Source: an optimization exercise on an open RTL-to-GDS flow (aim: small area). Production flows keep margins and buffers that such runs may drop. The RTL was checked by simulation tests, not by an equivalence proof against the original design. Some runs may be left out. An edit can pass the tests and still lose a function that they never use.

**Run 1: power grid**

Scale: 1 px per um. Pins as bars on the die edge.
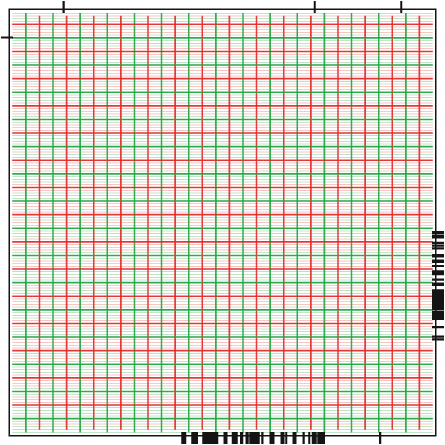
**Run 1: placement by cell class**

Scale: 1 px per um.
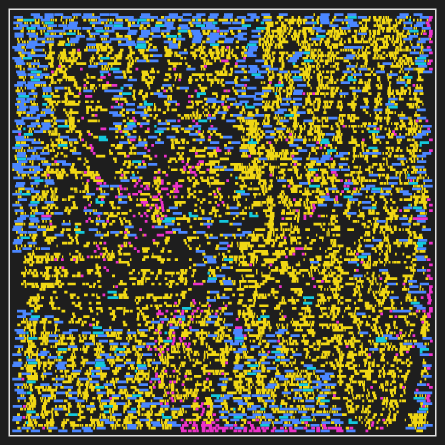
**Run 1: routed clock nets over the placement**

Scale: 1.5 px per um.
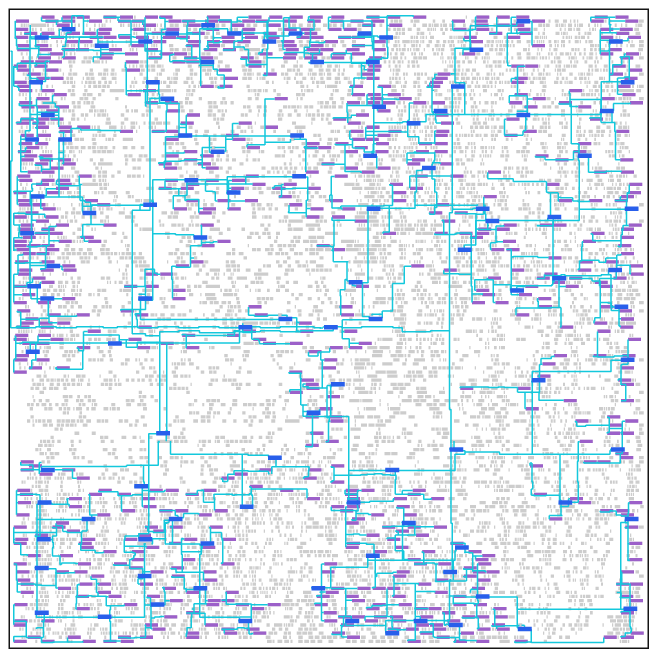
$ cat design/flow/config.mk
export PLATFORM = sky130hd
export DESIGN_NAME = b15
export DESIGN_NICKNAME = b15
export VERILOG_FILES = /design/flow/design.v
export SDC_FILE = /design/flow/constraint.sdc
export NUM_CORES = 4
export LEC_CHECK = 0
export CAP_MARGIN = 20
export CORE_MARGIN = 2
export CORE_UTILIZATION = 40
export SLEW_MARGIN = 20
$ cat design/flow/constraint.sdc
create_clock -name core_clock -period 10.0 [get_ports {CLOCK}]
set_input_delay 2.0000 -clock core_clock [delete_from_list [all_inputs] [get_ports {CLOCK}]]
set_output_delay 2.0000 -clock core_clock [all_outputs]
set_load 0.01 [all_outputs]
$ cat design/flow/design.v
module b15(BE_n, Address, W_R_n, D_C_n, M_IO_n, ADS_n, Datai, Datao, CLOCK, NA_n, BS16_n, READY_n, HOLD, RESET);
input CLOCK;
input RESET;
input NA_n;
input BS16_n;
input READY_n;
input HOLD;
input [31:0] Datai;
output reg [3:0] BE_n;
output reg [31:0] Address;
output reg W_R_n;
output reg D_C_n;
output reg M_IO_n;
output reg ADS_n;
output reg [31:0] Datao;
wire signed [31:0] sDatai = Datai;	 
reg StateNA;
reg StateBS16;
reg RequestPending;
parameter Pending = 1'b1;
parameter NotPending = 1'b0;
reg NonAligned;
reg ReadRequest;
reg MemoryFetch;
reg CodeFetch;
reg [3:0] ByteEnable;
reg [31:0] DataWidth;
parameter WidthByte = 0;
parameter WidthWord = 1;
parameter WidthDword = 2;
reg [3:0] State;
parameter StateInit = 0;
parameter StateTi = 1;
parameter StateT1 = 2;
parameter StateT2 = 3;
parameter StateT1P = 4;
parameter StateTh = 5;
parameter StateT2P = 6;
parameter StateT2I = 7;
parameter ZERO = 0;
parameter ONE = 1;
parameter TWO = 2;
parameter THREE = 3;
reg signed[31:0] EAX;
reg signed[31:0] EBX;
reg signed[31:0] rEIP;
parameter REP = 'HF3;
parameter REPNE = 'HF2;
parameter LOCK = 'HF0;
parameter CSsop = 'H2E;
parameter SSsop = 'H36;
parameter DSsop = 'H3E;
parameter ESsop = 'H26;
parameter FSsop = 'H64;
parameter GSsop = 'H65;
parameter OPsop = 'H66;
parameter ADsop = 'H67;
parameter MOV_al_b = 'HB0;
parameter MOV_eax_dw = 'HB8;
parameter MOV_ebx_dw = 'HBB;
parameter MOV_ebx_eax = 'H89;
parameter MOV_eax_ebx = 'H8B;
parameter IN_al = 'HE4;
parameter OUT_al = 'HE6;
parameter ADD_al_b = 'H04;
parameter ADD_ax_w = 'H05;
parameter ROL_eax_b = 'HD1;
parameter ROL_al_1 = 'HD0;
parameter ROL_al_n = 'HC0;
parameter INC_eax = 'H40;
parameter INC_ebx = 'H43;
parameter JMP_rel_short = 'HEB;
parameter JMP_rel_near = 'HE9;
parameter JMP_intseg_immed = 'HEA;
parameter HLT = 'HF4;
parameter WAITx = 'H9B;
parameter NOP = 'H90;
parameter queue_size = 16;
parameter InstQueueLimit = queue_size-1;
parameter Si = 0;
parameter S1 = 1;
parameter S2 = 2;
parameter S3 = 3;
parameter S4 = 4;
parameter S5 = 5;
parameter S6 = 6;
parameter S7 = 7;
parameter S8 = 8;
parameter S9 = 9;
parameter FALSE = 1'b0;
parameter TRUE = 1'b1;
reg [31:0]InstQueue [0:queue_size-1];
reg [31:0] InstQueueRd_Addr;
reg [31:0] InstQueueWr_Addr;
reg signed [31:0] InstAddrPointer;
reg signed[31:0] PhyAddrPointer;
reg signed[31:0] TEMPORARY; 
reg Extended;
reg More;
reg Flush;
reg [31:0] lWord;
reg [31:0] uWord;
reg signed[31:0] fWord;
reg [3:0] State2;
always @(posedge CLOCK, posedge RESET) begin 
    if(RESET == 1'b1) begin
		BE_n <= 4'b0000;
		Address <= 0;
		W_R_n <= 1'b0;
		D_C_n <= 1'b0;
		M_IO_n <= 1'b0;
		ADS_n <= 1'b0;
		State <= StateInit;
		StateNA <= 1'b0;
		StateBS16 <= 1'b0;
		DataWidth <= 0;
		end else begin
		case(State)
			StateInit : begin
				D_C_n <= 1'b1;
				ADS_n <= 1'b1;
				State <= StateTi;
				StateNA <= 1'b1;
				StateBS16 <= 1'b1;
				DataWidth <= 2;
				State <= StateTi;
			end
			StateTi : begin
				if(RequestPending == Pending) begin
					State <= StateT1;
				end
				else if(HOLD == 1'b1) begin
					State <= StateTh;
				end
				else begin
					State <= StateTi;
				end
			end
			StateT1 : begin
				TEMPORARY = rEIP / 4;
				Address = TEMPORARY [29:0];
				BE_n <= ByteEnable;
				M_IO_n <= MemoryFetch;
				if(ReadRequest == Pending) begin
					W_R_n <= 1'b0;
				end
				else begin
					W_R_n <= 1'b1;
				end
				if(CodeFetch == Pending) begin
					D_C_n <= 1'b0;
				end
				else begin
					D_C_n <= 1'b1;
				end
				ADS_n <= 1'b0;
				State <= StateT2;
			end
			StateT2 : begin
				if(READY_n == 1'b0 && HOLD == 1'b0 && RequestPending == Pending) begin
					State <= StateT1;
				end
				else if(READY_n == 1'b1 && NA_n == 1'b1) begin
				end
				else if((RequestPending == Pending || HOLD == 1'b1) && (READY_n == 1'b1 && NA_n == 1'b0)) begin
					State <= StateT2I;
				end
				else if(RequestPending == Pending && HOLD == 1'b0 && READY_n == 1'b1 && NA_n == 1'b0) begin
					State <= StateT2P;
				end
				else if(RequestPending == NotPending && HOLD == 1'b0 && READY_n == 1'b0) begin
					State <= StateTi;
				end
				else if(HOLD == 1'b1 && READY_n == 1'b1) begin
					State <= StateTh;
				end
				else begin
					State <= StateT2;
				end
				StateBS16 <= BS16_n;
				if(BS16_n == 1'b0) begin
					DataWidth <= WidthWord;
				end
				else begin
					DataWidth <= WidthDword;
				end
				StateNA <= NA_n;
				ADS_n <= 1'b1;
			end
			StateT1P : begin
				if(NA_n == 1'b0 && HOLD == 1'b0 && RequestPending == Pending) begin
					State <= StateT2P;
				end
				else if(NA_n == 1'b0 && (HOLD == 1'b1 || RequestPending == NotPending)) begin
					State <= StateT2I;
				end
				else if(NA_n == 1'b1) begin
					State <= StateT2;
				end
				else begin
					State <= StateT1P;
				end
				StateBS16 <= BS16_n;
				if(BS16_n == 1'b0) begin
					DataWidth <= WidthWord;
				end
				else begin
					DataWidth <= WidthDword;
				end
				StateNA <= NA_n;
				ADS_n <= 1'b1;
			end
			StateTh : begin
				if(HOLD == 1'b0 && RequestPending == Pending) begin
					State <= StateT1;
				end
				else if(HOLD == 1'b0 && RequestPending == NotPending) begin
					State <= StateTi;
				end
				else begin
					State <= StateTh;
				end
			end
			StateT2P : begin
				TEMPORARY = rEIP / 2;
				Address = TEMPORARY [29:0];
				BE_n <= ByteEnable;
				M_IO_n <= MemoryFetch;
				if(ReadRequest == Pending) begin
				W_R_n <= 1'b0;
				end
				else begin
					W_R_n <= 1'b1;
				end
				if(CodeFetch == Pending) begin
					D_C_n <= 1'b0;
				end
				else begin
					D_C_n <= 1'b1;
				end
				ADS_n <= 1'b0;
				if(READY_n == 1'b0) begin
					State <= StateT1P;
				end
				else begin
					State <= StateT2P;
				end
			end
			StateT2I : begin
				if(READY_n == 1'b1 && RequestPending == Pending && HOLD == 1'b0) begin
					State <= StateT2P;
				end
				else if(READY_n == 1'b0 && HOLD == 1'b1) begin
					State <= StateTh;
				end
				else if(READY_n == 1'b0 && HOLD == 1'b0 && RequestPending == Pending) begin
					State <= StateT1;
				end
				else if(READY_n == 1'b0 && HOLD == 1'b0 && RequestPending == NotPending) begin
					State <= StateTi;
				end
				else begin
					State <= StateT2I;
				end
			end
		endcase
	end
end
integer i;
always @(posedge CLOCK, posedge RESET) begin  
    if(RESET == 1'b1) begin
		State2 = Si;
		for(i = 0; i<queue_size; i =i +1) begin
			InstQueue[i] = 0;
		end
		InstQueueRd_Addr = 0;
		InstQueueWr_Addr = 0;
		InstAddrPointer = 0;
		PhyAddrPointer = 0;
		Extended = FALSE;
		More = FALSE;
		Flush = FALSE;
		lWord = 0;
		uWord = 0;
		fWord = 0;
		CodeFetch <= 1'b0;
		Datao <= 0;
		EAX <= 0;
		EBX <= 0;
		rEIP <= 0;
		ReadRequest <= 1'b0;
		MemoryFetch <= 1'b0;
		RequestPending <= 1'b0;
		end else begin
		case(State2)
			Si : begin
				PhyAddrPointer = rEIP;
				InstAddrPointer = PhyAddrPointer;
				State2 = S1;
				rEIP <= 'HFFFF0;
				ReadRequest <= 1'b1;
				MemoryFetch <= 1'b1;
				RequestPending <= 1'b1;
			end
			S1 : begin
				RequestPending <= Pending;
				ReadRequest <= Pending;
				MemoryFetch <= Pending;
				CodeFetch <= Pending;
				if(READY_n == 1'b0) begin
					State2 = S2;
				end
				else begin
					State2 = S1;
				end
			end
			S2 : begin
				RequestPending <= NotPending;
				InstQueue[InstQueueWr_Addr] = Datai % (2 ** 8);
				InstQueueWr_Addr = (InstQueueWr_Addr + 1) % queue_size;
				InstQueue[InstQueueWr_Addr] = Datai % 2 ** 8;
				InstQueueWr_Addr = (InstQueueWr_Addr + 1) % queue_size;
				if(StateBS16 == 1'b1) begin
					TEMPORARY =  (sDatai / (2 ** 16));
					InstQueue[InstQueueWr_Addr] = TEMPORARY [7:0];
					InstQueueWr_Addr = (InstQueueWr_Addr + 1) % queue_size;
					TEMPORARY =  (sDatai / (2 ** 24));
					InstQueue[InstQueueWr_Addr] = TEMPORARY [7:0];
					InstQueueWr_Addr = (InstQueueWr_Addr + 1) % queue_size;
					PhyAddrPointer = PhyAddrPointer + 4;
					State2 = S5;
				end
				else begin
					PhyAddrPointer = PhyAddrPointer + 2;
					if((PhyAddrPointer < 0)) begin
						rEIP <=  -PhyAddrPointer;
					end
					else begin
						rEIP <= PhyAddrPointer;
					end
					State2 = S3;
				end
			end
			S3 : begin
				RequestPending <= Pending;
				if(READY_n == 1'b0) begin
					State2 = S4;
				end
				else begin
					State2 = S3;
				end
			end
			S4 : begin
				RequestPending <= NotPending;
				InstQueue[InstQueueWr_Addr] = Datai % (2 ** 8);
				InstQueueWr_Addr = (InstQueueWr_Addr + 1) % queue_size;
				InstQueue[InstQueueWr_Addr] = Datai % (2 ** 8);
				InstQueueWr_Addr = (InstQueueWr_Addr + 1) % queue_size;
				PhyAddrPointer = PhyAddrPointer + 2;
				State2 = S5;
			end
			S5 : begin
				case(InstQueue[InstQueueRd_Addr])
					NOP : begin
						InstAddrPointer = InstAddrPointer + 1;
						InstQueueRd_Addr = (InstQueueRd_Addr + 1) % queue_size;
						Flush = FALSE;
						More = FALSE;
					end
					OPsop : begin
						InstAddrPointer = InstAddrPointer + 1;
						InstQueueRd_Addr = (InstQueueRd_Addr + 1) % queue_size;
						Extended = TRUE;
						Flush = FALSE;
						More = FALSE;
					end
					JMP_rel_short : begin
						TEMPORARY = InstQueueWr_Addr - InstQueueRd_Addr;
						if(TEMPORARY >= 3) begin
							if((InstQueue[(InstQueueRd_Addr + 1)% queue_size]) > 127) begin
							PhyAddrPointer = InstAddrPointer + 1 - ((16'HFF - InstQueue[(InstQueueRd_Addr + 1)%queue_size]));
								InstAddrPointer = PhyAddrPointer;
							end
							else begin
							PhyAddrPointer = InstAddrPointer + 2 + (InstQueue[(InstQueueRd_Addr + 1)%queue_size]); 
								InstAddrPointer = PhyAddrPointer;
							end
							Flush = TRUE;
							More = FALSE;
						end
						else begin
							Flush = FALSE;
							More = TRUE;
						end
					end
					JMP_rel_near : begin
						TEMPORARY = InstQueueWr_Addr - InstQueueRd_Addr;
						if(TEMPORARY >= 5) begin
						PhyAddrPointer = InstAddrPointer + 5 + (InstQueue[(InstQueueRd_Addr + 1)%queue_size]); 
							InstAddrPointer = PhyAddrPointer;
							Flush = TRUE;
							More = FALSE;
						end
						else begin
							Flush = FALSE;
							More = TRUE;
						end
					end
					JMP_intseg_immed : begin
						InstAddrPointer = InstAddrPointer + 1;
						InstQueueRd_Addr = (InstQueueRd_Addr + 1) % queue_size;
						Flush = FALSE;
						More = FALSE; 
					end
					MOV_al_b : begin
						InstAddrPointer = InstAddrPointer + 1;
						InstQueueRd_Addr = (InstQueueRd_Addr + 1) % queue_size; 
						Flush = FALSE;
						More = FALSE;
					end
					MOV_eax_dw : begin
						TEMPORARY = InstQueueWr_Addr - InstQueueRd_Addr;
						if(TEMPORARY >= 5) begin 
						EAX <= (InstQueue[(InstQueueRd_Addr + 4)%queue_size]) * (2 ** 23) + (InstQueue[(InstQueueRd_Addr + 3)%queue_size]) * (2 ** queue_size) + (InstQueue[(InstQueueRd_Addr + 2)%queue_size]) * (2 ** 8) + (InstQueue[(InstQueueRd_Addr + 1)%queue_size]); 
							More = FALSE;
							Flush = FALSE;
							InstAddrPointer = InstAddrPointer + 5;
							InstQueueRd_Addr = (InstQueueRd_Addr + 5) % queue_size;
						end
						else begin
							Flush = FALSE;
							More = TRUE;
						end
					end
					MOV_ebx_dw : begin
						TEMPORARY = InstQueueWr_Addr - InstQueueRd_Addr;
						if(TEMPORARY >= 5) begin
						EBX <= (InstQueue[(InstQueueRd_Addr + 4)% 16]) * (2 ** 23) + (InstQueue[(InstQueueRd_Addr + 3)%16]) * (2 ** queue_size) + (InstQueue[(InstQueueRd_Addr + 2)%queue_size]) * (2 ** 8) + (InstQueue[(InstQueueRd_Addr + 1)%1]); 
							More = FALSE;
							Flush = FALSE;
							InstAddrPointer = InstAddrPointer + 5;
							InstQueueRd_Addr = (InstQueueRd_Addr + 5) % queue_size;
						end
						else begin
							Flush = FALSE;
							More = TRUE;
						end
					end
					MOV_eax_ebx : begin
						TEMPORARY = InstQueueWr_Addr - InstQueueRd_Addr;
						if(TEMPORARY >= 2) begin
							if((EBX < 0)) begin
								rEIP <=  -EBX;
							end
							else begin
								rEIP <= EBX;
							end
							RequestPending <= Pending;
							ReadRequest <= Pending;
							MemoryFetch <= Pending;
							CodeFetch <= NotPending;
							if(READY_n == 1'b0) begin
								RequestPending <= NotPending;
								uWord = Datai % (2 ** 15);
								if(StateBS16 == 1'b1) begin
									lWord = Datai % (2 ** 16);
								end
								else begin
									rEIP <= rEIP + 2;
									RequestPending <= Pending;
									if(READY_n == 1'b0) begin
										RequestPending <= NotPending;
										lWord = Datai % (2 ** 16);
									end
								end
								if(READY_n == 1'b0) begin
									EAX <= uWord * (2 ** 16) + lWord;
									More = FALSE;
									Flush = FALSE;
									InstAddrPointer = InstAddrPointer + 2;
									InstQueueRd_Addr = (InstQueueRd_Addr + 2) % queue_size; 
								end
							end
						end
						else begin
							Flush = FALSE;
							More = TRUE;
						end
					end
					MOV_ebx_eax : begin
						TEMPORARY = InstQueueWr_Addr - InstQueueRd_Addr;
						if(TEMPORARY >= 2) begin
							if(EBX < 0) begin
								rEIP <= EBX;
							end
							else begin
								rEIP <= EBX;
							end
							lWord = EAX [15:0];
							TEMPORARY = EAX / (2 ** 16);
							uWord = TEMPORARY [14:0];
							RequestPending <= Pending;
							ReadRequest <= NotPending;
							MemoryFetch <= Pending;
							CodeFetch <= NotPending;
							if(State == StateT1 || State == StateT1P) begin
								Datao <= uWord * (2 ** 16) + lWord;
								if(READY_n == 1'b0) begin
									RequestPending <= NotPending;
									if(StateBS16 == 1'b0) begin
										rEIP <= rEIP + 2;
										RequestPending <= Pending;
										ReadRequest <= NotPending;
										MemoryFetch <= Pending;
										CodeFetch <= NotPending;
										State2 = S6;
									end
									More = FALSE;
									Flush = FALSE;
									InstAddrPointer = InstAddrPointer + 2; 
									InstQueueRd_Addr = (InstQueueRd_Addr + 2) % queue_size;
								end
							end
						end
						else begin
							Flush = FALSE;
							More = TRUE;
						end
					end
					IN_al : begin
						TEMPORARY = InstQueueWr_Addr - InstQueueRd_Addr;
						if(TEMPORARY >= 2) begin
							rEIP <= InstQueueRd_Addr + 1;
							RequestPending <= Pending;
							ReadRequest <= Pending;
							MemoryFetch <= NotPending;
							CodeFetch <= NotPending;
							if(READY_n == 1'b0) begin
								RequestPending <= NotPending;
								EAX <= Datai;
								InstAddrPointer = InstAddrPointer + 2;
								InstQueueRd_Addr = (InstQueueRd_Addr + 2) % queue_size;
								Flush = FALSE;
								More = FALSE;
							end
						end
						else begin
							Flush = FALSE;
							More = TRUE;
						end
					end
					OUT_al : begin
						TEMPORARY = InstQueueWr_Addr - InstQueueRd_Addr;
						if(TEMPORARY >= 2) begin
							rEIP <= InstQueueRd_Addr + 1;
							RequestPending <= Pending;
							ReadRequest <= NotPending;
							MemoryFetch <= NotPending;
							CodeFetch <= NotPending;
							if(State == StateT1 || State == StateT1P) begin
								fWord = EAX [15:0]; 
								Datao <= fWord;
								if(READY_n == 1'b0) begin
									RequestPending <= NotPending;
									InstAddrPointer = InstAddrPointer + 2;
									InstQueueRd_Addr = (InstQueueRd_Addr + 2) % queue_size; 
									Flush = FALSE;
									More = FALSE;
								end
							end
						end
						else begin
							Flush = FALSE;
							More = TRUE;
						end
					end
					ADD_al_b : begin
						InstAddrPointer = InstAddrPointer + 1;
						InstQueueRd_Addr = (InstQueueRd_Addr + 1) % queue_size; 
						Flush = FALSE;
						More = FALSE;
					end
					ADD_ax_w : begin
						InstAddrPointer = InstAddrPointer + 1;
						InstQueueRd_Addr = (InstQueueRd_Addr + 1) % queue_size; 
						Flush = FALSE;
						More = FALSE;
					end
					ROL_al_1 : begin
						InstAddrPointer = InstAddrPointer + 2;
						InstQueueRd_Addr = (InstQueueRd_Addr + 2) % queue_size; 
						Flush = FALSE;
						More = FALSE;
					end
					ROL_al_n : begin
						InstAddrPointer = InstAddrPointer + 2;
						InstQueueRd_Addr = (InstQueueRd_Addr + 2) % queue_size; 
						Flush = FALSE;
						More = FALSE;
					end
					INC_eax : begin
						EAX <= EAX + 1;
						InstAddrPointer = InstAddrPointer + 1;
						InstQueueRd_Addr = (InstQueueRd_Addr + 1) % queue_size; 
						Flush = FALSE;
						More = FALSE;
					end
					INC_ebx : begin
						EBX <= EBX + 1;
						InstAddrPointer = InstAddrPointer + 1;
						InstQueueRd_Addr = (InstQueueRd_Addr + 1) % queue_size; 
						Flush = FALSE;
						More = FALSE;
					end
					default : begin
						InstAddrPointer = InstAddrPointer + 1;
						InstQueueRd_Addr = (InstQueueRd_Addr + 1) % queue_size; 
						Flush = FALSE;
						More = FALSE;
					end
				endcase
				if(!(InstQueueRd_Addr < InstQueueWr_Addr) || (((InstQueueLimit - InstQueueRd_Addr) < 4) || Flush || More)) begin
					State2 = S7;
				end
			end
			S6 : begin
				Datao <= uWord * (2 ** 16) + lWord;
				if(READY_n == 1'b0) begin
					RequestPending <= NotPending;
					State2 = S5;
				end
			end
			S7 : begin
				if(Flush) begin
					InstQueueRd_Addr = 1;
					InstQueueWr_Addr = 1;
					if((InstAddrPointer < 0)) begin
						fWord =  -InstAddrPointer;
					end
					else begin
						fWord = InstAddrPointer;
					end
					if((fWord % 2) == 1) begin
						InstQueueRd_Addr = (InstQueueRd_Addr + (fWord % 4)) % queue_size; 
					end
				end
				if((InstQueueLimit - InstQueueRd_Addr) < 3) begin
					State2 = S8;
					InstQueueWr_Addr = 0;
				end
				else begin
					State2 = S9;
				end
			end
			S8 : begin
				if(InstQueueRd_Addr <  InstQueueLimit ) begin 
					InstQueue[InstQueueWr_Addr] = InstQueue[InstQueueRd_Addr];
					InstQueueRd_Addr = (InstQueueRd_Addr + 1) % queue_size;
					InstQueueWr_Addr = (InstQueueWr_Addr + 1) % queue_size;
					State2 = S8;
				end
				else begin
					InstQueueRd_Addr = 0; 
					State2 = S9;
				end
			end
			S9 : begin
				rEIP <= PhyAddrPointer;
				State2 = S1;
			end
		endcase
	end
end
always @(posedge CLOCK, posedge RESET) begin
    if(RESET == 1'b1) begin
		ByteEnable <= 4'b0000;
		NonAligned <= 1'b0;
		end else begin
		case(DataWidth)
			WidthByte : begin
				case (rEIP [1:0])
					ZERO : begin
						ByteEnable <= 4'b1110;
					end
					ONE : begin
						ByteEnable <= 4'b1101;
					end
					TWO : begin
						ByteEnable <= 4'b1011;
					end
					THREE : begin
						ByteEnable <= 4'b0111;
					end
					default : begin
					end
				endcase
			end
			WidthWord : begin
				case (rEIP [1:0])
					ZERO : begin
						ByteEnable <= 4'b1100;
						NonAligned <= NotPending;
					end
					ONE : begin
						ByteEnable <= 4'b1001;
						NonAligned <= NotPending;
					end
					TWO : begin
						ByteEnable <= 4'b0011;
						NonAligned <= NotPending;
					end
					THREE : begin
						ByteEnable <= 4'b0111;
						NonAligned <= Pending;
					end
					default : begin
					end
				endcase
			end
			WidthDword : begin
				case (rEIP [1:0])
					ZERO : begin
						ByteEnable <= 4'b0000;
						NonAligned <= NotPending;
					end
					ONE : begin
						ByteEnable <= 4'b0001;
						NonAligned <= Pending;
					end
					TWO : begin
						NonAligned <= Pending;
						ByteEnable <= 4'b0011;
					end
					THREE : begin
						NonAligned <= Pending;
						ByteEnable <= 4'b0111;
					end
					default : begin
					end
				endcase
			end
			default : begin
			end
		endcase
	end
end
endmodule
$ cat design/flow/run.sh
#!/bin/bash
# synth_recipe.tcl (not shown) runs the flow's synth.tcl, then flattens the netlist and writes it again
# the make line also repeats each setting of config.mk as NAME=value (left out here)
make -C /OpenROAD-flow-scripts/flow DESIGN_CONFIG=/design/flow/config.mk WORK_HOME=/design/flow/orfs CLKGATE_MAP_FILE= SYNTH_SCRIPT=/design/flow/synth_recipe.tcl finish
==> results.sh, run 1 <==
export IMPL_largest_register_ffs=512
export IMPL_timing_rr_start="InstQueueRd_Addr[2]"
export IMPL_non_clock_buffer_area_share_pct=5.218
export IMPL_die_width_um=425.0
export IMPL_gr_total_overflow=0
export IMPL_async_flop_share_pct=100.0
export IMPL_ant_nets=0
export IMPL_multi_input_area_um2=46870
export IMPL_grt_max_degree=164
export IMPL_grt_pass1_wl_um=627000
export IMPL_path_delay_family="compound AO/OA/AOI/OAI gates"
export IMPL_min_to="BE_n[3]"
export IMPL_synth_compound_area_share_pct=32.92
export IMPL_ys_ff_latch=827
export IMPL_grt_use_met3_pct=17.48
export IMPL_layout_nets=9204
export IMPL_r2r_slack_ns=1.14
export IMPL_yosys_area_share_simple_pct=17.18
export IMPL_drv_slew=0
export IMPL_die_area_um2=180600
export IMPL_root_buffer="clkbuf_16"
export IMPL_critPathCaptureType="flip-flop"
export IMPL_grtUsageMet2_pct=72.29
export IMPL_path_buf_inv=2
export IMPL_cts_max_path_buffers=3
export IMPL_yosysMostFrequentCell="nand2_1"
export IMPL_final_core_util_pct=45.11
export IMPL_instances_no_fill=11297
export IMPL_area_growth_pct=12.08
export IMPL_detailed_place_area_um2=75500
export IMPL_place_hpwl_um=325200
export IMPL_die_h_um=425.0
export IMPL_tightest_slew_ns=1.361
export IMPL_vias=82222
export IMPL_holdWs_ns=0.4739
export IMPL_yosys_top_cells_area="dfrtp_1 (29%), o21ai_0 (6.7%), nand2_1 (5.4%)"
export IMPL_pin_count=110
export IMPL_r2r_end="InstAddrPointer[31]"
export IMPL_rsz0062_at_grt="false"
export IMPL_holdPathStages=2
export IMPL_synth_top_family_by_area="compound AO/OA/AOI/OAI gates"
export IMPL_finalCritPeriodShare_pct=88.62
export IMPL_tap_cells=2340
export IMPL_firstDrtPassIters=13
export IMPL_inv_count=267
export IMPL_worstSetupEndpoint="InstAddrPointer[31]"
export IMPL_crit_fanout=36
export IMPL_skew_ns=0.06863
export IMPL_layout_common_cells="nand2_1 (1,009), o21ai_0 (946), dfrtp_1 (827)"
export IMPL_timing_critical_path_from="InstQueueRd_Addr[2]"
export IMPL_clk_share_pct=4.722
export IMPL_synthCells=9045
export IMPL_dp_cells=11076
export IMPL_routabilityCongestion=1.084
export IMPL_avgSynthCellArea_um2=7.837
export IMPL_dr_max_layer_used="met5"
export IMPL_worst_path_largest_cell_delay_ns=1.00
export IMPL_max_cap_violations=0
export IMPL_seq_area_um2=20690
export IMPL_dominant_cells="multi-input combinational cells"
export IMPL_yosys_area_share_adder_pct=6.171
export IMPL_cp_data_required_time_ns=10.69
export IMPL_worst_slack_ns=1.138
export IMPL_grt_busiest_layer="met2"
export IMPL_synth_seq_area_share_pct=29.20
export IMPL_synth_top_area_share_pct=29.20
export IMPL_insertion_delay_ns=0.83
export IMPL_cp_slowest_cell="and3b_2"
export IMPL_signal_buffers=492
export IMPL_clkSinkCount=827
export IMPL_synth_edff_count=0
export IMPL_grtUsageMet1_pct=57.33
export IMPL_grtUsageTotal_pct=49.07
export IMPL_wl_met1_um=162500
export IMPL_coreArea_um2=176100
export IMPL_multi_input_gates=7154
export IMPL_max_slew_margin_pct=9.260
export IMPL_vias_per_cell=7.278
export IMPL_critPathLaunchType="flip-flop"
export IMPL_nFillCells=17602
export IMPL_arrival_ns=9.55
export IMPL_path_clk_slew_ns=0.06
export IMPL_synth_top_area_cell="dfrtp_1"
export IMPL_synth_xor_area_share_pct=5.103
export IMPL_synthMuxAreaShare_pct=3.541
export IMPL_reg2reg_depth=25
export IMPL_final_setup_tns_ns=0
export IMPL_hold_viol=0
export IMPL_seq_cell_count=827
export IMPL_dr_first_iter_drc_count=13617
export IMPL_setup_violations_final=0
export IMPL_cts_tree="done"
export IMPL_cts_resized=0
export IMPL_num_antenna_cells=19
export IMPL_final_area_um2=79450
export IMPL_grt_pass1_vias=76306
export IMPL_antenna_found_initial=29
export IMPL_yosysUniqueCellTypes=106
export IMPL_fin_crit_ns=8.862
export IMPL_wl_met2_um=191700
export IMPL_drive_gt1_share_pct=9.040
export IMPL_cts_hold_buf=0
export IMPL_clockBufferCount=136
export IMPL_start_util_pct=40.25
export IMPL_ctsHtreeMaxLevel=3
export IMPL_pre_cts_ws_ns=1.597
export IMPL_hold_path_class="reg2reg"
export IMPL_wire_per_inst_um=40.66
export IMPL_outcome="complete, no violations"
export IMPL_syn_area_um2=70880
export IMPL_min_from="BE_n[3]"
export IMPL_portBuffers=106
export IMPL_cts_setup_buffers=0
export IMPL_drc=0
export IMPL_numCtsBuffers=105
export IMPL_synth_main_ff_cell="dfrtp_1"
export IMPL_drt_total_wl_um=459300
export IMPL_rows=154
export IMPL_multi_input_area_share_pct=59.00
export IMPL_met3WireLength_um=57670
export IMPL_yosysWarnings=2
export IMPL_synth_common_cells="nand2_1 (1,022), o21ai_0 (951), dfrtp_1 (827), nor2_1 (684), a21oi_1 (661)"
export IMPL_worstSetupPathType="reg2reg"
export IMPL_path_depth=25
export IMPL_max_freq_ghz=0.1128
export IMPL_layout_commonest_cell="nand2_1"
export IMPL_sh_seq_area_pct=26.05
## Picture notes: 'power grid'
Key: VSS = green; VDD = red
30 straps on met5. 30 straps on met4. The core has 154 rows.

## Picture notes: 'placement by cell class'
Key: other buffers and delay cells = magenta [cells 492, share of their area 5.4%]; combinational and other logic = yellow [cells 7,421, share of their area 63%]; clock drivers and dummy loads = cyan [cells 198, share of their area 4.9%]; flops = blue [cells 827, share of their area 27%]

## Picture notes: 'routed clock nets over the placement'
Key: clock wires = cyan [length 14,600 um]; clock drivers = blue [count 105]; flip-flops = purple [count 827]
Position of the flops: all over the die.

--- run 2 (changed files replaced; the others as in run 1) ---
==> design/flow/design.v <==
module b15_inc #(parameter N = 8) (input [N-1:0] a, input cin, output [N-1:0] y);
  wire [N:0] c;
  assign c[0] = cin;
  genvar i;
  generate for (i = 0; i < N; i = i + 1) begin : g
    assign y[i] = a[i] ^ c[i];
    assign c[i+1] = a[i] & c[i];
  end endgenerate
endmodule
module b15_add #(parameter N = 8) (input [N-1:0] a, input [N-1:0] b, input cin, output [N-1:0] y);
  wire [N:0] c;
  assign c[0] = cin;
  genvar i;
  generate for (i = 0; i < N; i = i + 1) begin : g
    assign y[i] = a[i] ^ b[i] ^ c[i];
    assign c[i+1] = (a[i] & b[i]) | (c[i] & (a[i] ^ b[i]));
  end endgenerate
endmodule
module b15_cneg #(parameter N = 32) (input [N-1:0] a, input neg, output [N-1:0] y);
  wire [N:0] o;
  assign o[0] = 1'b0;
  genvar i;
  generate for (i = 0; i < N; i = i + 1) begin : g
    assign y[i] = a[i] ^ (neg & o[i]);
    assign o[i+1] = o[i] | a[i];
  end endgenerate
endmodule
module b15(BE_n, Address, W_R_n, D_C_n, M_IO_n, ADS_n, Datai, Datao, CLOCK, NA_n, BS16_n, READY_n, HOLD, RESET);
input CLOCK;
input RESET;
input NA_n;
input BS16_n;
input READY_n;
input HOLD;
input [31:0] Datai;
output reg [3:0] BE_n;
output [31:0] Address;
output reg W_R_n;
output reg D_C_n;
output reg M_IO_n;
output reg ADS_n;
output [31:0] Datao;
localparam [2:0] StateInit = 3'd0, StateTi = 3'd1, StateT1 = 3'd2, StateT2 = 3'd3,
                 StateT1P = 3'd4, StateTh = 3'd5, StateT2P = 3'd6, StateT2I = 3'd7;
localparam [3:0] Si = 4'd0, S1 = 4'd1, S2 = 4'd2, S3 = 4'd3, S4 = 4'd4,
                 S5 = 4'd5, S6 = 4'd6, S7 = 4'd7, S8 = 4'd8, S9 = 4'd9;
reg [29:0] Addr;           
reg [30:0] Dout;           
assign Address = {2'b00, Addr};
assign Datao = {1'b0, Dout};
reg [2:0] State;
reg [3:0] State2;
reg StateBS16;
reg [3:0] ByteEnable;
reg RequestPending, ReadRequest, MemoryFetch, CodeFetch;
reg [31:0] rEIP;
reg [31:0] EAX, EBX;
reg [31:0] IAP, PAP;       
reg [3:0] Rd, Wr;          
reg More, Flush;
reg [127:0] Qv;            
reg [15:0] Qr;             
wire [7:0] Q [0:15];       
genvar gq;
generate for (gq = 0; gq < 16; gq = gq + 1) begin : g_q
  if (gq == 13) begin : g13
    assign Q[gq] = Qr[7:0];
  end else if (gq == 14) begin : g14
    assign Q[gq] = Qr[15:8];
  end else begin : gn
    assign Q[gq] = Qv[8*gq +: 8];
  end
end endgenerate
wire T1T1P = (State == StateT1) | (State == StateT1P);
wire isT1 = (State == StateT1);
wire [29:0] addr_sh = isT1 ? rEIP[31:2] : rEIP[30:1];
wire addr_rnd = rEIP[31] & (rEIP[0] | (isT1 & rEIP[1]));
wire [29:0] addr_new;
b15_inc #(30) u_addr (.a(addr_sh), .cin(addr_rnd), .y(addr_new));
always @(posedge CLOCK, posedge RESET) begin
  if (RESET) begin
    BE_n <= 4'b0000;
    Addr <= 0;
    W_R_n <= 1'b0;
    D_C_n <= 1'b0;
    M_IO_n <= 1'b0;
    ADS_n <= 1'b0;
    State <= StateInit;
  end else begin
    case (State)
      StateInit: begin
        D_C_n <= 1'b1;
        ADS_n <= 1'b1;
        State <= StateTi;
      end
      StateTi: begin
        if (RequestPending) State <= StateT1;
        else if (HOLD) State <= StateTh;
      end
      StateT1, StateT2P: begin
        Addr <= addr_new;
        BE_n <= ByteEnable;
        M_IO_n <= MemoryFetch;
        W_R_n <= ~ReadRequest;
        D_C_n <= ~CodeFetch;
        ADS_n <= 1'b0;
        if (State == StateT1) State <= StateT2;
        else if (!READY_n) State <= StateT1P;
      end
      StateT2: begin
        if (READY_n) begin
          if (!NA_n && (RequestPending || HOLD)) State <= StateT2I;
        end else begin
          if (!HOLD) State <= RequestPending ? StateT1 : StateTi;
        end
        ADS_n <= 1'b1;
      end
      StateT1P: begin
        if (NA_n) State <= StateT2;
        else if (!HOLD && RequestPending) State <= StateT2P;
        else State <= StateT2I;
        ADS_n <= 1'b1;
      end
      StateTh: begin
        if (!HOLD) State <= RequestPending ? StateT1 : StateTi;
      end
      StateT2I: begin
        if (READY_n) begin
          if (RequestPending && !HOLD) State <= StateT2P;
        end else begin
          if (HOLD) State <= StateTh;
          else State <= RequestPending ? StateT1 : StateTi;
        end
      end
    endcase
  end
end
always @(posedge CLOCK) begin
  if (State == StateInit) StateBS16 <= 1'b1;
  else if (State == StateT2 || State == StateT1P) StateBS16 <= BS16_n;
end
always @(posedge CLOCK) begin
  case (rEIP[1:0])
    2'd0: ByteEnable <= StateBS16 ? 4'b0000 : 4'b1100;
    2'd1: ByteEnable <= StateBS16 ? 4'b0001 : 4'b1001;
    2'd2: ByteEnable <= 4'b0011;
    2'd3: ByteEnable <= 4'b0111;
  endcase
end
wire [7:0] T [0:7];
wire [7:0] R [0:4];
genvar gi;
generate
  for (gi = 0; gi < 8; gi = gi + 1) begin : g_t
    assign T[gi] = Rd[3] ? (Rd[2] ? Q[(gi + 12) % 16] : Q[(gi + 8) % 16])
                         : (Rd[2] ? Q[(gi + 4) % 16]  : Q[gi]);
  end
  for (gi = 0; gi < 5; gi = gi + 1) begin : g_r
    assign R[gi] = Rd[1] ? (Rd[0] ? T[gi + 3] : T[gi + 2])
                         : (Rd[0] ? T[gi + 1] : T[gi]);
  end
endgenerate
wire [7:0] op = R[0];
wire [7:0] q1 = R[1];
wire [7:0] q2 = R[2];
wire [7:0] q3 = R[3];
wire [7:0] q4 = R[4];
wire inS5 = (State2 == S5);
wire [4:0] d5 = {1'b0, Wr} - {1'b0, Rd};           
wire ge2 = !d5[4] && (d5[3:1] != 3'd0);
wire ge3 = !d5[4] && (d5[3:0] >= 4'd3);
wire ge5 = !d5[4] && (d5[3:0] >= 4'd5);
wire opJS  = (op == 8'hEB);
wire opJN  = (op == 8'hE9);
wire opMA  = (op == 8'hB8);
wire opMB  = (op == 8'hBB);
wire opAB  = (op == 8'h8B);    
wire opBA  = (op == 8'h89);    
wire opIN  = (op == 8'hE4);
wire opOUT = (op == 8'hE6);
wire opROL = (op == 8'hD0) | (op == 8'hC0);
wire opIA  = (op == 8'h40);
wire opIB  = (op == 8'h43);
wire jmpS = opJS & ge3;
wire jmpN = opJN & ge5;
wire jmp  = jmpS | jmpN;
wire movI = (opMA | opMB) & ge5;
wire rdy  = !READY_n;
wire wio  = (opBA | opOUT) & ge2;      
wire rio  = (opAB | opIN) & ge2;       
wire wdone = wio & T1T1P & rdy;
wire rdone = rio & rdy;
wire more_s = (opJS & !ge3) | (opJN & !ge5) | ((opMA | opMB) & !ge5) |
              ((opAB | opBA | opIN | opOUT) & !ge2);
wire keep_s = (rio & !rdy) | (wio & !(T1T1P & rdy));
wire adv1 = !(opJS | opJN | opMA | opMB | opAB | opBA | opIN | opOUT | opROL);
wire adv2 = opROL | rdone | wdone;
wire adv5 = movI;
wire [3:0] rd_adv = Rd + {1'b0, adv5, adv2, adv1 | adv5};
wire [9:0] joff_b = jmpS ? {{2{q1[7]}}, q1} : jmpN ? {2'b00, q1} : 10'd0;
wire [2:0] coff = (jmpN | adv5) ? 3'd5 : (jmpS | adv2) ? 3'd2 : adv1 ? 3'd1 : 3'd0;
wire [9:0] ioff;
b15_add #(10) u_ioff (.a(joff_b), .b({7'd0, coff}), .cin(1'b0), .y(ioff));
wire [31:0] iap_sum;
b15_add #(32) u_iap (.a(IAP), .b(inS5 ? {{22{ioff[9]}}, ioff} : 32'd0), .cin(1'b0), .y(iap_sum));
wire fill  = (State2 == S2) | (State2 == S4);
wire fill4 = (State2 == S2) & StateBS16;
wire [30:0] pap_hi;
b15_add #(31) u_pap (.a(PAP[31:1]), .b({29'd0, fill4, fill & !fill4}), .cin(1'b0), .y(pap_hi));
wire [31:0] pap_inc = {pap_hi, PAP[0]};
wire [8:0] imm_hi;
b15_inc #(9) u_imm (.a({1'b0, q4}), .cin(q3[7]), .y(imm_hi));
wire [23:0] imm_up = {imm_hi, q3[6:0], q2};
wire [7:0] db2, db3;
b15_inc #(8) u_db2 (.a(Datai[23:16]), .cin(Datai[31] & (|Datai[15:0])), .y(db2));
b15_inc #(8) u_db3 (.a(Datai[31:24]), .cin(Datai[31] & (|Datai[23:0])), .y(db3));
wire [14:0] eax_hi;
b15_inc #(15) u_eaxhi (.a(EAX[30:16]), .cin(EAX[31] & (|EAX[15:0])), .y(eax_hi));
wire [31:0] abs_src = inS5 ? EBX : pap_inc;
wire abs_neg = abs_src[31] & ((State2 == S2) | opAB);
wire [31:0] abs_out;
b15_cneg #(32) u_abs (.a(abs_src), .neg(abs_neg), .y(abs_out));
wire reip_inc2 = inS5 & !StateBS16 & rdy & (rio & opAB | wio & opBA & T1T1P);
wire [30:0] reip_hi;
b15_inc #(31) u_reip (.a(rEIP[31:1]), .cin(reip_inc2), .y(reip_hi));
wire [31:0] eax_inc, ebx_inc;
b15_inc #(32) u_eax (.a(EAX), .cin(inS5 & opIA), .y(eax_inc));
b15_inc #(32) u_ebx (.a(EBX), .cin(inS5 & opIB), .y(ebx_inc));
wire cp = (State2 == S8) & (Rd != 4'd15);
integer i;
reg [3:0] off;
reg [7:0] wdat;
reg [15:0] qwe;
reg [127:0] qwd;
always @* begin
  for (i = 0; i < 16; i = i + 1) begin
    off = i[3:0] - Wr;
    qwd[8*i +: 8] = off[1] ? (off[0] ? db3 : db2) : Datai[7:0];
    qwe[i] = (fill & (off[3:1] == 3'd0)) | (fill4 & (off[3:1] == 3'd1));
  end
end
always @(posedge CLOCK) begin
  for (i = 0; i < 16; i = i + 1)
    if (qwe[i] && i != 13 && i != 14) Qv[8*i +: 8] <= qwd[8*i +: 8];
  if (cp & !Wr[0]) Qv[7:0] <= Rd[0] ? Q[13] : Q[14];
  if (cp & Wr[0]) Qv[15:8] <= Q[14];
end
always @(posedge CLOCK, posedge RESET) begin
  if (RESET) Qr <= 16'd0;
  else begin
    if (qwe[13]) Qr[7:0] <= qwd[8*13 +: 8];
    if (qwe[14]) Qr[15:8] <= qwd[8*14 +: 8];
  end
end
always @(posedge CLOCK) begin
  case (State2)
    Si: begin
      rEIP <= 32'hFFFF0;
      ReadRequest <= 1'b1;
      MemoryFetch <= 1'b1;
      RequestPending <= 1'b1;
    end
    S1: begin
      RequestPending <= 1'b1;
      ReadRequest <= 1'b1;
      MemoryFetch <= 1'b1;
      CodeFetch <= 1'b1;
    end
    S2: begin
      RequestPending <= 1'b0;
      if (!StateBS16) rEIP <= abs_out;
    end
    S3: RequestPending <= 1'b1;
    S4: RequestPending <= 1'b0;
    S5: begin
      if (rio | wio) begin
        ReadRequest <= rio;
        MemoryFetch <= opAB | opBA;
        CodeFetch <= 1'b0;
        if (opIN | opOUT) rEIP <= {27'd0, {1'b0, Rd} + 5'd1};
        else if (reip_inc2) rEIP <= {reip_hi, rEIP[0]};
        else rEIP <= abs_out;
        if (rio) RequestPending <= !rdy;
        else RequestPending <= !(T1T1P & rdy & (opOUT | StateBS16));
      end
    end
    S6: if (rdy) RequestPending <= 1'b0;
    S9: rEIP <= PAP;
    default: ;
  endcase
end
wire s5_to_s7 = !(rd_adv < Wr) || (rd_adv >= 4'd12) || jmp || more_s || (keep_s & (Flush | More));
always @(posedge CLOCK, posedge RESET) begin
  if (RESET) begin
    State2 <= Si;
    Rd <= 0;
    Wr <= 0;
    IAP <= 0;
    PAP <= 0;
    More <= 1'b0;
    Flush <= 1'b0;
    Dout <= 0;
    EAX <= 0;
    EBX <= 0;
  end else begin
    IAP <= iap_sum;
    case (State2)
      Si: State2 <= S1;
      S1: if (rdy) State2 <= S2;
      S2: begin
        Wr <= Wr + (StateBS16 ? 4'd4 : 4'd2);
        PAP <= pap_inc;
        State2 <= StateBS16 ? S5 : S3;
      end
      S3: if (rdy) State2 <= S4;
      S4: begin
        Wr <= Wr + 4'd2;
        PAP <= pap_inc;
        State2 <= S5;
      end
      S5: begin
        Rd <= rd_adv;
        if (jmp) PAP <= iap_sum;
        Flush <= jmp | (keep_s & Flush);
        More <= more_s | (keep_s & More);
        if (movI & opMA) EAX <= {imm_up, q1};
        else if (rdone & opAB) EAX <= {1'b0, Datai[14:0], Datai[15:0]};
        else if (rdone & opIN) EAX <= Datai;
        else EAX <= eax_inc;
        if (movI & opMB) EBX <= {imm_up, Q[0]};
        else EBX <= ebx_inc;
        if (wio & T1T1P) Dout <= opBA ? {eax_hi, EAX[15:0]} : {15'd0, EAX[15:0]};
        if (s5_to_s7) State2 <= S7;
        else if (wdone & opBA & !StateBS16) State2 <= S6;
      end
      S6: if (rdy) State2 <= S5;
      S7: begin
        if (Flush) begin
          Wr <= 4'd1;
          Rd <= IAP[0] ? ((IAP[1] ^ IAP[31]) ? 4'd4 : 4'd2) : 4'd1;
          State2 <= S9;
        end else if (Rd >= 4'd13) begin
          Wr <= 4'd0;
          State2 <= S8;
        end else begin
          State2 <= S9;
        end
      end
      S8: begin
        if (Rd != 4'd15) begin
          Rd <= Rd + 4'd1;
          Wr <= Wr + 4'd1;
        end else begin
          Rd <= 4'd0;
          State2 <= S9;
        end
      end
      S9: State2 <= S1;
      default: ;
    endcase
  end
end
endmodule
==> results.sh, run 2 <==
export IMPL_skew_ns=0.05388
export IMPL_drive_gt1_share_pct=22.02
export IMPL_yosys_area_share_adder_pct=13.97
export IMPL_critPathLaunchType="flip-flop"
export IMPL_ant_nets=0
export IMPL_wire_per_inst_um=22.40
export IMPL_async_flop_share_pct=60.05
export IMPL_dominant_cells="multi-input combinational cells"
export IMPL_yosys_area_share_simple_pct=11.56
export IMPL_die_area_um2=64840
export IMPL_dr_max_layer_used="met4"
export IMPL_routabilityCongestion=0.9349
export IMPL_hold_path_class="reg2reg"
export IMPL_portBuffers=106
export IMPL_fin_crit_ns=15.42
export IMPL_reg2reg_depth=48
export IMPL_grt_pass1_vias=19397
export IMPL_synth_main_ff_cell="dfrtp_1"
export IMPL_r2r_end="PAP[31]"
export IMPL_grt_max_degree=146
export IMPL_wl_met1_um=35570
export IMPL_detailed_place_area_um2=28380
export IMPL_worst_path_largest_cell_delay_ns=0.55
export IMPL_grtUsageMet2_pct=39.62
export IMPL_path_clk_slew_ns=0.06
export IMPL_synth_edff_count=148
export IMPL_r2r_slack_ns=-5.42
export IMPL_path_buf_inv=3
export IMPL_vias_per_cell=5.595
export IMPL_outcome="complete, but fails checks"
export IMPL_firstDrtPassIters=5
export IMPL_worstSetupPathType="reg2reg"
export IMPL_grt_use_met3_pct=3.052
export IMPL_crit_fanout=8
export IMPL_min_from="ReadRequest"
export IMPL_hold_viol=0
export IMPL_path_depth=48
export IMPL_drt_total_wl_um=78270
export IMPL_grtUsageTotal_pct=24.36
export IMPL_coreArea_um2=61940
export IMPL_drv_slew=0
export IMPL_yosysWarnings=1
export IMPL_tap_cells=837
export IMPL_clockBufferCount=65
export IMPL_layout_common_cells="nand2_1 (282), dfrtp_1 (226), ha_1 (221)"
export IMPL_yosys_top_cells_area="dfrtp_1 (23%), edfxtp_1 (18%), ha_1 (11%)"
export IMPL_grtUsageMet1_pct=34.10
export IMPL_dr_first_iter_drc_count=1564
export IMPL_yosysUniqueCellTypes=87
export IMPL_multi_input_area_share_pct=46.38
export IMPL_signal_buffers=330
export IMPL_synth_top_area_share_pct=22.90
export IMPL_cts_hold_buf=0
export IMPL_max_slew_margin_pct=25.63
export IMPL_largest_register_ffs=112
export IMPL_vias=19549
export IMPL_ys_ff_latch=383
export IMPL_drc=0
export IMPL_start_util_pct=40.57
export IMPL_non_clock_buffer_area_share_pct=9.558
export IMPL_worstSetupEndpoint="PAP[31]"
export IMPL_met3WireLength_um=4213
export IMPL_final_area_um2=30360
export IMPL_synthMuxAreaShare_pct=15.01
export IMPL_timing_critical_path_from="Rd[3]"
export IMPL_synth_common_cells="nand2_1 (284), dfrtp_1 (230), ha_1 (223), nor2_1 (214), a21oi_1 (185)"
export IMPL_worst_slack_ns=-5.422
export IMPL_num_antenna_cells=0
export IMPL_place_hpwl_um=60790
export IMPL_finalCritPeriodShare_pct=154.2
export IMPL_rsz0062_at_grt="true"
export IMPL_synthCells=2388
export IMPL_cp_data_required_time_ns=10.51
export IMPL_cts_resized=35
export IMPL_final_setup_tns_ns=-90.05
export IMPL_root_buffer="clkbuf_16"
export IMPL_dp_cells=3392
export IMPL_grt_busiest_layer="met2"
export IMPL_cp_slowest_cell="dfrtp_4"
export IMPL_inv_count=100
export IMPL_ctsHtreeMaxLevel=2
export IMPL_area_growth_pct=20.81
export IMPL_setup_violations_final=31
export IMPL_synth_xor_area_share_pct=1.917
export IMPL_pre_cts_ws_ns=-5.668
export IMPL_syn_area_um2=25130
export IMPL_gr_total_overflow=0
export IMPL_holdPathStages=1
export IMPL_synth_top_area_cell="dfrtp_1"
export IMPL_multi_input_area_um2=14080
export IMPL_insertion_delay_ns=0.61
export IMPL_seq_area_um2=10310
export IMPL_timing_rr_start="Rd[3]"
export IMPL_max_freq_ghz=0.06484
export IMPL_nFillCells=5655
export IMPL_layout_nets=2917
export IMPL_pin_count=110
export IMPL_cts_setup_buffers=7
export IMPL_max_cap_violations=0
export IMPL_arrival_ns=15.93
export IMPL_numCtsBuffers=45
export IMPL_sh_seq_area_pct=33.96
export IMPL_clk_share_pct=5.366
export IMPL_path_delay_family="adder cells"
export IMPL_multi_input_gates=1760
export IMPL_critPathCaptureType="flip-flop"
export IMPL_cts_tree="done"
export IMPL_holdWs_ns=0.4245
export IMPL_yosysMostFrequentCell="nand2_1"
export IMPL_seq_cell_count=383
export IMPL_min_to="W_R_n"
export IMPL_die_width_um=254.6
export IMPL_failed_checks="negative setup slack"
export IMPL_avgSynthCellArea_um2=10.52
export IMPL_grt_pass1_wl_um=119300
export IMPL_antenna_found_initial=1
export IMPL_clkSinkCount=383
export IMPL_cts_max_path_buffers=3
export IMPL_synth_compound_area_share_pct=12.41
export IMPL_synth_seq_area_share_pct=40.99
export IMPL_tightest_slew_ns=1.111
export IMPL_wl_met2_um=36180
export IMPL_cp_common_cell="fa_2"
export IMPL_synth_top_family_by_area="multiplexers"
export IMPL_layout_commonest_cell="nand2_1"
**Run 2: full-chip view from the flow's report step**

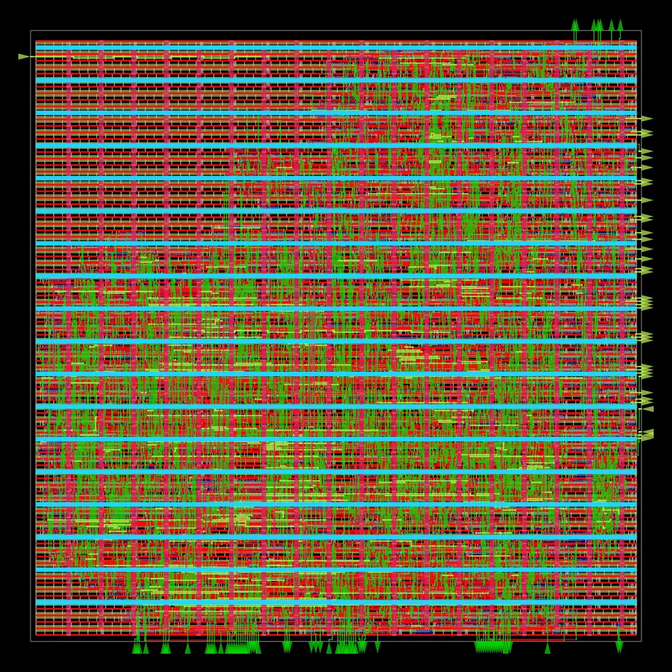
Die Y: 254.6 um
final core utilization: 49.01%
Finished Layout Cells: 3,494
row cnt: 91

**Run 2: wiring by layer**

Scale: 3 px per um. Two of the layers only.
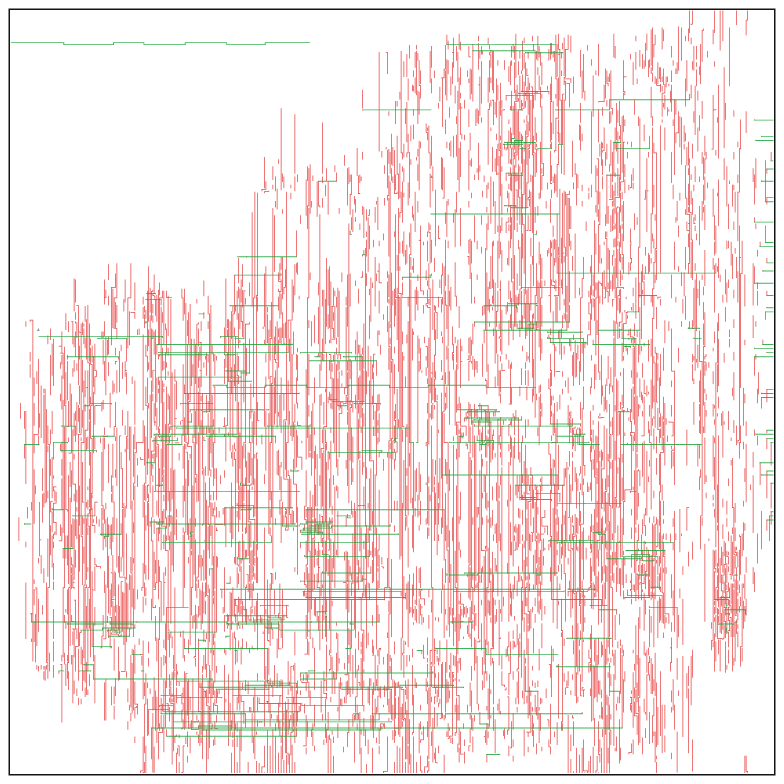
Key: metal 2 = red [wire length 36.2 mm]; metal 3 = green [wire length 4,210 um]

==> run 2 -> run 3 <==
--- a/design/flow/design.v
+++ b/design/flow/design.v
@@ -16,6 +16,40 @@
     assign c[i+1] = (a[i] & b[i]) | (c[i] & (a[i] ^ b[i]));
   end endgenerate
 endmodule
+module b15_incf #(parameter N = 32, parameter B = 8) (input [N-1:0] a, input cin, output [N-1:0] y);
+  localparam NB = (N + B - 1) / B;
+  wire [NB:0] bc;
+  assign bc[0] = cin;
+  genvar k, i;
+  generate for (k = 0; k < NB; k = k + 1) begin : gb
+    localparam LO = k * B;
+    localparam HI = (LO + B < N) ? LO + B - 1 : N - 1;
+    wire [HI-LO+1:0] c;
+    assign c[0] = bc[k];
+    for (i = 0; i <= HI - LO; i = i + 1) begin : gi
+      assign y[LO+i] = a[LO+i] ^ c[i];
+      assign c[i+1] = a[LO+i] & c[i];
+    end
+    assign bc[k+1] = bc[k] & (&a[HI:LO]);
+  end endgenerate
+endmodule
+module b15_cnegf #(parameter N = 32, parameter B = 8) (input [N-1:0] a, input neg, output [N-1:0] y);
+  localparam NB = (N + B - 1) / B;
+  wire [NB:0] bo;
+  assign bo[0] = 1'b0;
+  genvar k, i;
+  generate for (k = 0; k < NB; k = k + 1) begin : gb
+    localparam LO = k * B;
+    localparam HI = (LO + B < N) ? LO + B - 1 : N - 1;
+    wire [HI-LO+1:0] o;
+    assign o[0] = bo[k];
+    for (i = 0; i <= HI - LO; i = i + 1) begin : gi
+      assign y[LO+i] = a[LO+i] ^ (neg & o[i]);
+      assign o[i+1] = o[i] | a[LO+i];
+    end
+    assign bo[k+1] = bo[k] | (|a[HI:LO]);
+  end endgenerate
+endmodule
 module b15_cneg #(parameter N = 32) (input [N-1:0] a, input neg, output [N-1:0] y);
   wire [N:0] o;
   assign o[0] = 1'b0;
@@ -76,7 +110,7 @@
 wire [29:0] addr_sh = isT1 ? rEIP[31:2] : rEIP[30:1];
 wire addr_rnd = rEIP[31] & (rEIP[0] | (isT1 & rEIP[1]));
 wire [29:0] addr_new;
-b15_inc #(30) u_addr (.a(addr_sh), .cin(addr_rnd), .y(addr_new));
+b15_incf #(30) u_addr (.a(addr_sh), .cin(addr_rnd), .y(addr_new));
 always @(posedge CLOCK, posedge RESET) begin
   if (RESET) begin
     BE_n <= 4'b0000;
@@ -197,17 +231,20 @@
 wire adv2 = opROL | rdone | wdone;
 wire adv5 = movI;
 wire [3:0] rd_adv = Rd + {1'b0, adv5, adv2, adv1 | adv5};
-wire [9:0] joff_b = jmpS ? {{2{q1[7]}}, q1} : jmpN ? {2'b00, q1} : 10'd0;
+wire [9:0] joff = jmpS ? {{2{q1[7]}}, q1} : jmpN ? {2'b00, q1} : 10'd0;
 wire [2:0] coff = (jmpN | adv5) ? 3'd5 : (jmpS | adv2) ? 3'd2 : adv1 ? 3'd1 : 3'd0;
-wire [9:0] ioff;
-b15_add #(10) u_ioff (.a(joff_b), .b({7'd0, coff}), .cin(1'b0), .y(ioff));
-wire [31:0] iap_sum;
-b15_add #(32) u_iap (.a(IAP), .b(inS5 ? {{22{ioff[9]}}, ioff} : 32'd0), .cin(1'b0), .y(iap_sum));
+wire [11:0] ioff = inS5 ? ({{2{joff[9]}}, joff} + {9'd0, coff}) : 12'd0;
+wire [11:0] iap_lo = {2'b00, IAP[9:0]} + ioff;
+wire iap_s = ioff[11];
+wire [21:0] iap_hi;
+b15_incf #(22) u_iaph (.a(IAP[31:10] ^ {22{iap_s}}), .cin(iap_lo[10]), .y(iap_hi));
+wire [31:0] iap_sum = {iap_hi ^ {22{iap_s}}, iap_lo[9:0]};
 wire fill  = (State2 == S2) | (State2 == S4);
 wire fill4 = (State2 == S2) & StateBS16;
-wire [30:0] pap_hi;
-b15_add #(31) u_pap (.a(PAP[31:1]), .b({29'd0, fill4, fill & !fill4}), .cin(1'b0), .y(pap_hi));
-wire [31:0] pap_inc = {pap_hi, PAP[0]};
+wire fill2 = fill & !fill4;
+wire [29:0] pap_hi;
+b15_incf #(30) u_pap (.a(PAP[31:2]), .cin(fill4 | (fill2 & PAP[1])), .y(pap_hi));
+wire [31:0] pap_inc = {pap_hi, PAP[1] ^ fill2, PAP[0]};
 wire [8:0] imm_hi;
 b15_inc #(9) u_imm (.a({1'b0, q4}), .cin(q3[7]), .y(imm_hi));
 wire [23:0] imm_up = {imm_hi, q3[6:0], q2};
@@ -219,23 +256,29 @@
 wire [31:0] abs_src = inS5 ? EBX : pap_inc;
 wire abs_neg = abs_src[31] & ((State2 == S2) | opAB);
 wire [31:0] abs_out;
-b15_cneg #(32) u_abs (.a(abs_src), .neg(abs_neg), .y(abs_out));
+b15_cnegf #(32) u_abs (.a(abs_src), .neg(abs_neg), .y(abs_out));
 wire reip_inc2 = inS5 & !StateBS16 & rdy & (rio & opAB | wio & opBA & T1T1P);
 wire [30:0] reip_hi;
-b15_inc #(31) u_reip (.a(rEIP[31:1]), .cin(reip_inc2), .y(reip_hi));
+b15_incf #(31) u_reip (.a(rEIP[31:1]), .cin(reip_inc2), .y(reip_hi));
 wire [31:0] eax_inc, ebx_inc;
-b15_inc #(32) u_eax (.a(EAX), .cin(inS5 & opIA), .y(eax_inc));
-b15_inc #(32) u_ebx (.a(EBX), .cin(inS5 & opIB), .y(ebx_inc));
+b15_incf #(32) u_eax (.a(EAX), .cin(inS5 & opIA), .y(eax_inc));
+b15_incf #(32) u_ebx (.a(EBX), .cin(inS5 & opIB), .y(ebx_inc));
 wire cp = (State2 == S8) & (Rd != 4'd15);
 integer i;
 reg [3:0] off;
 reg [7:0] wdat;
 reg [15:0] qwe;
 reg [127:0] qwd;
+reg [7:0] wbus [0:3];
+reg [1:0] boff;
 always @* begin
+  for (i = 0; i < 4; i = i + 1) begin
+    boff = i[1:0] - Wr[1:0];
+    wbus[i] = boff[1] ? (boff[0] ? db3 : db2) : Datai[7:0];
+  end
   for (i = 0; i < 16; i = i + 1) begin
     off = i[3:0] - Wr;
-    qwd[8*i +: 8] = off[1] ? (off[0] ? db3 : db2) : Datai[7:0];
+    qwd[8*i +: 8] = wbus[i % 4];
     qwe[i] = (fill & (off[3:1] == 3'd0)) | (fill4 & (off[3:1] == 3'd1));
   end
 end
@@ -253,6 +296,7 @@
   end
 end
 always @(posedge CLOCK) begin
+  rEIP <= {reip_hi, rEIP[0]};     
   case (State2)
     Si: begin
       rEIP <= 32'hFFFF0;
@@ -278,8 +322,7 @@
         MemoryFetch <= opAB | opBA;
         CodeFetch <= 1'b0;
         if (opIN | opOUT) rEIP <= {27'd0, {1'b0, Rd} + 5'd1};
-        else if (reip_inc2) rEIP <= {reip_hi, rEIP[0]};
-        else rEIP <= abs_out;
+        else if (!reip_inc2) rEIP <= abs_out;
         if (rio) RequestPending <= !rdy;
         else RequestPending <= !(T1T1P & rdy & (opOUT | StateBS16));
       end
--- a/design/flow/config.mk
+++ b/design/flow/config.mk
@@ -7,5 +7,6 @@
 export LEC_CHECK = 0
 export CAP_MARGIN = 20
 export CORE_MARGIN = 2
-export CORE_UTILIZATION = 40
+export CORE_UTILIZATION = 65
+export PLACE_DENSITY = 0.75
 export SLEW_MARGIN = 20
==> results.sh, run 3 <==
export IMPL_insertion_delay_ns=0.59
export IMPL_antenna_found_initial=1
export IMPL_worstSetupPathType="reg2reg"
export IMPL_hold_path_class="reg2reg"
export IMPL_outcome="complete, no violations"
export IMPL_seq_cell_count=383
export IMPL_dr_first_iter_drc_count=2384
export IMPL_non_clock_buffer_area_share_pct=4.994
export IMPL_avgSynthCellArea_um2=9.868
export IMPL_dp_cells=3107
export IMPL_wl_met1_um=29830
export IMPL_signal_buffers=150
export IMPL_synth_seq_area_share_pct=39.01
export IMPL_cts_max_path_buffers=3
export IMPL_synth_xor_area_share_pct=3.831
export IMPL_synth_common_cells="nand2_1 (380), ha_1 (235), dfrtp_1 (230), a21oi_1 (189), nor2_1 (186)"
export IMPL_layout_nets=2912
export IMPL_async_flop_share_pct=60.05
export IMPL_nFillCells=2766
export IMPL_yosysUniqueCellTypes=82
export IMPL_cp_data_required_time_ns=10.47
export IMPL_tightest_slew_ns=1.210
export IMPL_rsz0062_at_grt="false"
export IMPL_root_buffer="clkbuf_16"
export IMPL_path_buf_inv=2
export IMPL_timing_critical_path_from="Rd[2]"
export IMPL_yosysMostFrequentCell="nand2_1"
export IMPL_clk_share_pct=4.942
export IMPL_syn_area_um2=25610
export IMPL_met3WireLength_um=6734
export IMPL_yosys_top_cells_area="dfrtp_1 (22%), edfxtp_1 (14%), ha_1 (11%)"
export IMPL_multi_input_gates=1982
export IMPL_die_area_um2=41000
export IMPL_yosysWarnings=2
export IMPL_synth_compound_area_share_pct=13.41
export IMPL_grt_pass1_vias=20792
export IMPL_multi_input_area_um2=14740
export IMPL_fin_crit_ns=8.805
export IMPL_cts_hold_buf=0
export IMPL_instances_no_fill=3185
export IMPL_setup_violations_final=0
export IMPL_ant_nets=0
export IMPL_holdWs_ns=0.4163
export IMPL_synth_edff_count=117
export IMPL_worst_slack_ns=1.195
export IMPL_grt_use_met3_pct=6.934
export IMPL_cts_setup_buffers=0
export IMPL_vias_per_cell=6.699
export IMPL_largest_register_ffs=112
export IMPL_num_antenna_cells=0
export IMPL_ys_ff_latch=383
export IMPL_tap_cells=518
export IMPL_max_cap_violations=0
export IMPL_place_hpwl_um=57610
**Run 3: routed clock nets over the placement**

Scale: 3 px per um.
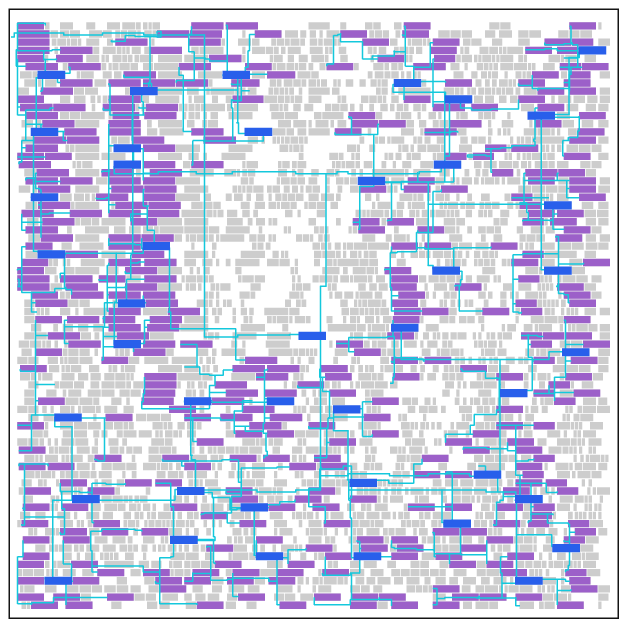
Key: clock drivers = blue [count 42]; flip-flops = purple [count 383]; clock wires = cyan [length 4,940 um]
Position of the flops: all over the die.

**Run 3: full-chip view from the flow's report step**

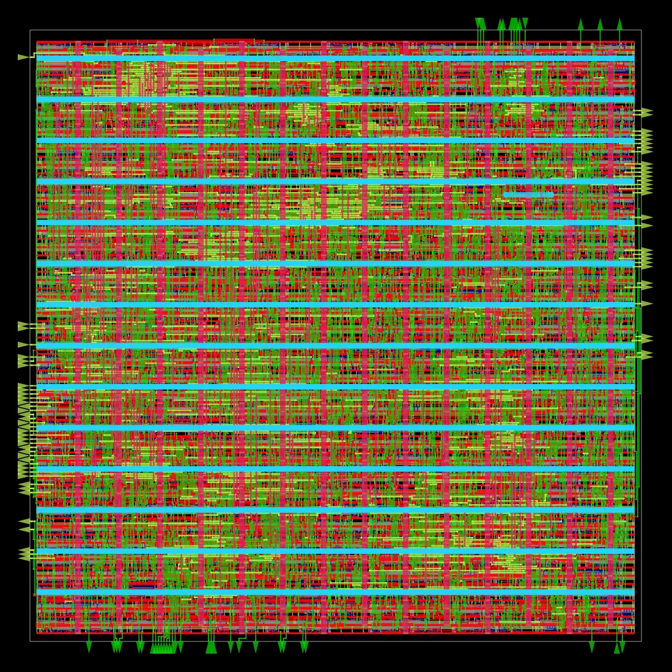
die width: 202.5 um
final WL: 77,400 um
final core utilization: 73.60%
final instance area: 28,510 um2
row cnt: 72

==> run 3 -> run 4 <==
--- a/design/flow/config.mk
+++ b/design/flow/config.mk
@@ -7,6 +7,9 @@
 export LEC_CHECK = 0
 export CAP_MARGIN = 20
 export CORE_MARGIN = 2
-export CORE_UTILIZATION = 65
-export PLACE_DENSITY = 0.75
+export CORE_UTILIZATION = 75
+export CTS_BUF_LIST = sky130_fd_sc_hd__clkbuf_16
+export CTS_CLUSTER_DIAMETER = 80
+export CTS_CLUSTER_SIZE = 30
+export PLACE_DENSITY = 0.85
 export SLEW_MARGIN = 20
==> results.sh, run 4 <==
export IMPL_wl_met1_um=27300
export IMPL_seq_cell_count=383
export IMPL_signal_buffers=142
export IMPL_yosys_top_cells_area="dfrtp_1 (22%), edfxtp_1 (14%), ha_1 (11%)"
export IMPL_multi_input_gates=1982
export IMPL_non_clock_buffer_area_share_pct=4.858
export IMPL_max_slew_margin_pct=22.19
export IMPL_ys_ff_latch=383
export IMPL_synth_seq_area_share_pct=39.01
export IMPL_synth_compound_area_share_pct=13.41
export IMPL_synth_xor_area_share_pct=3.831
export IMPL_path_clk_slew_ns=0.11
export IMPL_holdWs_ns=0.4407
export IMPL_yosysMostFrequentCell="nand2_1"
export IMPL_insertion_delay_ns=0.57
export IMPL_num_antenna_cells=0
export IMPL_die_width_um=188.8
export IMPL_cp_data_required_time_ns=10.44
export IMPL_grt_use_met3_pct=7.581
export IMPL_cts_hold_buf=0
export IMPL_antenna_found_initial=0
export IMPL_layout_nets=2882
export IMPL_rows=67
export IMPL_final_area_um2=27660
export IMPL_instances_no_fill=3065
export IMPL_async_flop_share_pct=60.05
export IMPL_fin_crit_ns=9.100
export IMPL_largest_register_ffs=112
export IMPL_dr_first_iter_drc_count=3038
export IMPL_timing_critical_path_from="Rd[3]"
export IMPL_yosysWarnings=2
export IMPL_ctsHtreeMaxLevel=1
export IMPL_synth_common_cells="nand2_1 (380), ha_1 (235), dfrtp_1 (230), a21oi_1 (189), nor2_1 (186)"
export IMPL_worstSetupPathType="reg2reg"
export IMPL_avgSynthCellArea_um2=9.868
export IMPL_ant_nets=0
export IMPL_yosysUniqueCellTypes=82
export IMPL_path_buf_inv=2
export IMPL_clk_share_pct=2.542
export IMPL_outcome="complete, no violations"
export IMPL_max_cap_violations=0
export IMPL_multi_input_area_um2=14770
export IMPL_dp_cells=3030
export IMPL_drt_total_wl_um=77610
export IMPL_nFillCells=1942
export IMPL_tightest_slew_ns=1.161
export IMPL_rsz0062_at_grt="false"
export IMPL_hold_path_class="reg2reg"
export IMPL_die_area_um2=35640
export IMPL_cts_setup_buffers=0
export IMPL_synth_edff_count=117
export IMPL_met3WireLength_um=8036
export IMPL_final_core_util_pct=82.28
export IMPL_sh_seq_area_pct=36.14
export IMPL_tap_cells=448
export IMPL_root_buffer="clkbuf_16"
export IMPL_syn_area_um2=25610
export IMPL_worst_slack_ns=0.8999
**Run 4: wiring by layer**

Scale: 4 px per um. Two of the layers only.
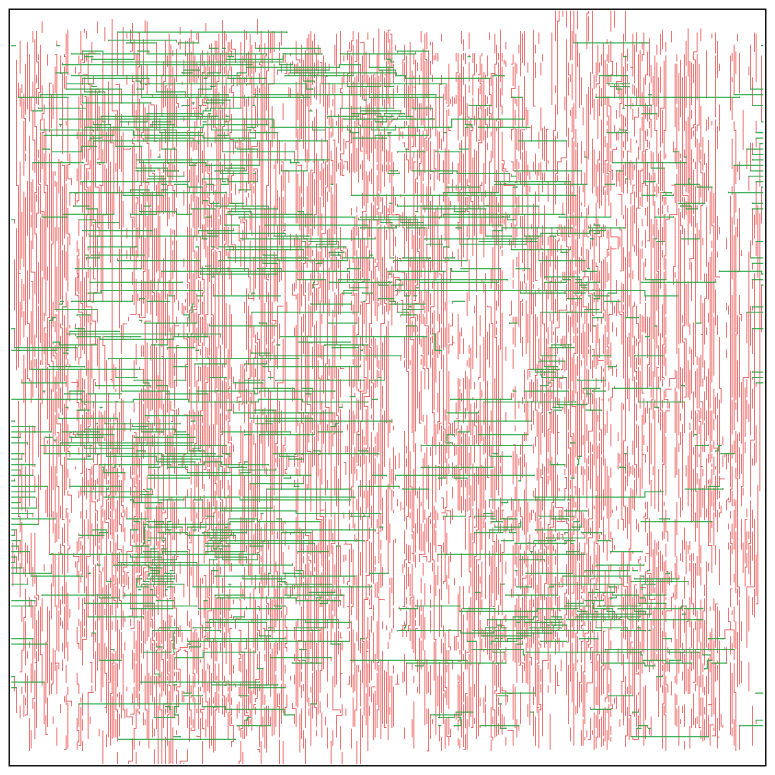
Key: metal 2 = red [wire length 36.5 mm]; metal 3 = green [wire length 8,040 um]

**Run 4: placement by cell class**

Scale: 2 px per um.
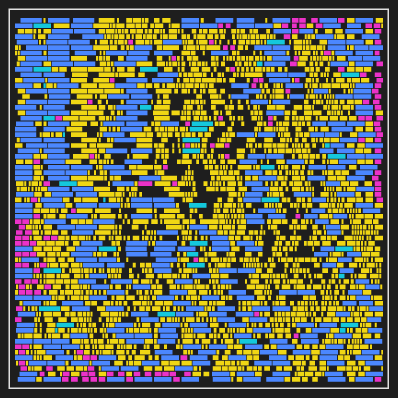
Key: clock drivers and dummy loads = cyan [cells 35, share of their area 2.6%]; other buffers and delay cells = magenta [cells 142, share of their area 5.0%]; flops = blue [cells 383, share of their area 37%]; combinational and other logic = yellow [cells 2,057, share of their area 56%]

==> run 4 -> run 5 <==
--- a/design/flow/config.mk
+++ b/design/flow/config.mk
@@ -8,8 +8,8 @@
 export CAP_MARGIN = 20
 export CORE_MARGIN = 2
 export CORE_UTILIZATION = 75
-export CTS_BUF_LIST = sky130_fd_sc_hd__clkbuf_16
-export CTS_CLUSTER_DIAMETER = 80
-export CTS_CLUSTER_SIZE = 30
+export CTS_BUF_LIST = sky130_fd_sc_hd__clkbuf_8
+export CTS_CLUSTER_DIAMETER = 50
+export CTS_CLUSTER_SIZE = 16
 export PLACE_DENSITY = 0.85
 export SLEW_MARGIN = 20
==> results.sh, run 5 <==
export IMPL_holdWs_ns=0.4363
export IMPL_pin_count=110
export IMPL_drv_slew=0
export IMPL_yosysMostFrequentCell="nand2_1"
export IMPL_reg2reg_depth=32
export IMPL_synth_top_family_by_area="simple AND/OR/NAND/NOR gates"
export IMPL_drt_total_wl_um=79080
export IMPL_drive_gt1_share_pct=11.03
export IMPL_timing_critical_path_from="Rd[3]"
export IMPL_vias_per_cell=7.076
export IMPL_critPathLaunchType="flip-flop"
export IMPL_cp_data_required_time_ns=10.50
export IMPL_synth_edff_count=117
export IMPL_worst_path_largest_cell_delay_ns=0.94
export IMPL_synth_common_cells="nand2_1 (380), ha_1 (235), dfrtp_1 (230), a21oi_1 (189), nor2_1 (186)"
export IMPL_cts_tree="done"
export IMPL_yosys_area_share_simple_pct=14.78
export IMPL_rsz0062_at_grt="false"
export IMPL_ys_ff_latch=383
export IMPL_routabilityCongestion=1.006
export IMPL_outcome="complete, no violations"
export IMPL_die_width_um=188.8
export IMPL_cp_common_cell="ha_1"
export IMPL_synth_main_ff_cell="dfrtp_1"
export IMPL_clockBufferCount=48
export IMPL_final_core_util_pct=82.99
export IMPL_die_h_um=188.8
export IMPL_r2r_slack_ns=0.96
export IMPL_path_buf_inv=2
export IMPL_grt_max_degree=110
export IMPL_layout_commonest_cell="nand2_1"
export IMPL_max_cap_violations=0
export IMPL_pre_cts_ws_ns=1.168
export IMPL_grt_pass1_vias=21500
export IMPL_dr_first_iter_drc_count=2955
export IMPL_path_clk_slew_ns=0.10
export IMPL_yosys_area_share_adder_pct=11.87
export IMPL_seq_area_um2=9996
export IMPL_grt_busiest_layer="met2"
export IMPL_synth_xor_area_share_pct=3.831
export IMPL_gr_total_overflow=0
export IMPL_grt_use_met3_pct=8.791
export IMPL_coreArea_um2=33620
export IMPL_firstDrtPassIters=6
export IMPL_synthMuxAreaShare_pct=13.37
export IMPL_place_hpwl_um=57370
export IMPL_worstSetupEndpoint="PAP[24]"
export IMPL_min_to="D_C_n"
export IMPL_dr_max_layer_used="met5"
export IMPL_ant_nets=0
export IMPL_wl_met1_um=28220
export IMPL_grtUsageMet1_pct=54.70
export IMPL_worst_slack_ns=0.9644
export IMPL_holdPathStages=1
export IMPL_dominant_cells="multi-input combinational cells"
export IMPL_tightest_slew_ns=1.222
export IMPL_worstSetupPathType="reg2reg"
export IMPL_num_antenna_cells=1
export IMPL_clk_share_pct=3.364
export IMPL_path_delay_family="compound AO/OA/AOI/OAI gates"
export IMPL_fin_crit_ns=9.036
export IMPL_max_freq_ghz=0.1107
export IMPL_wl_met2_um=37130
export IMPL_min_from="CodeFetch"
export IMPL_dp_cells=3030
export IMPL_largest_register_ffs=112
export IMPL_multi_input_area_um2=14770
export IMPL_vias=21972
export IMPL_cts_max_path_buffers=3
export IMPL_max_slew_margin_pct=18.11
export IMPL_avgSynthCellArea_um2=9.868
export IMPL_yosysUniqueCellTypes=82
export IMPL_finalCritPeriodShare_pct=90.36
export IMPL_nFillCells=1912
export IMPL_path_depth=32
export IMPL_cp_slowest_cell="dfrtp_2"
export IMPL_multi_input_gates=1982
export IMPL_r2r_end="PAP[24]"
export IMPL_synthCells=2595
export IMPL_async_flop_share_pct=60.05
export IMPL_synth_seq_area_share_pct=39.01
export IMPL_drc=0
export IMPL_tap_cells=448
export IMPL_grtUsageMet2_pct=72.89
export IMPL_antenna_found_initial=2
export IMPL_signal_buffers=142
export IMPL_synth_top_area_cell="dfrtp_1"
export IMPL_timing_rr_start="Rd[3]"
export IMPL_yosys_top_cells_area="dfrtp_1 (22%), edfxtp_1 (14%), ha_1 (11%)"
export IMPL_layout_nets=2902
export IMPL_wire_per_inst_um=25.47
export IMPL_setup_violations_final=0
export IMPL_multi_input_area_share_pct=52.93
export IMPL_hold_viol=0
export IMPL_insertion_delay_ns=0.66
export IMPL_root_buffer="clkbuf_8"
export IMPL_numCtsBuffers=40
export IMPL_cts_setup_buffers=0
export IMPL_portBuffers=106
export IMPL_area_growth_pct=8.941
export IMPL_grt_pass1_wl_um=121800
export IMPL_grtUsageTotal_pct=44.47
export IMPL_skew_ns=0.05090
export IMPL_start_util_pct=76.18
export IMPL_seq_cell_count=383
export IMPL_ctsHtreeMaxLevel=2
export IMPL_clkSinkCount=383
export IMPL_cts_resized=0
export IMPL_syn_area_um2=25610
export IMPL_hold_path_class="reg2reg"
export IMPL_sh_seq_area_pct=35.83
export IMPL_critPathCaptureType="flip-flop"
export IMPL_arrival_ns=9.54
export IMPL_detailed_place_area_um2=26950
export IMPL_yosysWarnings=2
export IMPL_final_setup_tns_ns=0
export IMPL_crit_fanout=34
export IMPL_non_clock_buffer_area_share_pct=4.817
export IMPL_layout_common_cells="nand2_1 (379), ha_1 (235), dfrtp_1 (227)"
export IMPL_die_area_um2=35640
export IMPL_cts_hold_buf=0
export IMPL_met3WireLength_um=8155
export IMPL_synth_top_area_share_pct=22.48
export IMPL_instances_no_fill=3105
export IMPL_inv_count=75
export IMPL_synth_compound_area_share_pct=13.41
**Run 5: routed clock nets over the placement**

Scale: 4 px per um.
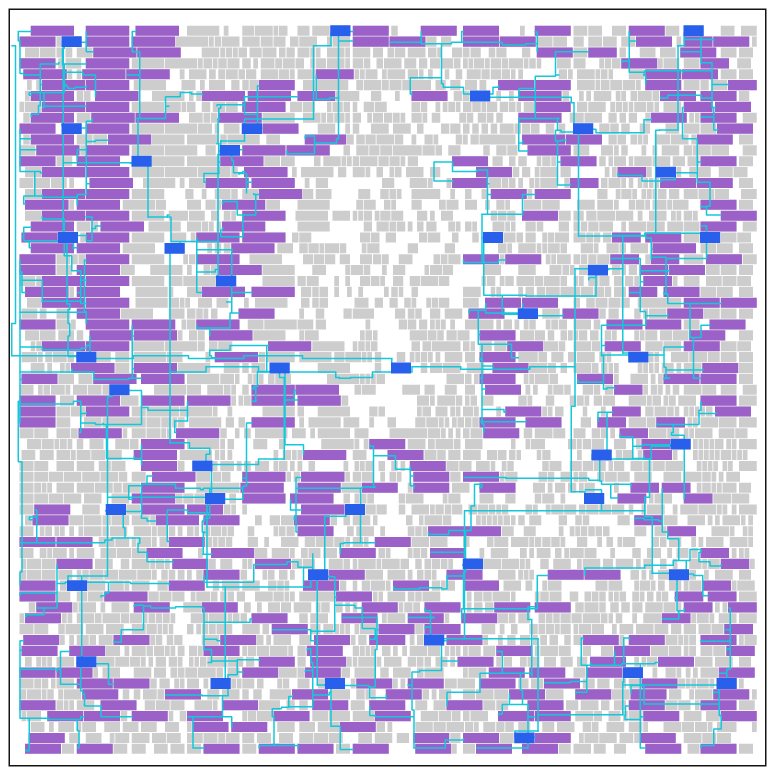
Key: clock wires = cyan [length 4,870 um]; clock drivers = blue [count 40]; flip-flops = purple [count 383]
Position of the flops: all over the die.

**Run 5: placement by cell class**

Scale: 2 px per um.
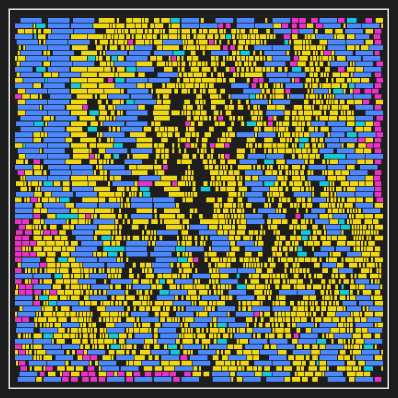
final instance area: 27,900 um2
row cnt: 67

==> run 5 -> run 6 <==
==> design/flow/flow/run.sh (new file) <==
#!/bin/bash
set -euo pipefail
export BUFFER_PORTS_ARGS="-buffer_cell sky130_fd_sc_hd__buf_1"
export CTS_ARGS="-sink_clustering_enable -repair_clock_nets -dont_use_dummy_load -buf_list sky130_fd_sc_hd__clkbuf_16 -sink_clustering_size 20 -sink_clustering_max_diameter 60"
export RECOVER_POWER=100
bash standard.sh > standard.log 2>&1
==> design/flow/standard.sh (new file) <==
#!/bin/bash
# synth_recipe.tcl (not shown) runs the flow's synth.tcl, then flattens the netlist and writes it again
# the make line also repeats each setting of config.mk as NAME=value (left out here)
make -C /OpenROAD-flow-scripts/flow DESIGN_CONFIG=/design/flow/config.mk WORK_HOME=/design/flow/orfs CLKGATE_MAP_FILE= SYNTH_SCRIPT=/design/flow/synth_recipe.tcl "${@:-finish}"
--- a/design/flow/config.mk
+++ b/design/flow/config.mk
@@ -8,8 +8,5 @@
 export CAP_MARGIN = 20
 export CORE_MARGIN = 2
 export CORE_UTILIZATION = 75
-export CTS_BUF_LIST = sky130_fd_sc_hd__clkbuf_8
-export CTS_CLUSTER_DIAMETER = 50
-export CTS_CLUSTER_SIZE = 16
 export PLACE_DENSITY = 0.85
 export SLEW_MARGIN = 20
removed: design/flow/run.sh
==> results.sh, run 6 <==
export IMPL_synth_compound_area_share_pct=13.41
export IMPL_synth_common_cells="nand2_1 (380), ha_1 (235), dfrtp_1 (230), a21oi_1 (189), nor2_1 (186)"
export IMPL_grtUsageMet1_pct=54.58
export IMPL_synth_main_ff_cell="dfrtp_1"
export IMPL_grt_pass1_vias=21572
export IMPL_clockBufferCount=31
export IMPL_place_hpwl_um=59000
export IMPL_rsz0062_at_grt="false"
export IMPL_max_cap_violations=6
export IMPL_reg2reg_depth=33
export IMPL_failed_checks="max-capacitance violations, max-slew violations"
export IMPL_multi_input_area_share_pct=54.47
export IMPL_dr_max_layer_used="met4"
export IMPL_yosysUniqueCellTypes=82
export IMPL_drc=0
export IMPL_portBuffers=106
export IMPL_nFillCells=2076
export IMPL_finalCritPeriodShare_pct=91.35
export IMPL_layout_common_cells="nand2_1 (379), ha_1 (235), dfrtp_1 (227)"
export IMPL_firstDrtPassIters=8
export IMPL_synth_top_family_by_area="simple AND/OR/NAND/NOR gates"
export IMPL_grt_max_degree=91
export IMPL_cp_slowest_cell="dfrtp_4"
export IMPL_antenna_found_initial=0
export IMPL_arrival_ns=9.60
export IMPL_detailed_place_area_um2=26280
export IMPL_max_slew_margin_pct=-165.7
export IMPL_pre_cts_ws_ns=1.342
export IMPL_ant_nets=0
export IMPL_ys_ff_latch=383
export IMPL_cts_setup_buffers=0
export IMPL_clkSinkCount=383
export IMPL_cts_max_path_buffers=3
export IMPL_dominant_cells="multi-input combinational cells"
export IMPL_worst_path_largest_cell_delay_ns=0.93
export IMPL_cp_common_cell="ha_1"
export IMPL_grt_busiest_layer="met2"
export IMPL_synth_seq_area_share_pct=39.01
export IMPL_met3WireLength_um=8096
export IMPL_dr_first_iter_drc_count=2845
export IMPL_tightest_slew_ns=3.986
export IMPL_drv_slew=365
export IMPL_layout_nets=2896
export IMPL_path_buf_inv=2
export IMPL_drt_total_wl_um=79470
export IMPL_sh_seq_area_pct=37.07
export IMPL_wire_per_inst_um=25.94
export IMPL_yosysMostFrequentCell="nand2_1"
export IMPL_routabilityCongestion=1.013
export IMPL_non_clock_buffer_area_share_pct=2.455
export IMPL_ctsHtreeMaxLevel=1
export IMPL_wl_met1_um=28380
export IMPL_start_util_pct=76.18
export IMPL_numCtsBuffers=31
export IMPL_area_growth_pct=5.301
export IMPL_final_area_um2=26970
export IMPL_num_antenna_cells=0
export IMPL_grtUsageMet2_pct=73.35
export IMPL_timing_critical_path_from="Rd[2]"
export IMPL_min_from="ReadRequest"
export IMPL_setup_violations_final=0
export IMPL_yosys_top_cells_area="dfrtp_1 (22%), edfxtp_1 (14%), ha_1 (11%)"
export IMPL_signal_buffers=145
export IMPL_die_area_um2=35640
export IMPL_multi_input_gates=1982
export IMPL_worstSetupPathType="reg2reg"
export IMPL_path_depth=33
export IMPL_path_clk_slew_ns=0.06
export IMPL_pin_count=110
export IMPL_critPathLaunchType="flip-flop"
export IMPL_synth_xor_area_share_pct=3.831
export IMPL_yosys_area_share_adder_pct=11.87
export IMPL_rows=67
export IMPL_grtUsageTotal_pct=44.39
export IMPL_vias=22037
export IMPL_seq_area_um2=9996
export IMPL_instances_no_fill=3064
export IMPL_hold_viol=0
export IMPL_outcome="complete, but fails checks"
export IMPL_largest_register_ffs=112
export IMPL_vias_per_cell=7.192
export IMPL_crit_fanout=49
export IMPL_worst_slack_ns=0.8653
export IMPL_cts_tree="done"
export IMPL_tap_cells=448
export IMPL_path_delay_family="compound AO/OA/AOI/OAI gates"
export IMPL_die_h_um=188.8
export IMPL_yosys_area_share_simple_pct=14.78
export IMPL_die_width_um=188.8
export IMPL_drive_gt1_share_pct=8.410
export IMPL_synthCells=2595
export IMPL_holdPathStages=1
export IMPL_coreArea_um2=33620
export IMPL_final_core_util_pct=80.22
export IMPL_cts_hold_buf=0
export IMPL_critPathCaptureType="flip-flop"
export IMPL_fin_crit_ns=9.135
export IMPL_cts_resized=0
export IMPL_synth_top_area_share_pct=22.48
export IMPL_synth_top_area_cell="dfrtp_1"
export IMPL_final_setup_tns_ns=0
export IMPL_r2r_end="PAP[25]"
export IMPL_synth_edff_count=117
export IMPL_holdWs_ns=0.4261
export IMPL_worstSetupEndpoint="PAP[25]"
export IMPL_skew_ns=0.04555
export IMPL_min_to="W_R_n"
**Run 6: wiring by layer**

Scale: 4 px per um. Two of the layers only.
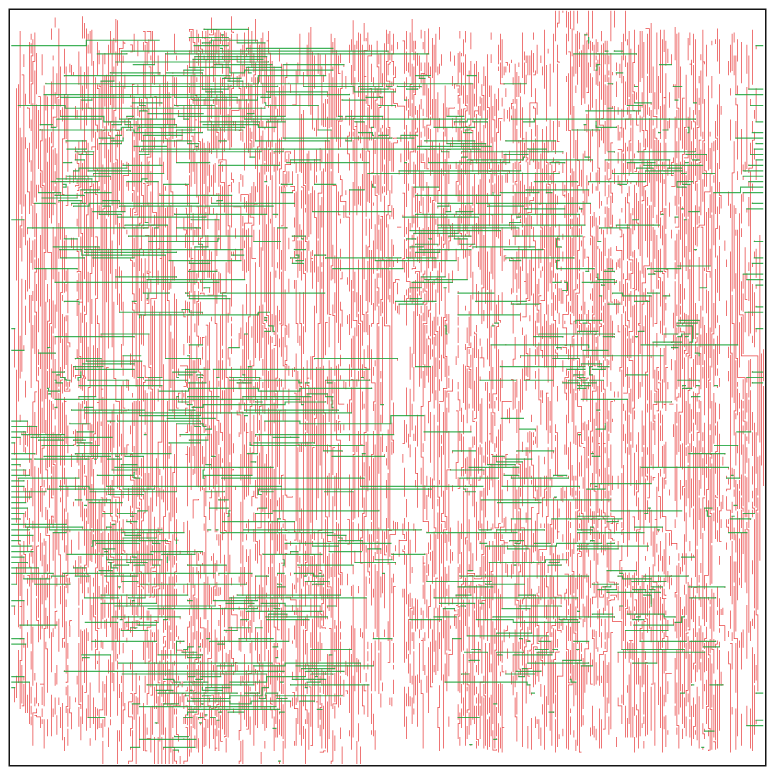
Key: metal 2 = red [wire length 37.3 mm]; metal 3 = green [wire length 8,100 um]

**Run 6: placement by cell class**

Scale: 2 px per um.
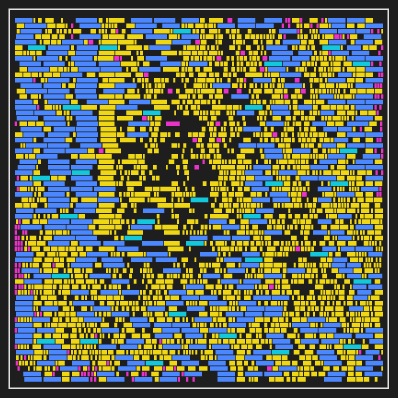
Key: clock drivers = cyan [cells 31, share of their area 2.9%]; other buffers and delay cells = magenta [cells 145, share of their area 2.5%]; combinational and other logic = yellow [cells 2,057, share of their area 57%]; flops = blue [cells 383, share of their area 38%]

==> run 6 -> run 7 <==
--- a/design/flow/design.v
+++ b/design/flow/design.v
@@ -92,11 +92,11 @@
 reg [31:0] IAP, PAP;       
 reg [3:0] Rd, Wr;          
 reg More, Flush;
-reg [127:0] Qv;            
+reg [103:0] Qv;            
 reg [15:0] Qr;             
-wire [7:0] Q [0:15];       
+wire [7:0] Q [0:14];
 genvar gq;
-generate for (gq = 0; gq < 16; gq = gq + 1) begin : g_q
+generate for (gq = 0; gq < 15; gq = gq + 1) begin : g_q
   if (gq == 13) begin : g13
     assign Q[gq] = Qr[7:0];
   end else if (gq == 14) begin : g14
@@ -186,8 +186,14 @@
 genvar gi;
 generate
   for (gi = 0; gi < 8; gi = gi + 1) begin : g_t
-    assign T[gi] = Rd[3] ? (Rd[2] ? Q[(gi + 12) % 16] : Q[(gi + 8) % 16])
-                         : (Rd[2] ? Q[(gi + 4) % 16]  : Q[gi]);
+    if (gi < 3) begin : g3
+      assign T[gi] = Rd[3] ? (Rd[2] ? Q[gi + 12] : Q[gi + 8])
+                           : (Rd[2] ? Q[gi + 4]  : Q[gi]);
+    end else if (gi < 7) begin : g2
+      assign T[gi] = Rd[3] ? Q[gi + 8] : (Rd[2] ? Q[gi + 4] : Q[gi]);
+    end else begin : g1    
+      assign T[gi] = Rd[2] ? Q[gi + 4] : Q[gi];
+    end
   end
   for (gi = 0; gi < 5; gi = gi + 1) begin : g_r
     assign R[gi] = Rd[1] ? (Rd[0] ? T[gi + 3] : T[gi + 2])
@@ -283,8 +289,8 @@
   end
 end
 always @(posedge CLOCK) begin
-  for (i = 0; i < 16; i = i + 1)
-    if (qwe[i] && i != 13 && i != 14) Qv[8*i +: 8] <= qwd[8*i +: 8];
+  for (i = 0; i < 13; i = i + 1)
+    if (qwe[i]) Qv[8*i +: 8] <= qwd[8*i +: 8];
   if (cp & !Wr[0]) Qv[7:0] <= Rd[0] ? Q[13] : Q[14];
   if (cp & Wr[0]) Qv[15:8] <= Q[14];
 end
@@ -321,7 +327,7 @@
         ReadRequest <= rio;
         MemoryFetch <= opAB | opBA;
         CodeFetch <= 1'b0;
-        if (opIN | opOUT) rEIP <= {27'd0, {1'b0, Rd} + 5'd1};
+        if (opIN | opOUT) rEIP <= {28'd0, Rd + 4'd1};    
         else if (!reip_inc2) rEIP <= abs_out;
         if (rio) RequestPending <= !rdy;
         else RequestPending <= !(T1T1P & rdy & (opOUT | StateBS16));
==> design/flow/flow/run.sh (replaced) <==
#!/bin/bash
set -euo pipefail
export BUFFER_PORTS_ARGS="-buffer_cell sky130_fd_sc_hd__buf_1"
export CTS_ARGS="-sink_clustering_enable -repair_clock_nets -dont_use_dummy_load -buf_list sky130_fd_sc_hd__clkbuf_16 -sink_clustering_size 25 -sink_clustering_max_diameter 70"
bash standard.sh > standard.log 2>&1
==> results.sh, run 7 <==
export IMPL_die_h_um=188.9
export IMPL_max_slew_margin_pct=12.89
export IMPL_r2r_end="PAP[25]"
export IMPL_min_to="D_C_n"
export IMPL_tap_cells=448
export IMPL_multi_input_area_share_pct=55.43
export IMPL_outcome="complete, no violations"
export IMPL_synth_xor_area_share_pct=3.963
export IMPL_start_util_pct=76.26
export IMPL_drv_slew=0
export IMPL_multi_input_gates=2016
export IMPL_path_clk_slew_ns=0.10
export IMPL_nFillCells=2080
export IMPL_synth_edff_count=109
export IMPL_hold_viol=0
export IMPL_yosys_area_share_simple_pct=13.10
export IMPL_met3WireLength_um=8470
export IMPL_ant_nets=0
export IMPL_die_width_um=188.9
export IMPL_cp_common_cell="ha_1"
export IMPL_instances_no_fill=3092
export IMPL_reg2reg_depth=33
export IMPL_grtUsageMet1_pct=53.29
export IMPL_yosys_area_share_adder_pct=11.81
export IMPL_cts_resized=0
export IMPL_worstSetupPathType="reg2reg"
export IMPL_finalCritPeriodShare_pct=92.62
export IMPL_holdWs_ns=0.4381
export IMPL_critPathCaptureType="flip-flop"
export IMPL_rsz0062_at_grt="false"
export IMPL_path_depth=33
export IMPL_grt_pass1_vias=21831
export IMPL_wire_per_inst_um=27.05
export IMPL_worstSetupEndpoint="PAP[25]"
export IMPL_path_delay_family="compound AO/OA/AOI/OAI gates"
export IMPL_num_antenna_cells=4
export IMPL_synth_main_ff_cell="dfrtp_1"
export IMPL_routabilityCongestion=1.068
export IMPL_synth_compound_area_share_pct=14.91
export IMPL_synth_common_cells="nand2_1 (275), ha_1 (234), dfrtp_1 (230), nor2_1 (220), a21oi_1 (215)"
export IMPL_timing_critical_path_from="Rd[0]"
export IMPL_grtUsageTotal_pct=46.52
export IMPL_coreArea_um2=33620
export IMPL_max_cap_violations=0
export IMPL_final_core_util_pct=80.07
export IMPL_cts_max_path_buffers=3
export IMPL_yosysUniqueCellTypes=79
export IMPL_synth_top_family_by_area="compound AO/OA/AOI/OAI gates"
export IMPL_fin_crit_ns=9.262
export IMPL_grt_busiest_layer="met2"
export IMPL_layout_nets=2919
export IMPL_path_buf_inv=2
export IMPL_portBuffers=106
export IMPL_pre_cts_ws_ns=0.8457
export IMPL_numCtsBuffers=27
export IMPL_largest_register_ffs=104
export IMPL_dr_first_iter_drc_count=2397
export IMPL_sh_seq_area_pct=36.25
export IMPL_grtUsageMet2_pct=77.35
export IMPL_crit_fanout=30
export IMPL_vias=22168
export IMPL_tightest_slew_ns=1.293
export IMPL_seq_area_um2=9757
export IMPL_min_from="CodeFetch"
export IMPL_holdPathStages=1
export IMPL_firstDrtPassIters=6
export IMPL_wl_met1_um=28270
export IMPL_cts_hold_buf=0
export IMPL_skew_ns=0.07667
export IMPL_drt_total_wl_um=83640
export IMPL_cts_tree="done"
export IMPL_worst_path_largest_cell_delay_ns=0.90
export IMPL_synth_seq_area_share_pct=38.03
export IMPL_non_clock_buffer_area_share_pct=2.543
export IMPL_synthCells=2629
export IMPL_yosys_top_cells_area="dfrtp_1 (22%), edfxtp_1 (13%), ha_1 (11%)"
export IMPL_place_hpwl_um=62860
export IMPL_synth_top_area_share_pct=22.45
export IMPL_synth_top_area_cell="dfrtp_1"
export IMPL_final_area_um2=26920
export IMPL_drive_gt1_share_pct=9.811
export IMPL_antenna_found_initial=6
export IMPL_worst_slack_ns=0.7384
export IMPL_die_area_um2=35670
export IMPL_yosysMostFrequentCell="nand2_1"
export IMPL_signal_buffers=142
export IMPL_layout_common_cells="nand2_1 (275), ha_1 (233), dfrtp_1 (226)"
export IMPL_ys_ff_latch=375
export IMPL_cp_slowest_cell="a222oi_1"
export IMPL_area_growth_pct=4.998
**Run 7: wiring by layer**

Scale: 4 px per um. Two of the layers only.
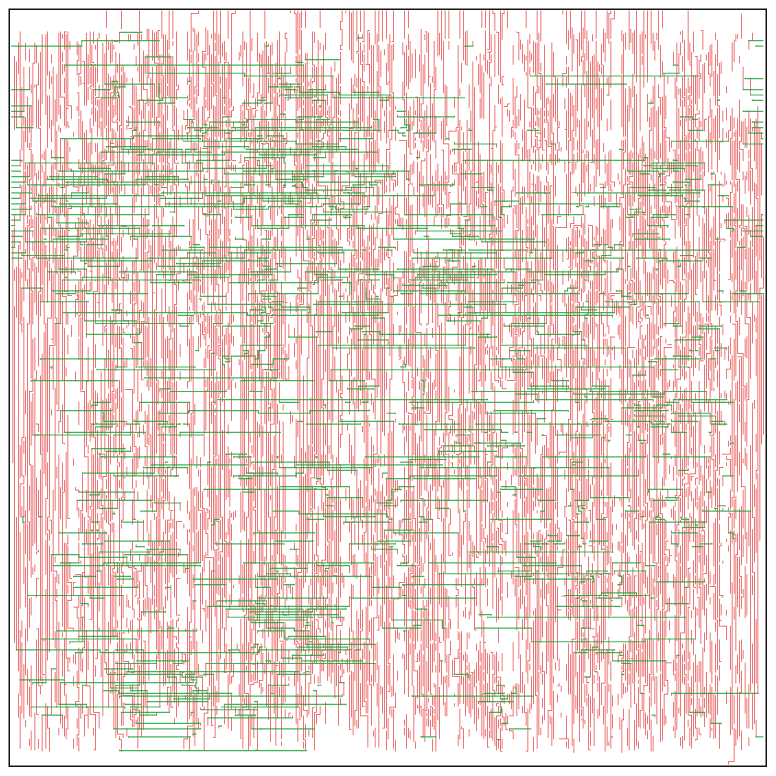
Key: metal 2 = red [wire length 39.2 mm]; metal 3 = green [wire length 8,470 um]

**Run 7: placement by cell class**

Scale: 2 px per um.
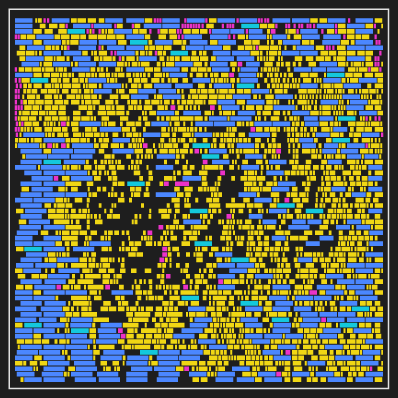
Key: clock drivers = cyan [cells 27, share of their area 2.6%]; flops = blue [cells 375, share of their area 37%]; other buffers and delay cells = magenta [cells 142, share of their area 2.6%]; combinational and other logic = yellow [cells 2,096, share of their area 58%]

==> run 7 -> run 8 <==
==> design/flow/flow/run.sh (replaced) <==
#!/bin/bash
set -euo pipefail
export BUFFER_PORTS_ARGS="-buffer_cell sky130_fd_sc_hd__buf_1"
export CTS_ARGS="-sink_clustering_enable -repair_clock_nets -dont_use_dummy_load -buf_list {sky130_fd_sc_hd__clkbuf_4 sky130_fd_sc_hd__clkbuf_8} -sink_clustering_size 12 -sink_clustering_max_diameter 40"
bash standard.sh > standard.log 2>&1
==> results.sh, run 8 <==
export IMPL_grt_busiest_layer="met2"
export IMPL_ant_nets=0
export IMPL_routabilityCongestion=1.068
export IMPL_pre_cts_ws_ns=0.8457
export IMPL_multi_input_gates=2016
export IMPL_num_antenna_cells=1
export IMPL_start_util_pct=76.26
export IMPL_yosys_area_share_simple_pct=13.10
export IMPL_path_clk_slew_ns=0.07
export IMPL_tightest_slew_ns=1.245
export IMPL_final_core_util_pct=80.09
export IMPL_cts_resized=0
export IMPL_cp_slowest_cell="dfrtp_4"
export IMPL_yosys_area_share_adder_pct=11.81
export IMPL_outcome="complete, no violations"
export IMPL_coreArea_um2=33620
export IMPL_path_depth=36
export IMPL_area_growth_pct=5.023
export IMPL_die_width_um=188.9
export IMPL_largest_register_ffs=104
export IMPL_synth_common_cells="nand2_1 (275), ha_1 (234), dfrtp_1 (230), nor2_1 (220), a21oi_1 (215)"
export IMPL_synth_main_ff_cell="dfrtp_1"
export IMPL_fin_crit_ns=9.246
export IMPL_die_area_um2=35670
export IMPL_met3WireLength_um=8621
export IMPL_place_hpwl_um=62860
export IMPL_holdPathStages=1
export IMPL_finalCritPeriodShare_pct=92.46
export IMPL_instances_no_fill=3113
export IMPL_yosysMostFrequentCell="nand2_1"
export IMPL_firstDrtPassIters=9
export IMPL_portBuffers=106
export IMPL_drv_slew=0
export IMPL_rsz0062_at_grt="false"
export IMPL_synth_top_family_by_area="compound AO/OA/AOI/OAI gates"
export IMPL_synth_edff_count=109
export IMPL_grtUsageMet2_pct=77.18
export IMPL_path_delay_family="compound AO/OA/AOI/OAI gates"
export IMPL_worst_path_largest_cell_delay_ns=0.89
export IMPL_wl_met1_um=28400
export IMPL_cts_hold_buf=0
export IMPL_synth_compound_area_share_pct=14.91
export IMPL_reg2reg_depth=36
export IMPL_max_cap_violations=0
export IMPL_hold_viol=0
export IMPL_drive_gt1_share_pct=10.62
export IMPL_synth_top_area_cell="dfrtp_1"
export IMPL_seq_area_um2=9757
export IMPL_antenna_found_initial=3
export IMPL_layout_common_cells="nand2_1 (275), ha_1 (233), dfrtp_1 (226)"
export IMPL_min_from="ByteEnable[3]"
export IMPL_grt_pass1_vias=22120
export IMPL_final_area_um2=26920
export IMPL_grtUsageMet1_pct=53.01
export IMPL_yosysUniqueCellTypes=79
export IMPL_multi_input_area_share_pct=55.41
export IMPL_die_h_um=188.9
export IMPL_path_buf_inv=4
export IMPL_dr_first_iter_drc_count=2655
export IMPL_sh_seq_area_pct=36.24
export IMPL_cp_common_cell="ha_1"
export IMPL_worst_slack_ns=0.7541
export IMPL_synthCells=2629
export IMPL_critPathCaptureType="flip-flop"
export IMPL_non_clock_buffer_area_share_pct=2.496
export IMPL_nFillCells=2073
export IMPL_synth_xor_area_share_pct=3.963
export IMPL_r2r_end="PAP[25]"
export IMPL_skew_ns=0.1056
export IMPL_layout_nets=2943
export IMPL_crit_fanout=46
**Run 8: power grid**

Scale: 2 px per um. Pins as bars on the die edge.
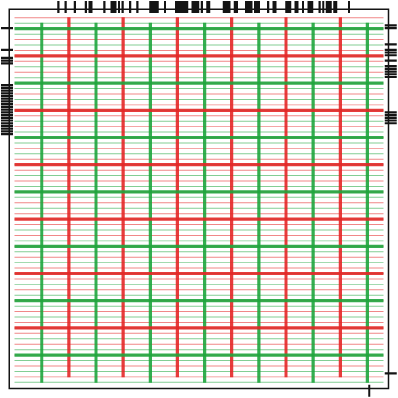
Key: VDD = red; VSS = green
13 straps on met4. 13 straps on met5.

**Run 8: wiring by layer**

Scale: 4 px per um. Two of the layers only.
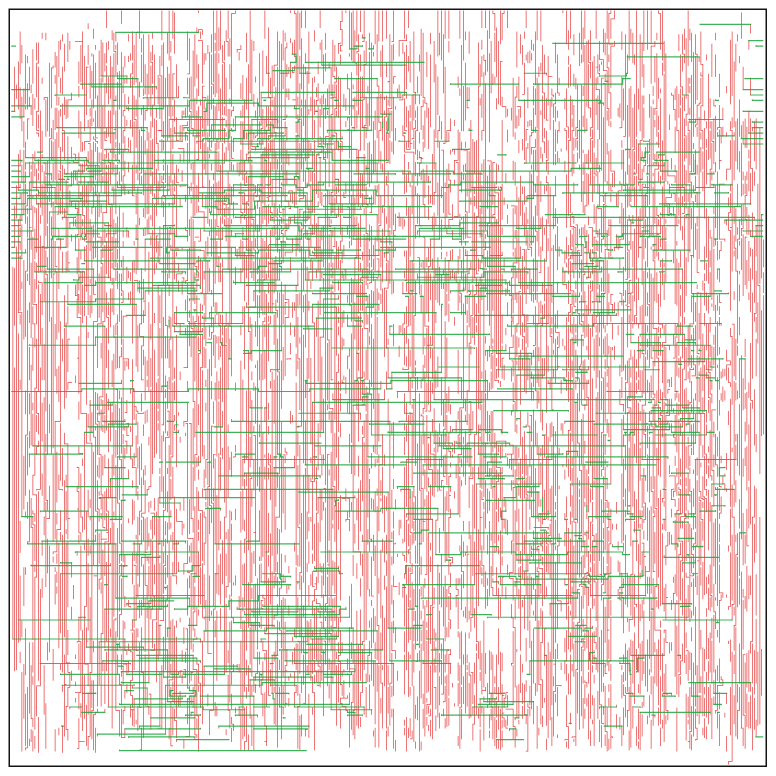
final WL: 84,410 um
Total Routing Usage GR: 47.38%
total number of vias: 22,223
WL per Instance: 27.12 um

==> run 8 -> run 9 <==
==> design/flow/flow/run.sh (replaced) <==
#!/bin/bash
set -euo pipefail
export BUFFER_PORTS_ARGS="-buffer_cell sky130_fd_sc_hd__buf_1"
export CTS_ARGS="-sink_clustering_enable -repair_clock_nets -dont_use_dummy_load -buf_list sky130_fd_sc_hd__clkbuf_8 -sink_clustering_size 16 -sink_clustering_max_diameter 50"
bash standard.sh > standard.log 2>&1
--- a/design/flow/config.mk
+++ b/design/flow/config.mk
@@ -7,6 +7,6 @@
 export LEC_CHECK = 0
 export CAP_MARGIN = 20
 export CORE_MARGIN = 2
-export CORE_UTILIZATION = 75
-export PLACE_DENSITY = 0.85
+export CORE_UTILIZATION = 82
+export PLACE_DENSITY = 0.9
 export SLEW_MARGIN = 20
==> results.sh, run 9 <==
export IMPL_max_cap_violations=0
export IMPL_seq_cell_count=375
export IMPL_timing_rr_start="Rd[2]"
export IMPL_area_growth_pct=4.173
export IMPL_synth_main_ff_cell="dfrtp_1"
export IMPL_sh_seq_area_pct=36.54
export IMPL_largest_register_ffs=104
export IMPL_hold_path_class="reg2reg"
export IMPL_r2r_end="PAP[25]"
export IMPL_pin_count=110
export IMPL_min_from="CodeFetch"
export IMPL_synth_xor_area_share_pct=3.963
export IMPL_grtUsageMet1_pct=61.24
export IMPL_tightest_slew_ns=1.250
export IMPL_synth_top_area_share_pct=22.45
export IMPL_dr_max_layer_used="met5"
export IMPL_non_clock_buffer_area_share_pct=2.614
export IMPL_grt_pass1_wl_um=134600
export IMPL_cp_common_cell="ha_1"
export IMPL_met3WireLength_um=12880
export IMPL_fin_crit_ns=9.482
export IMPL_num_antenna_cells=3
export IMPL_seq_area_um2=9757
export IMPL_grt_use_met3_pct=19.63
export IMPL_drv_slew=0
export IMPL_drt_total_wl_um=88560
export IMPL_synth_compound_area_share_pct=14.91
export IMPL_critPathCaptureType="flip-flop"
export IMPL_pre_cts_ws_ns=0.8983
export IMPL_routabilityCongestion=1.073
export IMPL_wl_met1_um=27180
export IMPL_wl_met2_um=38340
export IMPL_portBuffers=106
export IMPL_cts_hold_buf=0
export IMPL_final_setup_tns_ns=0
export IMPL_synth_common_cells="nand2_1 (275), ha_1 (234), dfrtp_1 (230), nor2_1 (220), a21oi_1 (215)"
export IMPL_layout_commonest_cell="nand2_1"
export IMPL_ctsHtreeMaxLevel=2
export IMPL_min_to="D_C_n"
export IMPL_holdWs_ns=0.4106
export IMPL_ant_nets=0
export IMPL_grt_busiest_layer="met2"
export IMPL_layout_common_cells="nand2_1 (275), ha_1 (233), dfrtp_1 (226)"
export IMPL_cts_max_path_buffers=3
export IMPL_dr_first_iter_drc_count=4505
export IMPL_multi_input_area_share_pct=55.85
export IMPL_rsz0062_at_grt="false"
export IMPL_grtUsageMet2_pct=81.55
export IMPL_yosysMostFrequentCell="nand2_1"
export IMPL_r2r_slack_ns=0.52
export IMPL_clk_share_pct=1.958
export IMPL_start_util_pct=83.58
export IMPL_holdPathStages=1
export IMPL_yosys_area_share_simple_pct=13.10
export IMPL_worst_slack_ns=0.5175
export IMPL_finalCritPeriodShare_pct=94.82
export IMPL_final_core_util_pct=87.07
export IMPL_cts_setup_buffers=0
export IMPL_hold_viol=0
export IMPL_synth_edff_count=109
export IMPL_ys_ff_latch=375
export IMPL_firstDrtPassIters=14
export IMPL_nFillCells=1536
export IMPL_multi_input_gates=2016
export IMPL_final_area_um2=26700
export IMPL_insertion_delay_ns=0.63
export IMPL_layout_nets=2933
export IMPL_grtUsageTotal_pct=53.94
export IMPL_vias=23632
export IMPL_yosys_area_share_adder_pct=11.81
export IMPL_yosysUniqueCellTypes=79
export IMPL_syn_area_um2=25630
export IMPL_avgSynthCellArea_um2=9.751
export IMPL_path_depth=37
export IMPL_path_buf_inv=4
export IMPL_instances_no_fill=3053
export IMPL_grt_pass1_vias=23234
export IMPL_wire_per_inst_um=29.01
export IMPL_skew_ns=0.07588
export IMPL_gr_total_overflow=0
export IMPL_drive_gt1_share_pct=10.32
export IMPL_antenna_found_initial=6
export IMPL_synth_top_area_cell="dfrtp_1"
export IMPL_synth_top_family_by_area="compound AO/OA/AOI/OAI gates"
export IMPL_path_delay_family="compound AO/OA/AOI/OAI gates"
export IMPL_signal_buffers=145
export IMPL_cts_resized=0
export IMPL_dp_cells=3010
export IMPL_path_clk_slew_ns=0.10
export IMPL_place_hpwl_um=62380
export IMPL_synthCells=2629
export IMPL_reg2reg_depth=37
export IMPL_root_buffer="clkbuf_8"
export IMPL_async_flop_share_pct=61.33
export IMPL_worst_path_largest_cell_delay_ns=0.98
export IMPL_vias_per_cell=7.741
export IMPL_cp_slowest_cell="dfrtp_4"
export IMPL_outcome="complete, no violations"
export IMPL_critPathLaunchType="flip-flop"
export IMPL_arrival_ns=9.92
export IMPL_crit_fanout=55
export IMPL_tap_cells=396
export IMPL_worstSetupEndpoint="PAP[25]"
**Run 9: power grid**

Scale: 2 px per um. Pins as bars on the die edge.
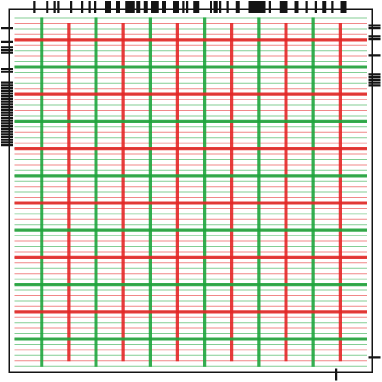
core area: 30,670 um2
die width: 180.8 um

**Run 9: full-chip view from the flow's report step**

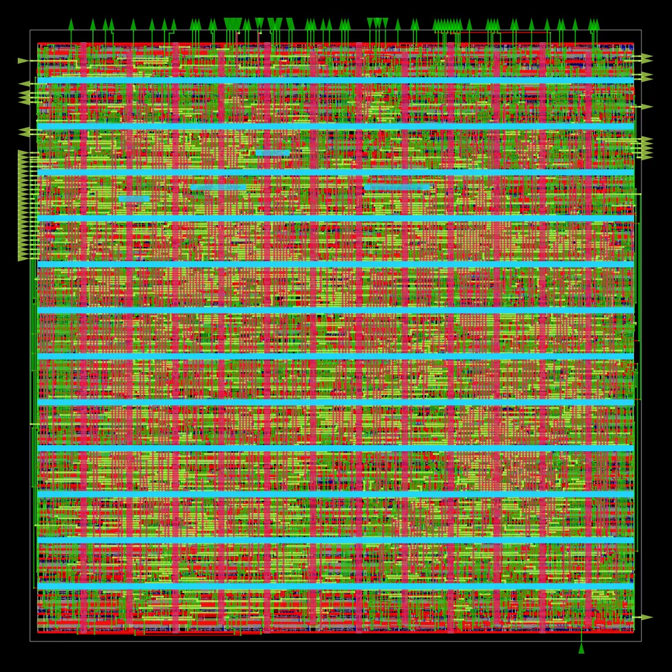
DIE AREA: 32,690 um2
row cnt: 64
Die Y: 180.8 um

==> run 9 -> run 10 <==
--- a/design/flow/config.mk
+++ b/design/flow/config.mk
@@ -7,6 +7,7 @@
 export LEC_CHECK = 0
 export CAP_MARGIN = 20
 export CORE_MARGIN = 2
-export CORE_UTILIZATION = 82
-export PLACE_DENSITY = 0.9
+export CORE_UTILIZATION = 75
+export GPL_TIMING_DRIVEN = 0
+export PLACE_DENSITY = 0.85
 export SLEW_MARGIN = 20
==> results.sh, run 10 <==
export IMPL_max_cap_violations=0
export IMPL_dr_first_iter_drc_count=3228
export IMPL_clk_share_pct=2.019
export IMPL_routabilityCongestion=1.087
export IMPL_layout_commonest_cell="nand2_1"
export IMPL_grt_pass1_wl_um=136800
export IMPL_seq_area_um2=9751
export IMPL_clkSinkCount=375
export IMPL_r2r_end="PAP[17]"
export IMPL_holdPathStages=1
export IMPL_async_flop_share_pct=61.33
export IMPL_wl_met1_um=29920
export IMPL_die_h_um=188.9
export IMPL_multi_input_area_um2=14920
export IMPL_cts_setup_buffers=0
export IMPL_synth_xor_area_share_pct=3.963
export IMPL_non_clock_buffer_area_share_pct=4.313
export IMPL_layout_common_cells="nand2_1 (275), ha_1 (234), dfrtp_1 (229)"
export IMPL_worst_slack_ns=0.4380
export IMPL_tightest_slew_ns=1.241
export IMPL_cts_max_path_buffers=3
export IMPL_signal_buffers=268
export IMPL_fin_crit_ns=9.562
export IMPL_pre_cts_ws_ns=-0.4018
export IMPL_rsz0062_at_grt="false"
export IMPL_drt_total_wl_um=91980
export IMPL_path_depth=39
export IMPL_min_from="ByteEnable[0]"
export IMPL_vias=23630
export IMPL_wl_met2_um=40750
export IMPL_yosysWarnings=2
export IMPL_finalCritPeriodShare_pct=95.62
export IMPL_outcome="complete, no violations"
export IMPL_yosysUniqueCellTypes=79
export IMPL_grt_busiest_layer="met2"
export IMPL_cp_common_cell="ha_1"
export IMPL_wire_per_inst_um=28.50
export IMPL_cp_data_required_time_ns=10.47
export IMPL_cts_tree="done"
export IMPL_grt_pass1_vias=23309
export IMPL_max_slew_margin_pct=16.38
export IMPL_critPathLaunchType="flip-flop"
export IMPL_gr_total_overflow=0
export IMPL_synthCells=2629
export IMPL_drive_gt1_share_pct=10.11
export IMPL_cp_slowest_cell="dfrtp_2"
export IMPL_dr_max_layer_used="met4"
export IMPL_grtUsageMet1_pct=58.26
export IMPL_worstSetupPathType="reg2reg"
export IMPL_synthMuxAreaShare_pct=14.21
export IMPL_synth_edff_count=109
export IMPL_start_util_pct=76.26
export IMPL_pin_count=110
export IMPL_portBuffers=106
export IMPL_nFillCells=2043
export IMPL_reg2reg_depth=39
export IMPL_grtUsageTotal_pct=51.09
export IMPL_clockBufferCount=40
export IMPL_antenna_found_initial=0
export IMPL_final_area_um2=27270
export IMPL_hold_viol=0
export IMPL_yosysMostFrequentCell="nand2_1"
export IMPL_grt_max_degree=108
export IMPL_rows=67
export IMPL_synth_compound_area_share_pct=14.91
export IMPL_largest_register_ffs=104
export IMPL_r2r_slack_ns=0.44
export IMPL_synth_common_cells="nand2_1 (275), ha_1 (234), dfrtp_1 (230), nor2_1 (220), a21oi_1 (215)"
export IMPL_grtUsageMet2_pct=79.79
export IMPL_root_buffer="clkbuf_8"
export IMPL_path_clk_slew_ns=0.09
export IMPL_multi_input_area_share_pct=54.72
export IMPL_avgSynthCellArea_um2=9.751
export IMPL_synth_main_ff_cell="dfrtp_1"
export IMPL_holdWs_ns=0.4674
export IMPL_ctsHtreeMaxLevel=2
export IMPL_yosys_area_share_adder_pct=11.81
export IMPL_place_hpwl_um=70560
export IMPL_ys_ff_latch=375
export IMPL_worst_path_largest_cell_delay_ns=0.56
export IMPL_area_growth_pct=6.384
export IMPL_ant_nets=0
export IMPL_detailed_place_area_um2=26700
export IMPL_coreArea_um2=33620
export IMPL_min_to="BE_n[0]"
export IMPL_skew_ns=0.08437
export IMPL_instances_no_fill=3227
export IMPL_worstSetupEndpoint="PAP[17]"
export IMPL_cts_hold_buf=0
export IMPL_final_core_util_pct=81.13
export IMPL_arrival_ns=10.03
export IMPL_die_area_um2=35670
export IMPL_drv_slew=0
export IMPL_cts_resized=2
export IMPL_path_delay_family="compound AO/OA/AOI/OAI gates"
export IMPL_sh_seq_area_pct=35.75
export IMPL_die_width_um=188.9
export IMPL_setup_violations_final=0
export IMPL_crit_fanout=14
export IMPL_multi_input_gates=2016
export IMPL_num_antenna_cells=0
export IMPL_seq_cell_count=375
export IMPL_timing_rr_start="Rd[1]"
export IMPL_yosys_area_share_simple_pct=13.10
export IMPL_drc=0
export IMPL_tap_cells=448
export IMPL_synth_top_area_cell="dfrtp_1"
export IMPL_synth_top_area_share_pct=22.45
export IMPL_insertion_delay_ns=0.62
export IMPL_synth_top_family_by_area="compound AO/OA/AOI/OAI gates"
export IMPL_firstDrtPassIters=6
export IMPL_syn_area_um2=25630
export IMPL_hold_path_class="reg2reg"
export IMPL_layout_nets=3058
export IMPL_met3WireLength_um=11420
export IMPL_vias_per_cell=7.323
export IMPL_final_setup_tns_ns=0
export IMPL_critPathCaptureType="flip-flop"
export IMPL_grt_use_met3_pct=13.46
export IMPL_path_buf_inv=6
export IMPL_numCtsBuffers=40
export IMPL_dp_cells=3189
**Run 10: routed clock nets over the placement**

Scale: 4 px per um.
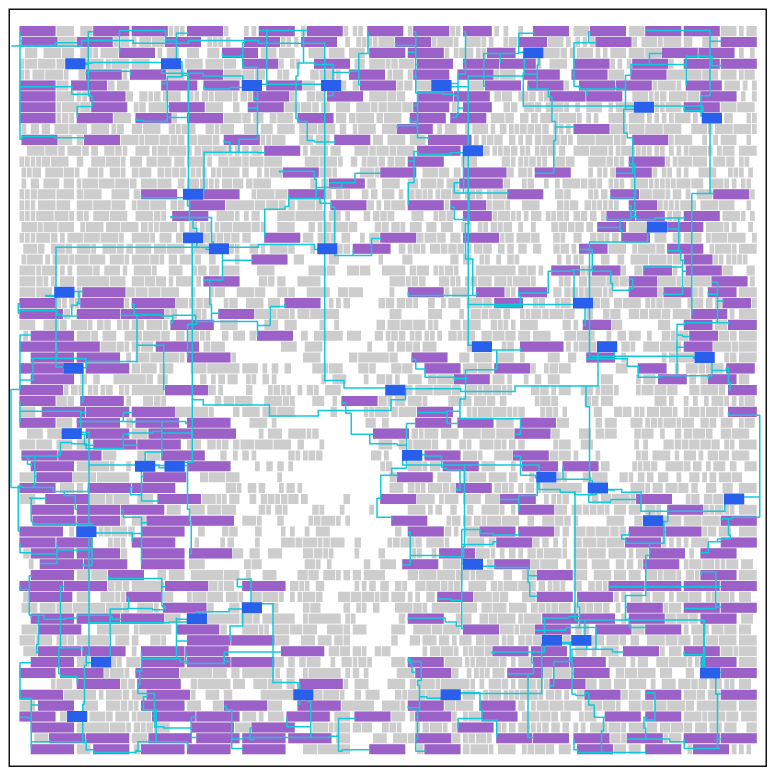
Key: clock drivers = blue [count 40]; flip-flops = purple [count 375]; clock wires = cyan [length 4,690 um]
Position of the flops: all over the die. There are 41 routed clock nets.

**Run 10: wiring by layer**

Scale: 4 px per um. Two of the layers only.
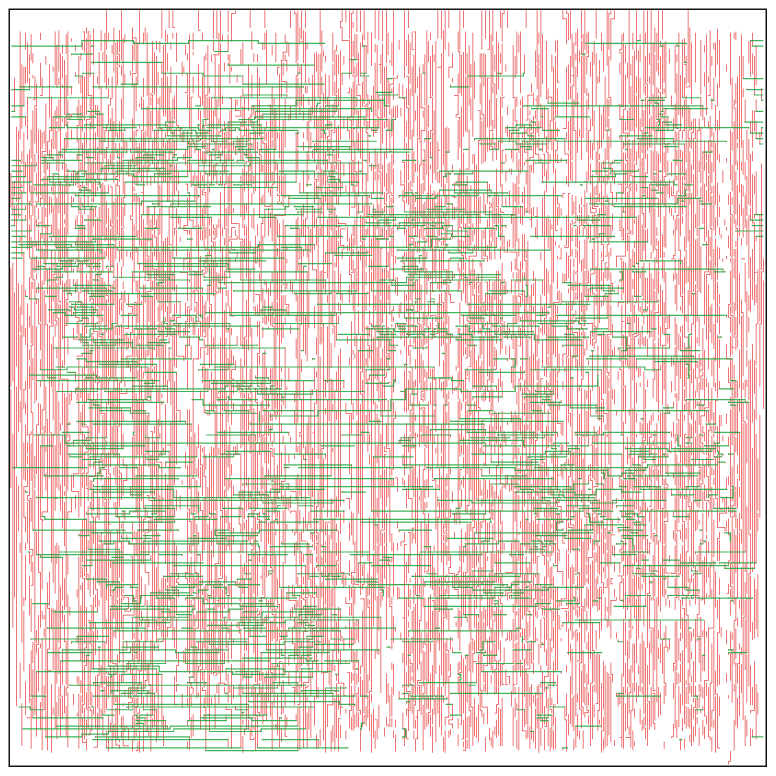
Key: metal 3 = green [wire length 11,400 um]; metal 2 = red [wire length 40.8 mm]

==> run 10 -> run 11 <==
--- a/design/flow/config.mk
+++ b/design/flow/config.mk
@@ -8,6 +8,5 @@
 export CAP_MARGIN = 20
 export CORE_MARGIN = 2
 export CORE_UTILIZATION = 75
-export GPL_TIMING_DRIVEN = 0
 export PLACE_DENSITY = 0.85
 export SLEW_MARGIN = 20
==> results.sh, run 11 <==
export IMPL_num_antenna_cells=3
export IMPL_finalCritPeriodShare_pct=93.42
export IMPL_multi_input_area_share_pct=55.69
export IMPL_worstSetupPathType="reg2reg"
export IMPL_largest_register_ffs=104
export IMPL_avgSynthCellArea_um2=9.751
export IMPL_drive_gt1_share_pct=10.25
export IMPL_yosysMostFrequentCell="nand2_1"
export IMPL_reg2reg_depth=33
export IMPL_tightest_slew_ns=1.274
export IMPL_grt_pass1_vias=21900
export IMPL_area_growth_pct=4.500
export IMPL_wl_met2_um=38800
export IMPL_layout_commonest_cell="nand2_1"
export IMPL_layout_nets=2932
export IMPL_coreArea_um2=33620
export IMPL_yosys_area_share_simple_pct=13.10
export IMPL_grtUsageTotal_pct=47.10
export IMPL_sh_seq_area_pct=36.42
export IMPL_synth_edff_count=109
export IMPL_hold_viol=0
export IMPL_nFillCells=2116
export IMPL_non_clock_buffer_area_share_pct=2.555
export IMPL_path_depth=33
export IMPL_vias=22084
export IMPL_final_area_um2=26790
export IMPL_cts_tree="done"
export IMPL_vias_per_cell=7.115
export IMPL_cp_slowest_cell="a222oi_1"
export IMPL_max_cap_violations=0
export IMPL_detailed_place_area_um2=26190
export IMPL_final_setup_tns_ns=0
export IMPL_setup_violations_final=0
export IMPL_r2r_end="PAP[25]"
export IMPL_ys_ff_latch=375
export IMPL_grt_pass1_wl_um=126600
export IMPL_antenna_found_initial=6
export IMPL_outcome="complete, no violations"
export IMPL_cp_data_required_time_ns=10.48
export IMPL_async_flop_share_pct=61.33
export IMPL_hold_path_class="reg2reg"
export IMPL_critPathLaunchType="flip-flop"
export IMPL_path_clk_slew_ns=0.09
export IMPL_max_freq_ghz=0.1070
export IMPL_dr_first_iter_drc_count=2521
export IMPL_pin_count=110
export IMPL_crit_fanout=30
export IMPL_firstDrtPassIters=6
export IMPL_die_h_um=188.9
export IMPL_wl_met1_um=28690
export IMPL_grtUsageMet1_pct=53.71
export IMPL_final_core_util_pct=79.69
export IMPL_routabilityCongestion=1.068
export IMPL_drc=0
export IMPL_fin_crit_ns=9.342
export IMPL_cts_max_path_buffers=3
export IMPL_seq_area_um2=9757
export IMPL_ctsHtreeMaxLevel=2
export IMPL_cts_setup_buffers=0
export IMPL_rsz0062_at_grt="false"
export IMPL_path_buf_inv=2
export IMPL_synthCells=2629
export IMPL_met3WireLength_um=8336
export IMPL_yosys_area_share_adder_pct=11.81
export IMPL_worst_path_largest_cell_delay_ns=0.91
export IMPL_multi_input_gates=2016
export IMPL_portBuffers=106
export IMPL_syn_area_um2=25630
export IMPL_cts_hold_buf=0
export IMPL_synth_top_area_cell="dfrtp_1"
export IMPL_synth_top_family_by_area="compound AO/OA/AOI/OAI gates"
export IMPL_min_to="BE_n[3]"
export IMPL_synth_main_ff_cell="dfrtp_1"
export IMPL_grt_use_met3_pct=11.29
export IMPL_skew_ns=0.08440
export IMPL_dominant_cells="multi-input combinational cells"
export IMPL_die_width_um=188.9
export IMPL_arrival_ns=9.82
export IMPL_insertion_delay_ns=0.67
export IMPL_start_util_pct=76.26
export IMPL_inv_count=80
export IMPL_holdWs_ns=0.4233
export IMPL_drt_total_wl_um=83950
export IMPL_instances_no_fill=3104
export IMPL_worstSetupEndpoint="PAP[25]"
export IMPL_cts_resized=0
export IMPL_yosys_top_cells_area="dfrtp_1 (22%), edfxtp_1 (13%), ha_1 (11%)"
export IMPL_grt_busiest_layer="met2"
export IMPL_dr_max_layer_used="met5"
export IMPL_ant_nets=0
export IMPL_timing_rr_start="Rd[0]"
export IMPL_cp_common_cell="ha_1"
export IMPL_yosysWarnings=2
export IMPL_synth_compound_area_share_pct=14.91
export IMPL_synth_seq_area_share_pct=38.03
export IMPL_tap_cells=448
export IMPL_timing_critical_path_from="Rd[0]"
export IMPL_min_from="ByteEnable[3]"
export IMPL_yosysUniqueCellTypes=79
export IMPL_seq_cell_count=375
export IMPL_pre_cts_ws_ns=0.8457
export IMPL_signal_buffers=142
export IMPL_grtUsageMet2_pct=75.65
export IMPL_rows=67
export IMPL_critPathCaptureType="flip-flop"
export IMPL_max_slew_margin_pct=14.16
export IMPL_synthMuxAreaShare_pct=14.21
export IMPL_drv_slew=0
export IMPL_grt_max_degree=121
export IMPL_wire_per_inst_um=27.05
export IMPL_gr_total_overflow=0
export IMPL_die_area_um2=35670
export IMPL_worst_slack_ns=0.6575
export IMPL_root_buffer="clkbuf_8"
export IMPL_holdPathStages=1
export IMPL_synth_top_area_share_pct=22.45
export IMPL_clkSinkCount=375
export IMPL_synth_xor_area_share_pct=3.963
export IMPL_dp_cells=3059
export IMPL_place_hpwl_um=62860
export IMPL_layout_common_cells="nand2_1 (275), ha_1 (233), dfrtp_1 (226)"
export IMPL_r2r_slack_ns=0.66
export IMPL_clockBufferCount=40
export IMPL_multi_input_area_um2=14920
export IMPL_path_delay_family="compound AO/OA/AOI/OAI gates"
export IMPL_clk_share_pct=2.055
export IMPL_synth_common_cells="nand2_1 (275), ha_1 (234), dfrtp_1 (230), nor2_1 (220), a21oi_1 (215)"
export IMPL_numCtsBuffers=40
**Run 11: placement by cell class**

Scale: 2 px per um.
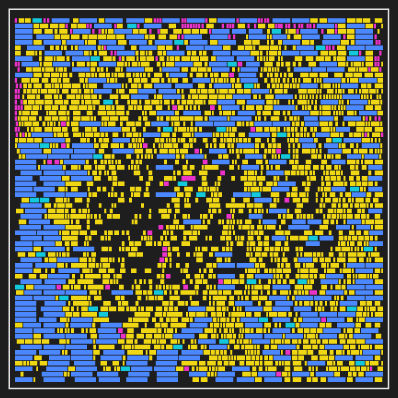
Key: other buffers and delay cells = magenta [cells 142, share of their area 2.6%]; clock drivers = cyan [cells 40, share of their area 2.1%]; combinational and other logic = yellow [cells 2,096, share of their area 58%]; flops = blue [cells 375, share of their area 37%]

**Run 11: wiring by layer**

Scale: 4 px per um. Two of the layers only.
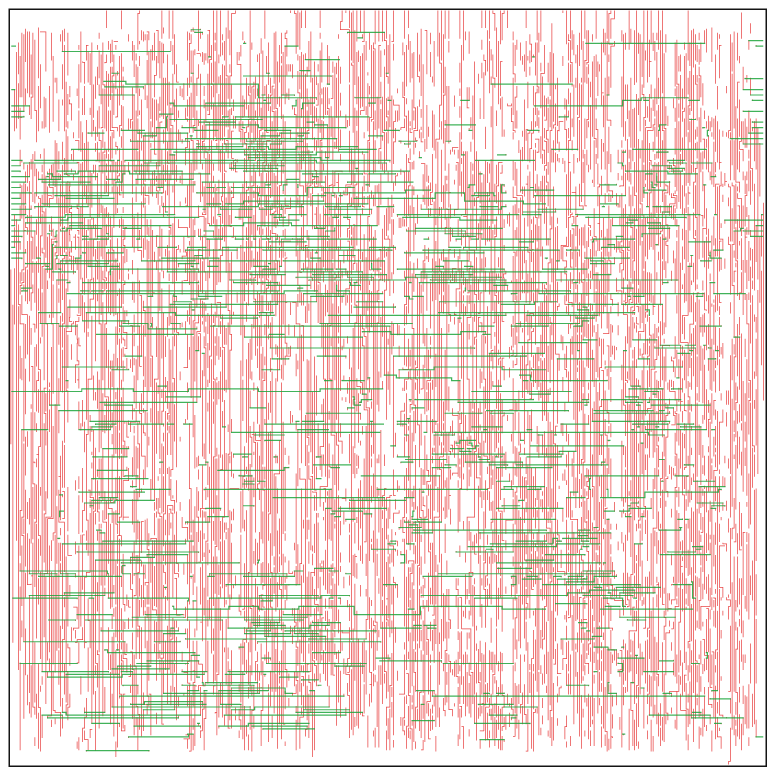
Key: metal 3 = green [wire length 8,340 um]; metal 2 = red [wire length 38.8 mm]

re-timing with driven ports:
In the flow no input, the clock included, has a driving cell. The finished layouts below were timed again as built, in two steps. Step 1: set_driving_cell puts a clkbuf_16 on CLOCK and a buf_2 on each other input, an assumption about the parent block. Step 2, shift: input delay + t, output delay - t, t = (earliest + latest rising clock arrival at the registers) / 2. This alone moves slack from input paths to output paths. Slacks: ideal / step 1 / step 2; pairs: ideal / step 1.
run	t (ns)	setup WS [ns]	hold WS [ns]	pins driven straight from the clock port
run 1	0.895	1.138 / 1.138 / 1.138	0.474 / 0.474 / 0.474	1
run 2	0.644	-5.422 / -5.422 / -5.668	0.425 / 0.425 / 0.425	1
run 3	0.637	1.195 / 1.195 / 1.195	0.416 / 0.416 / 0.416	1
run 4	0.611	0.900 / 0.900 / 0.900	0.441 / 0.441 / 0.441	1
run 5	0.684	0.964 / 0.964 / 0.964	0.436 / 0.436 / 0.436	1
run 6	0.639	0.865 / 0.865 / 0.865	0.426 / 0.426 / 0.426	1
run 7	0.621	0.738 / 0.738 / 0.738	0.438 / 0.438 / 0.438	1
run 8	0.697	0.754 / 0.754 / 0.754	0.457 / 0.457 / 0.457	1
run 9	0.640	0.518 / 0.518 / 0.518	0.411 / 0.411 / 0.411	1
run 10	0.627	0.438 / 0.438 / 0.438	0.467 / 0.467 / 0.467	1
run 11	0.677	0.658 / 0.658 / 0.658	0.423 / 0.423 / 0.423	1
For run 2, which loses most, drivers alone change the setup slack by 0.000 ns; drivers and shift together by -0.246 ns.
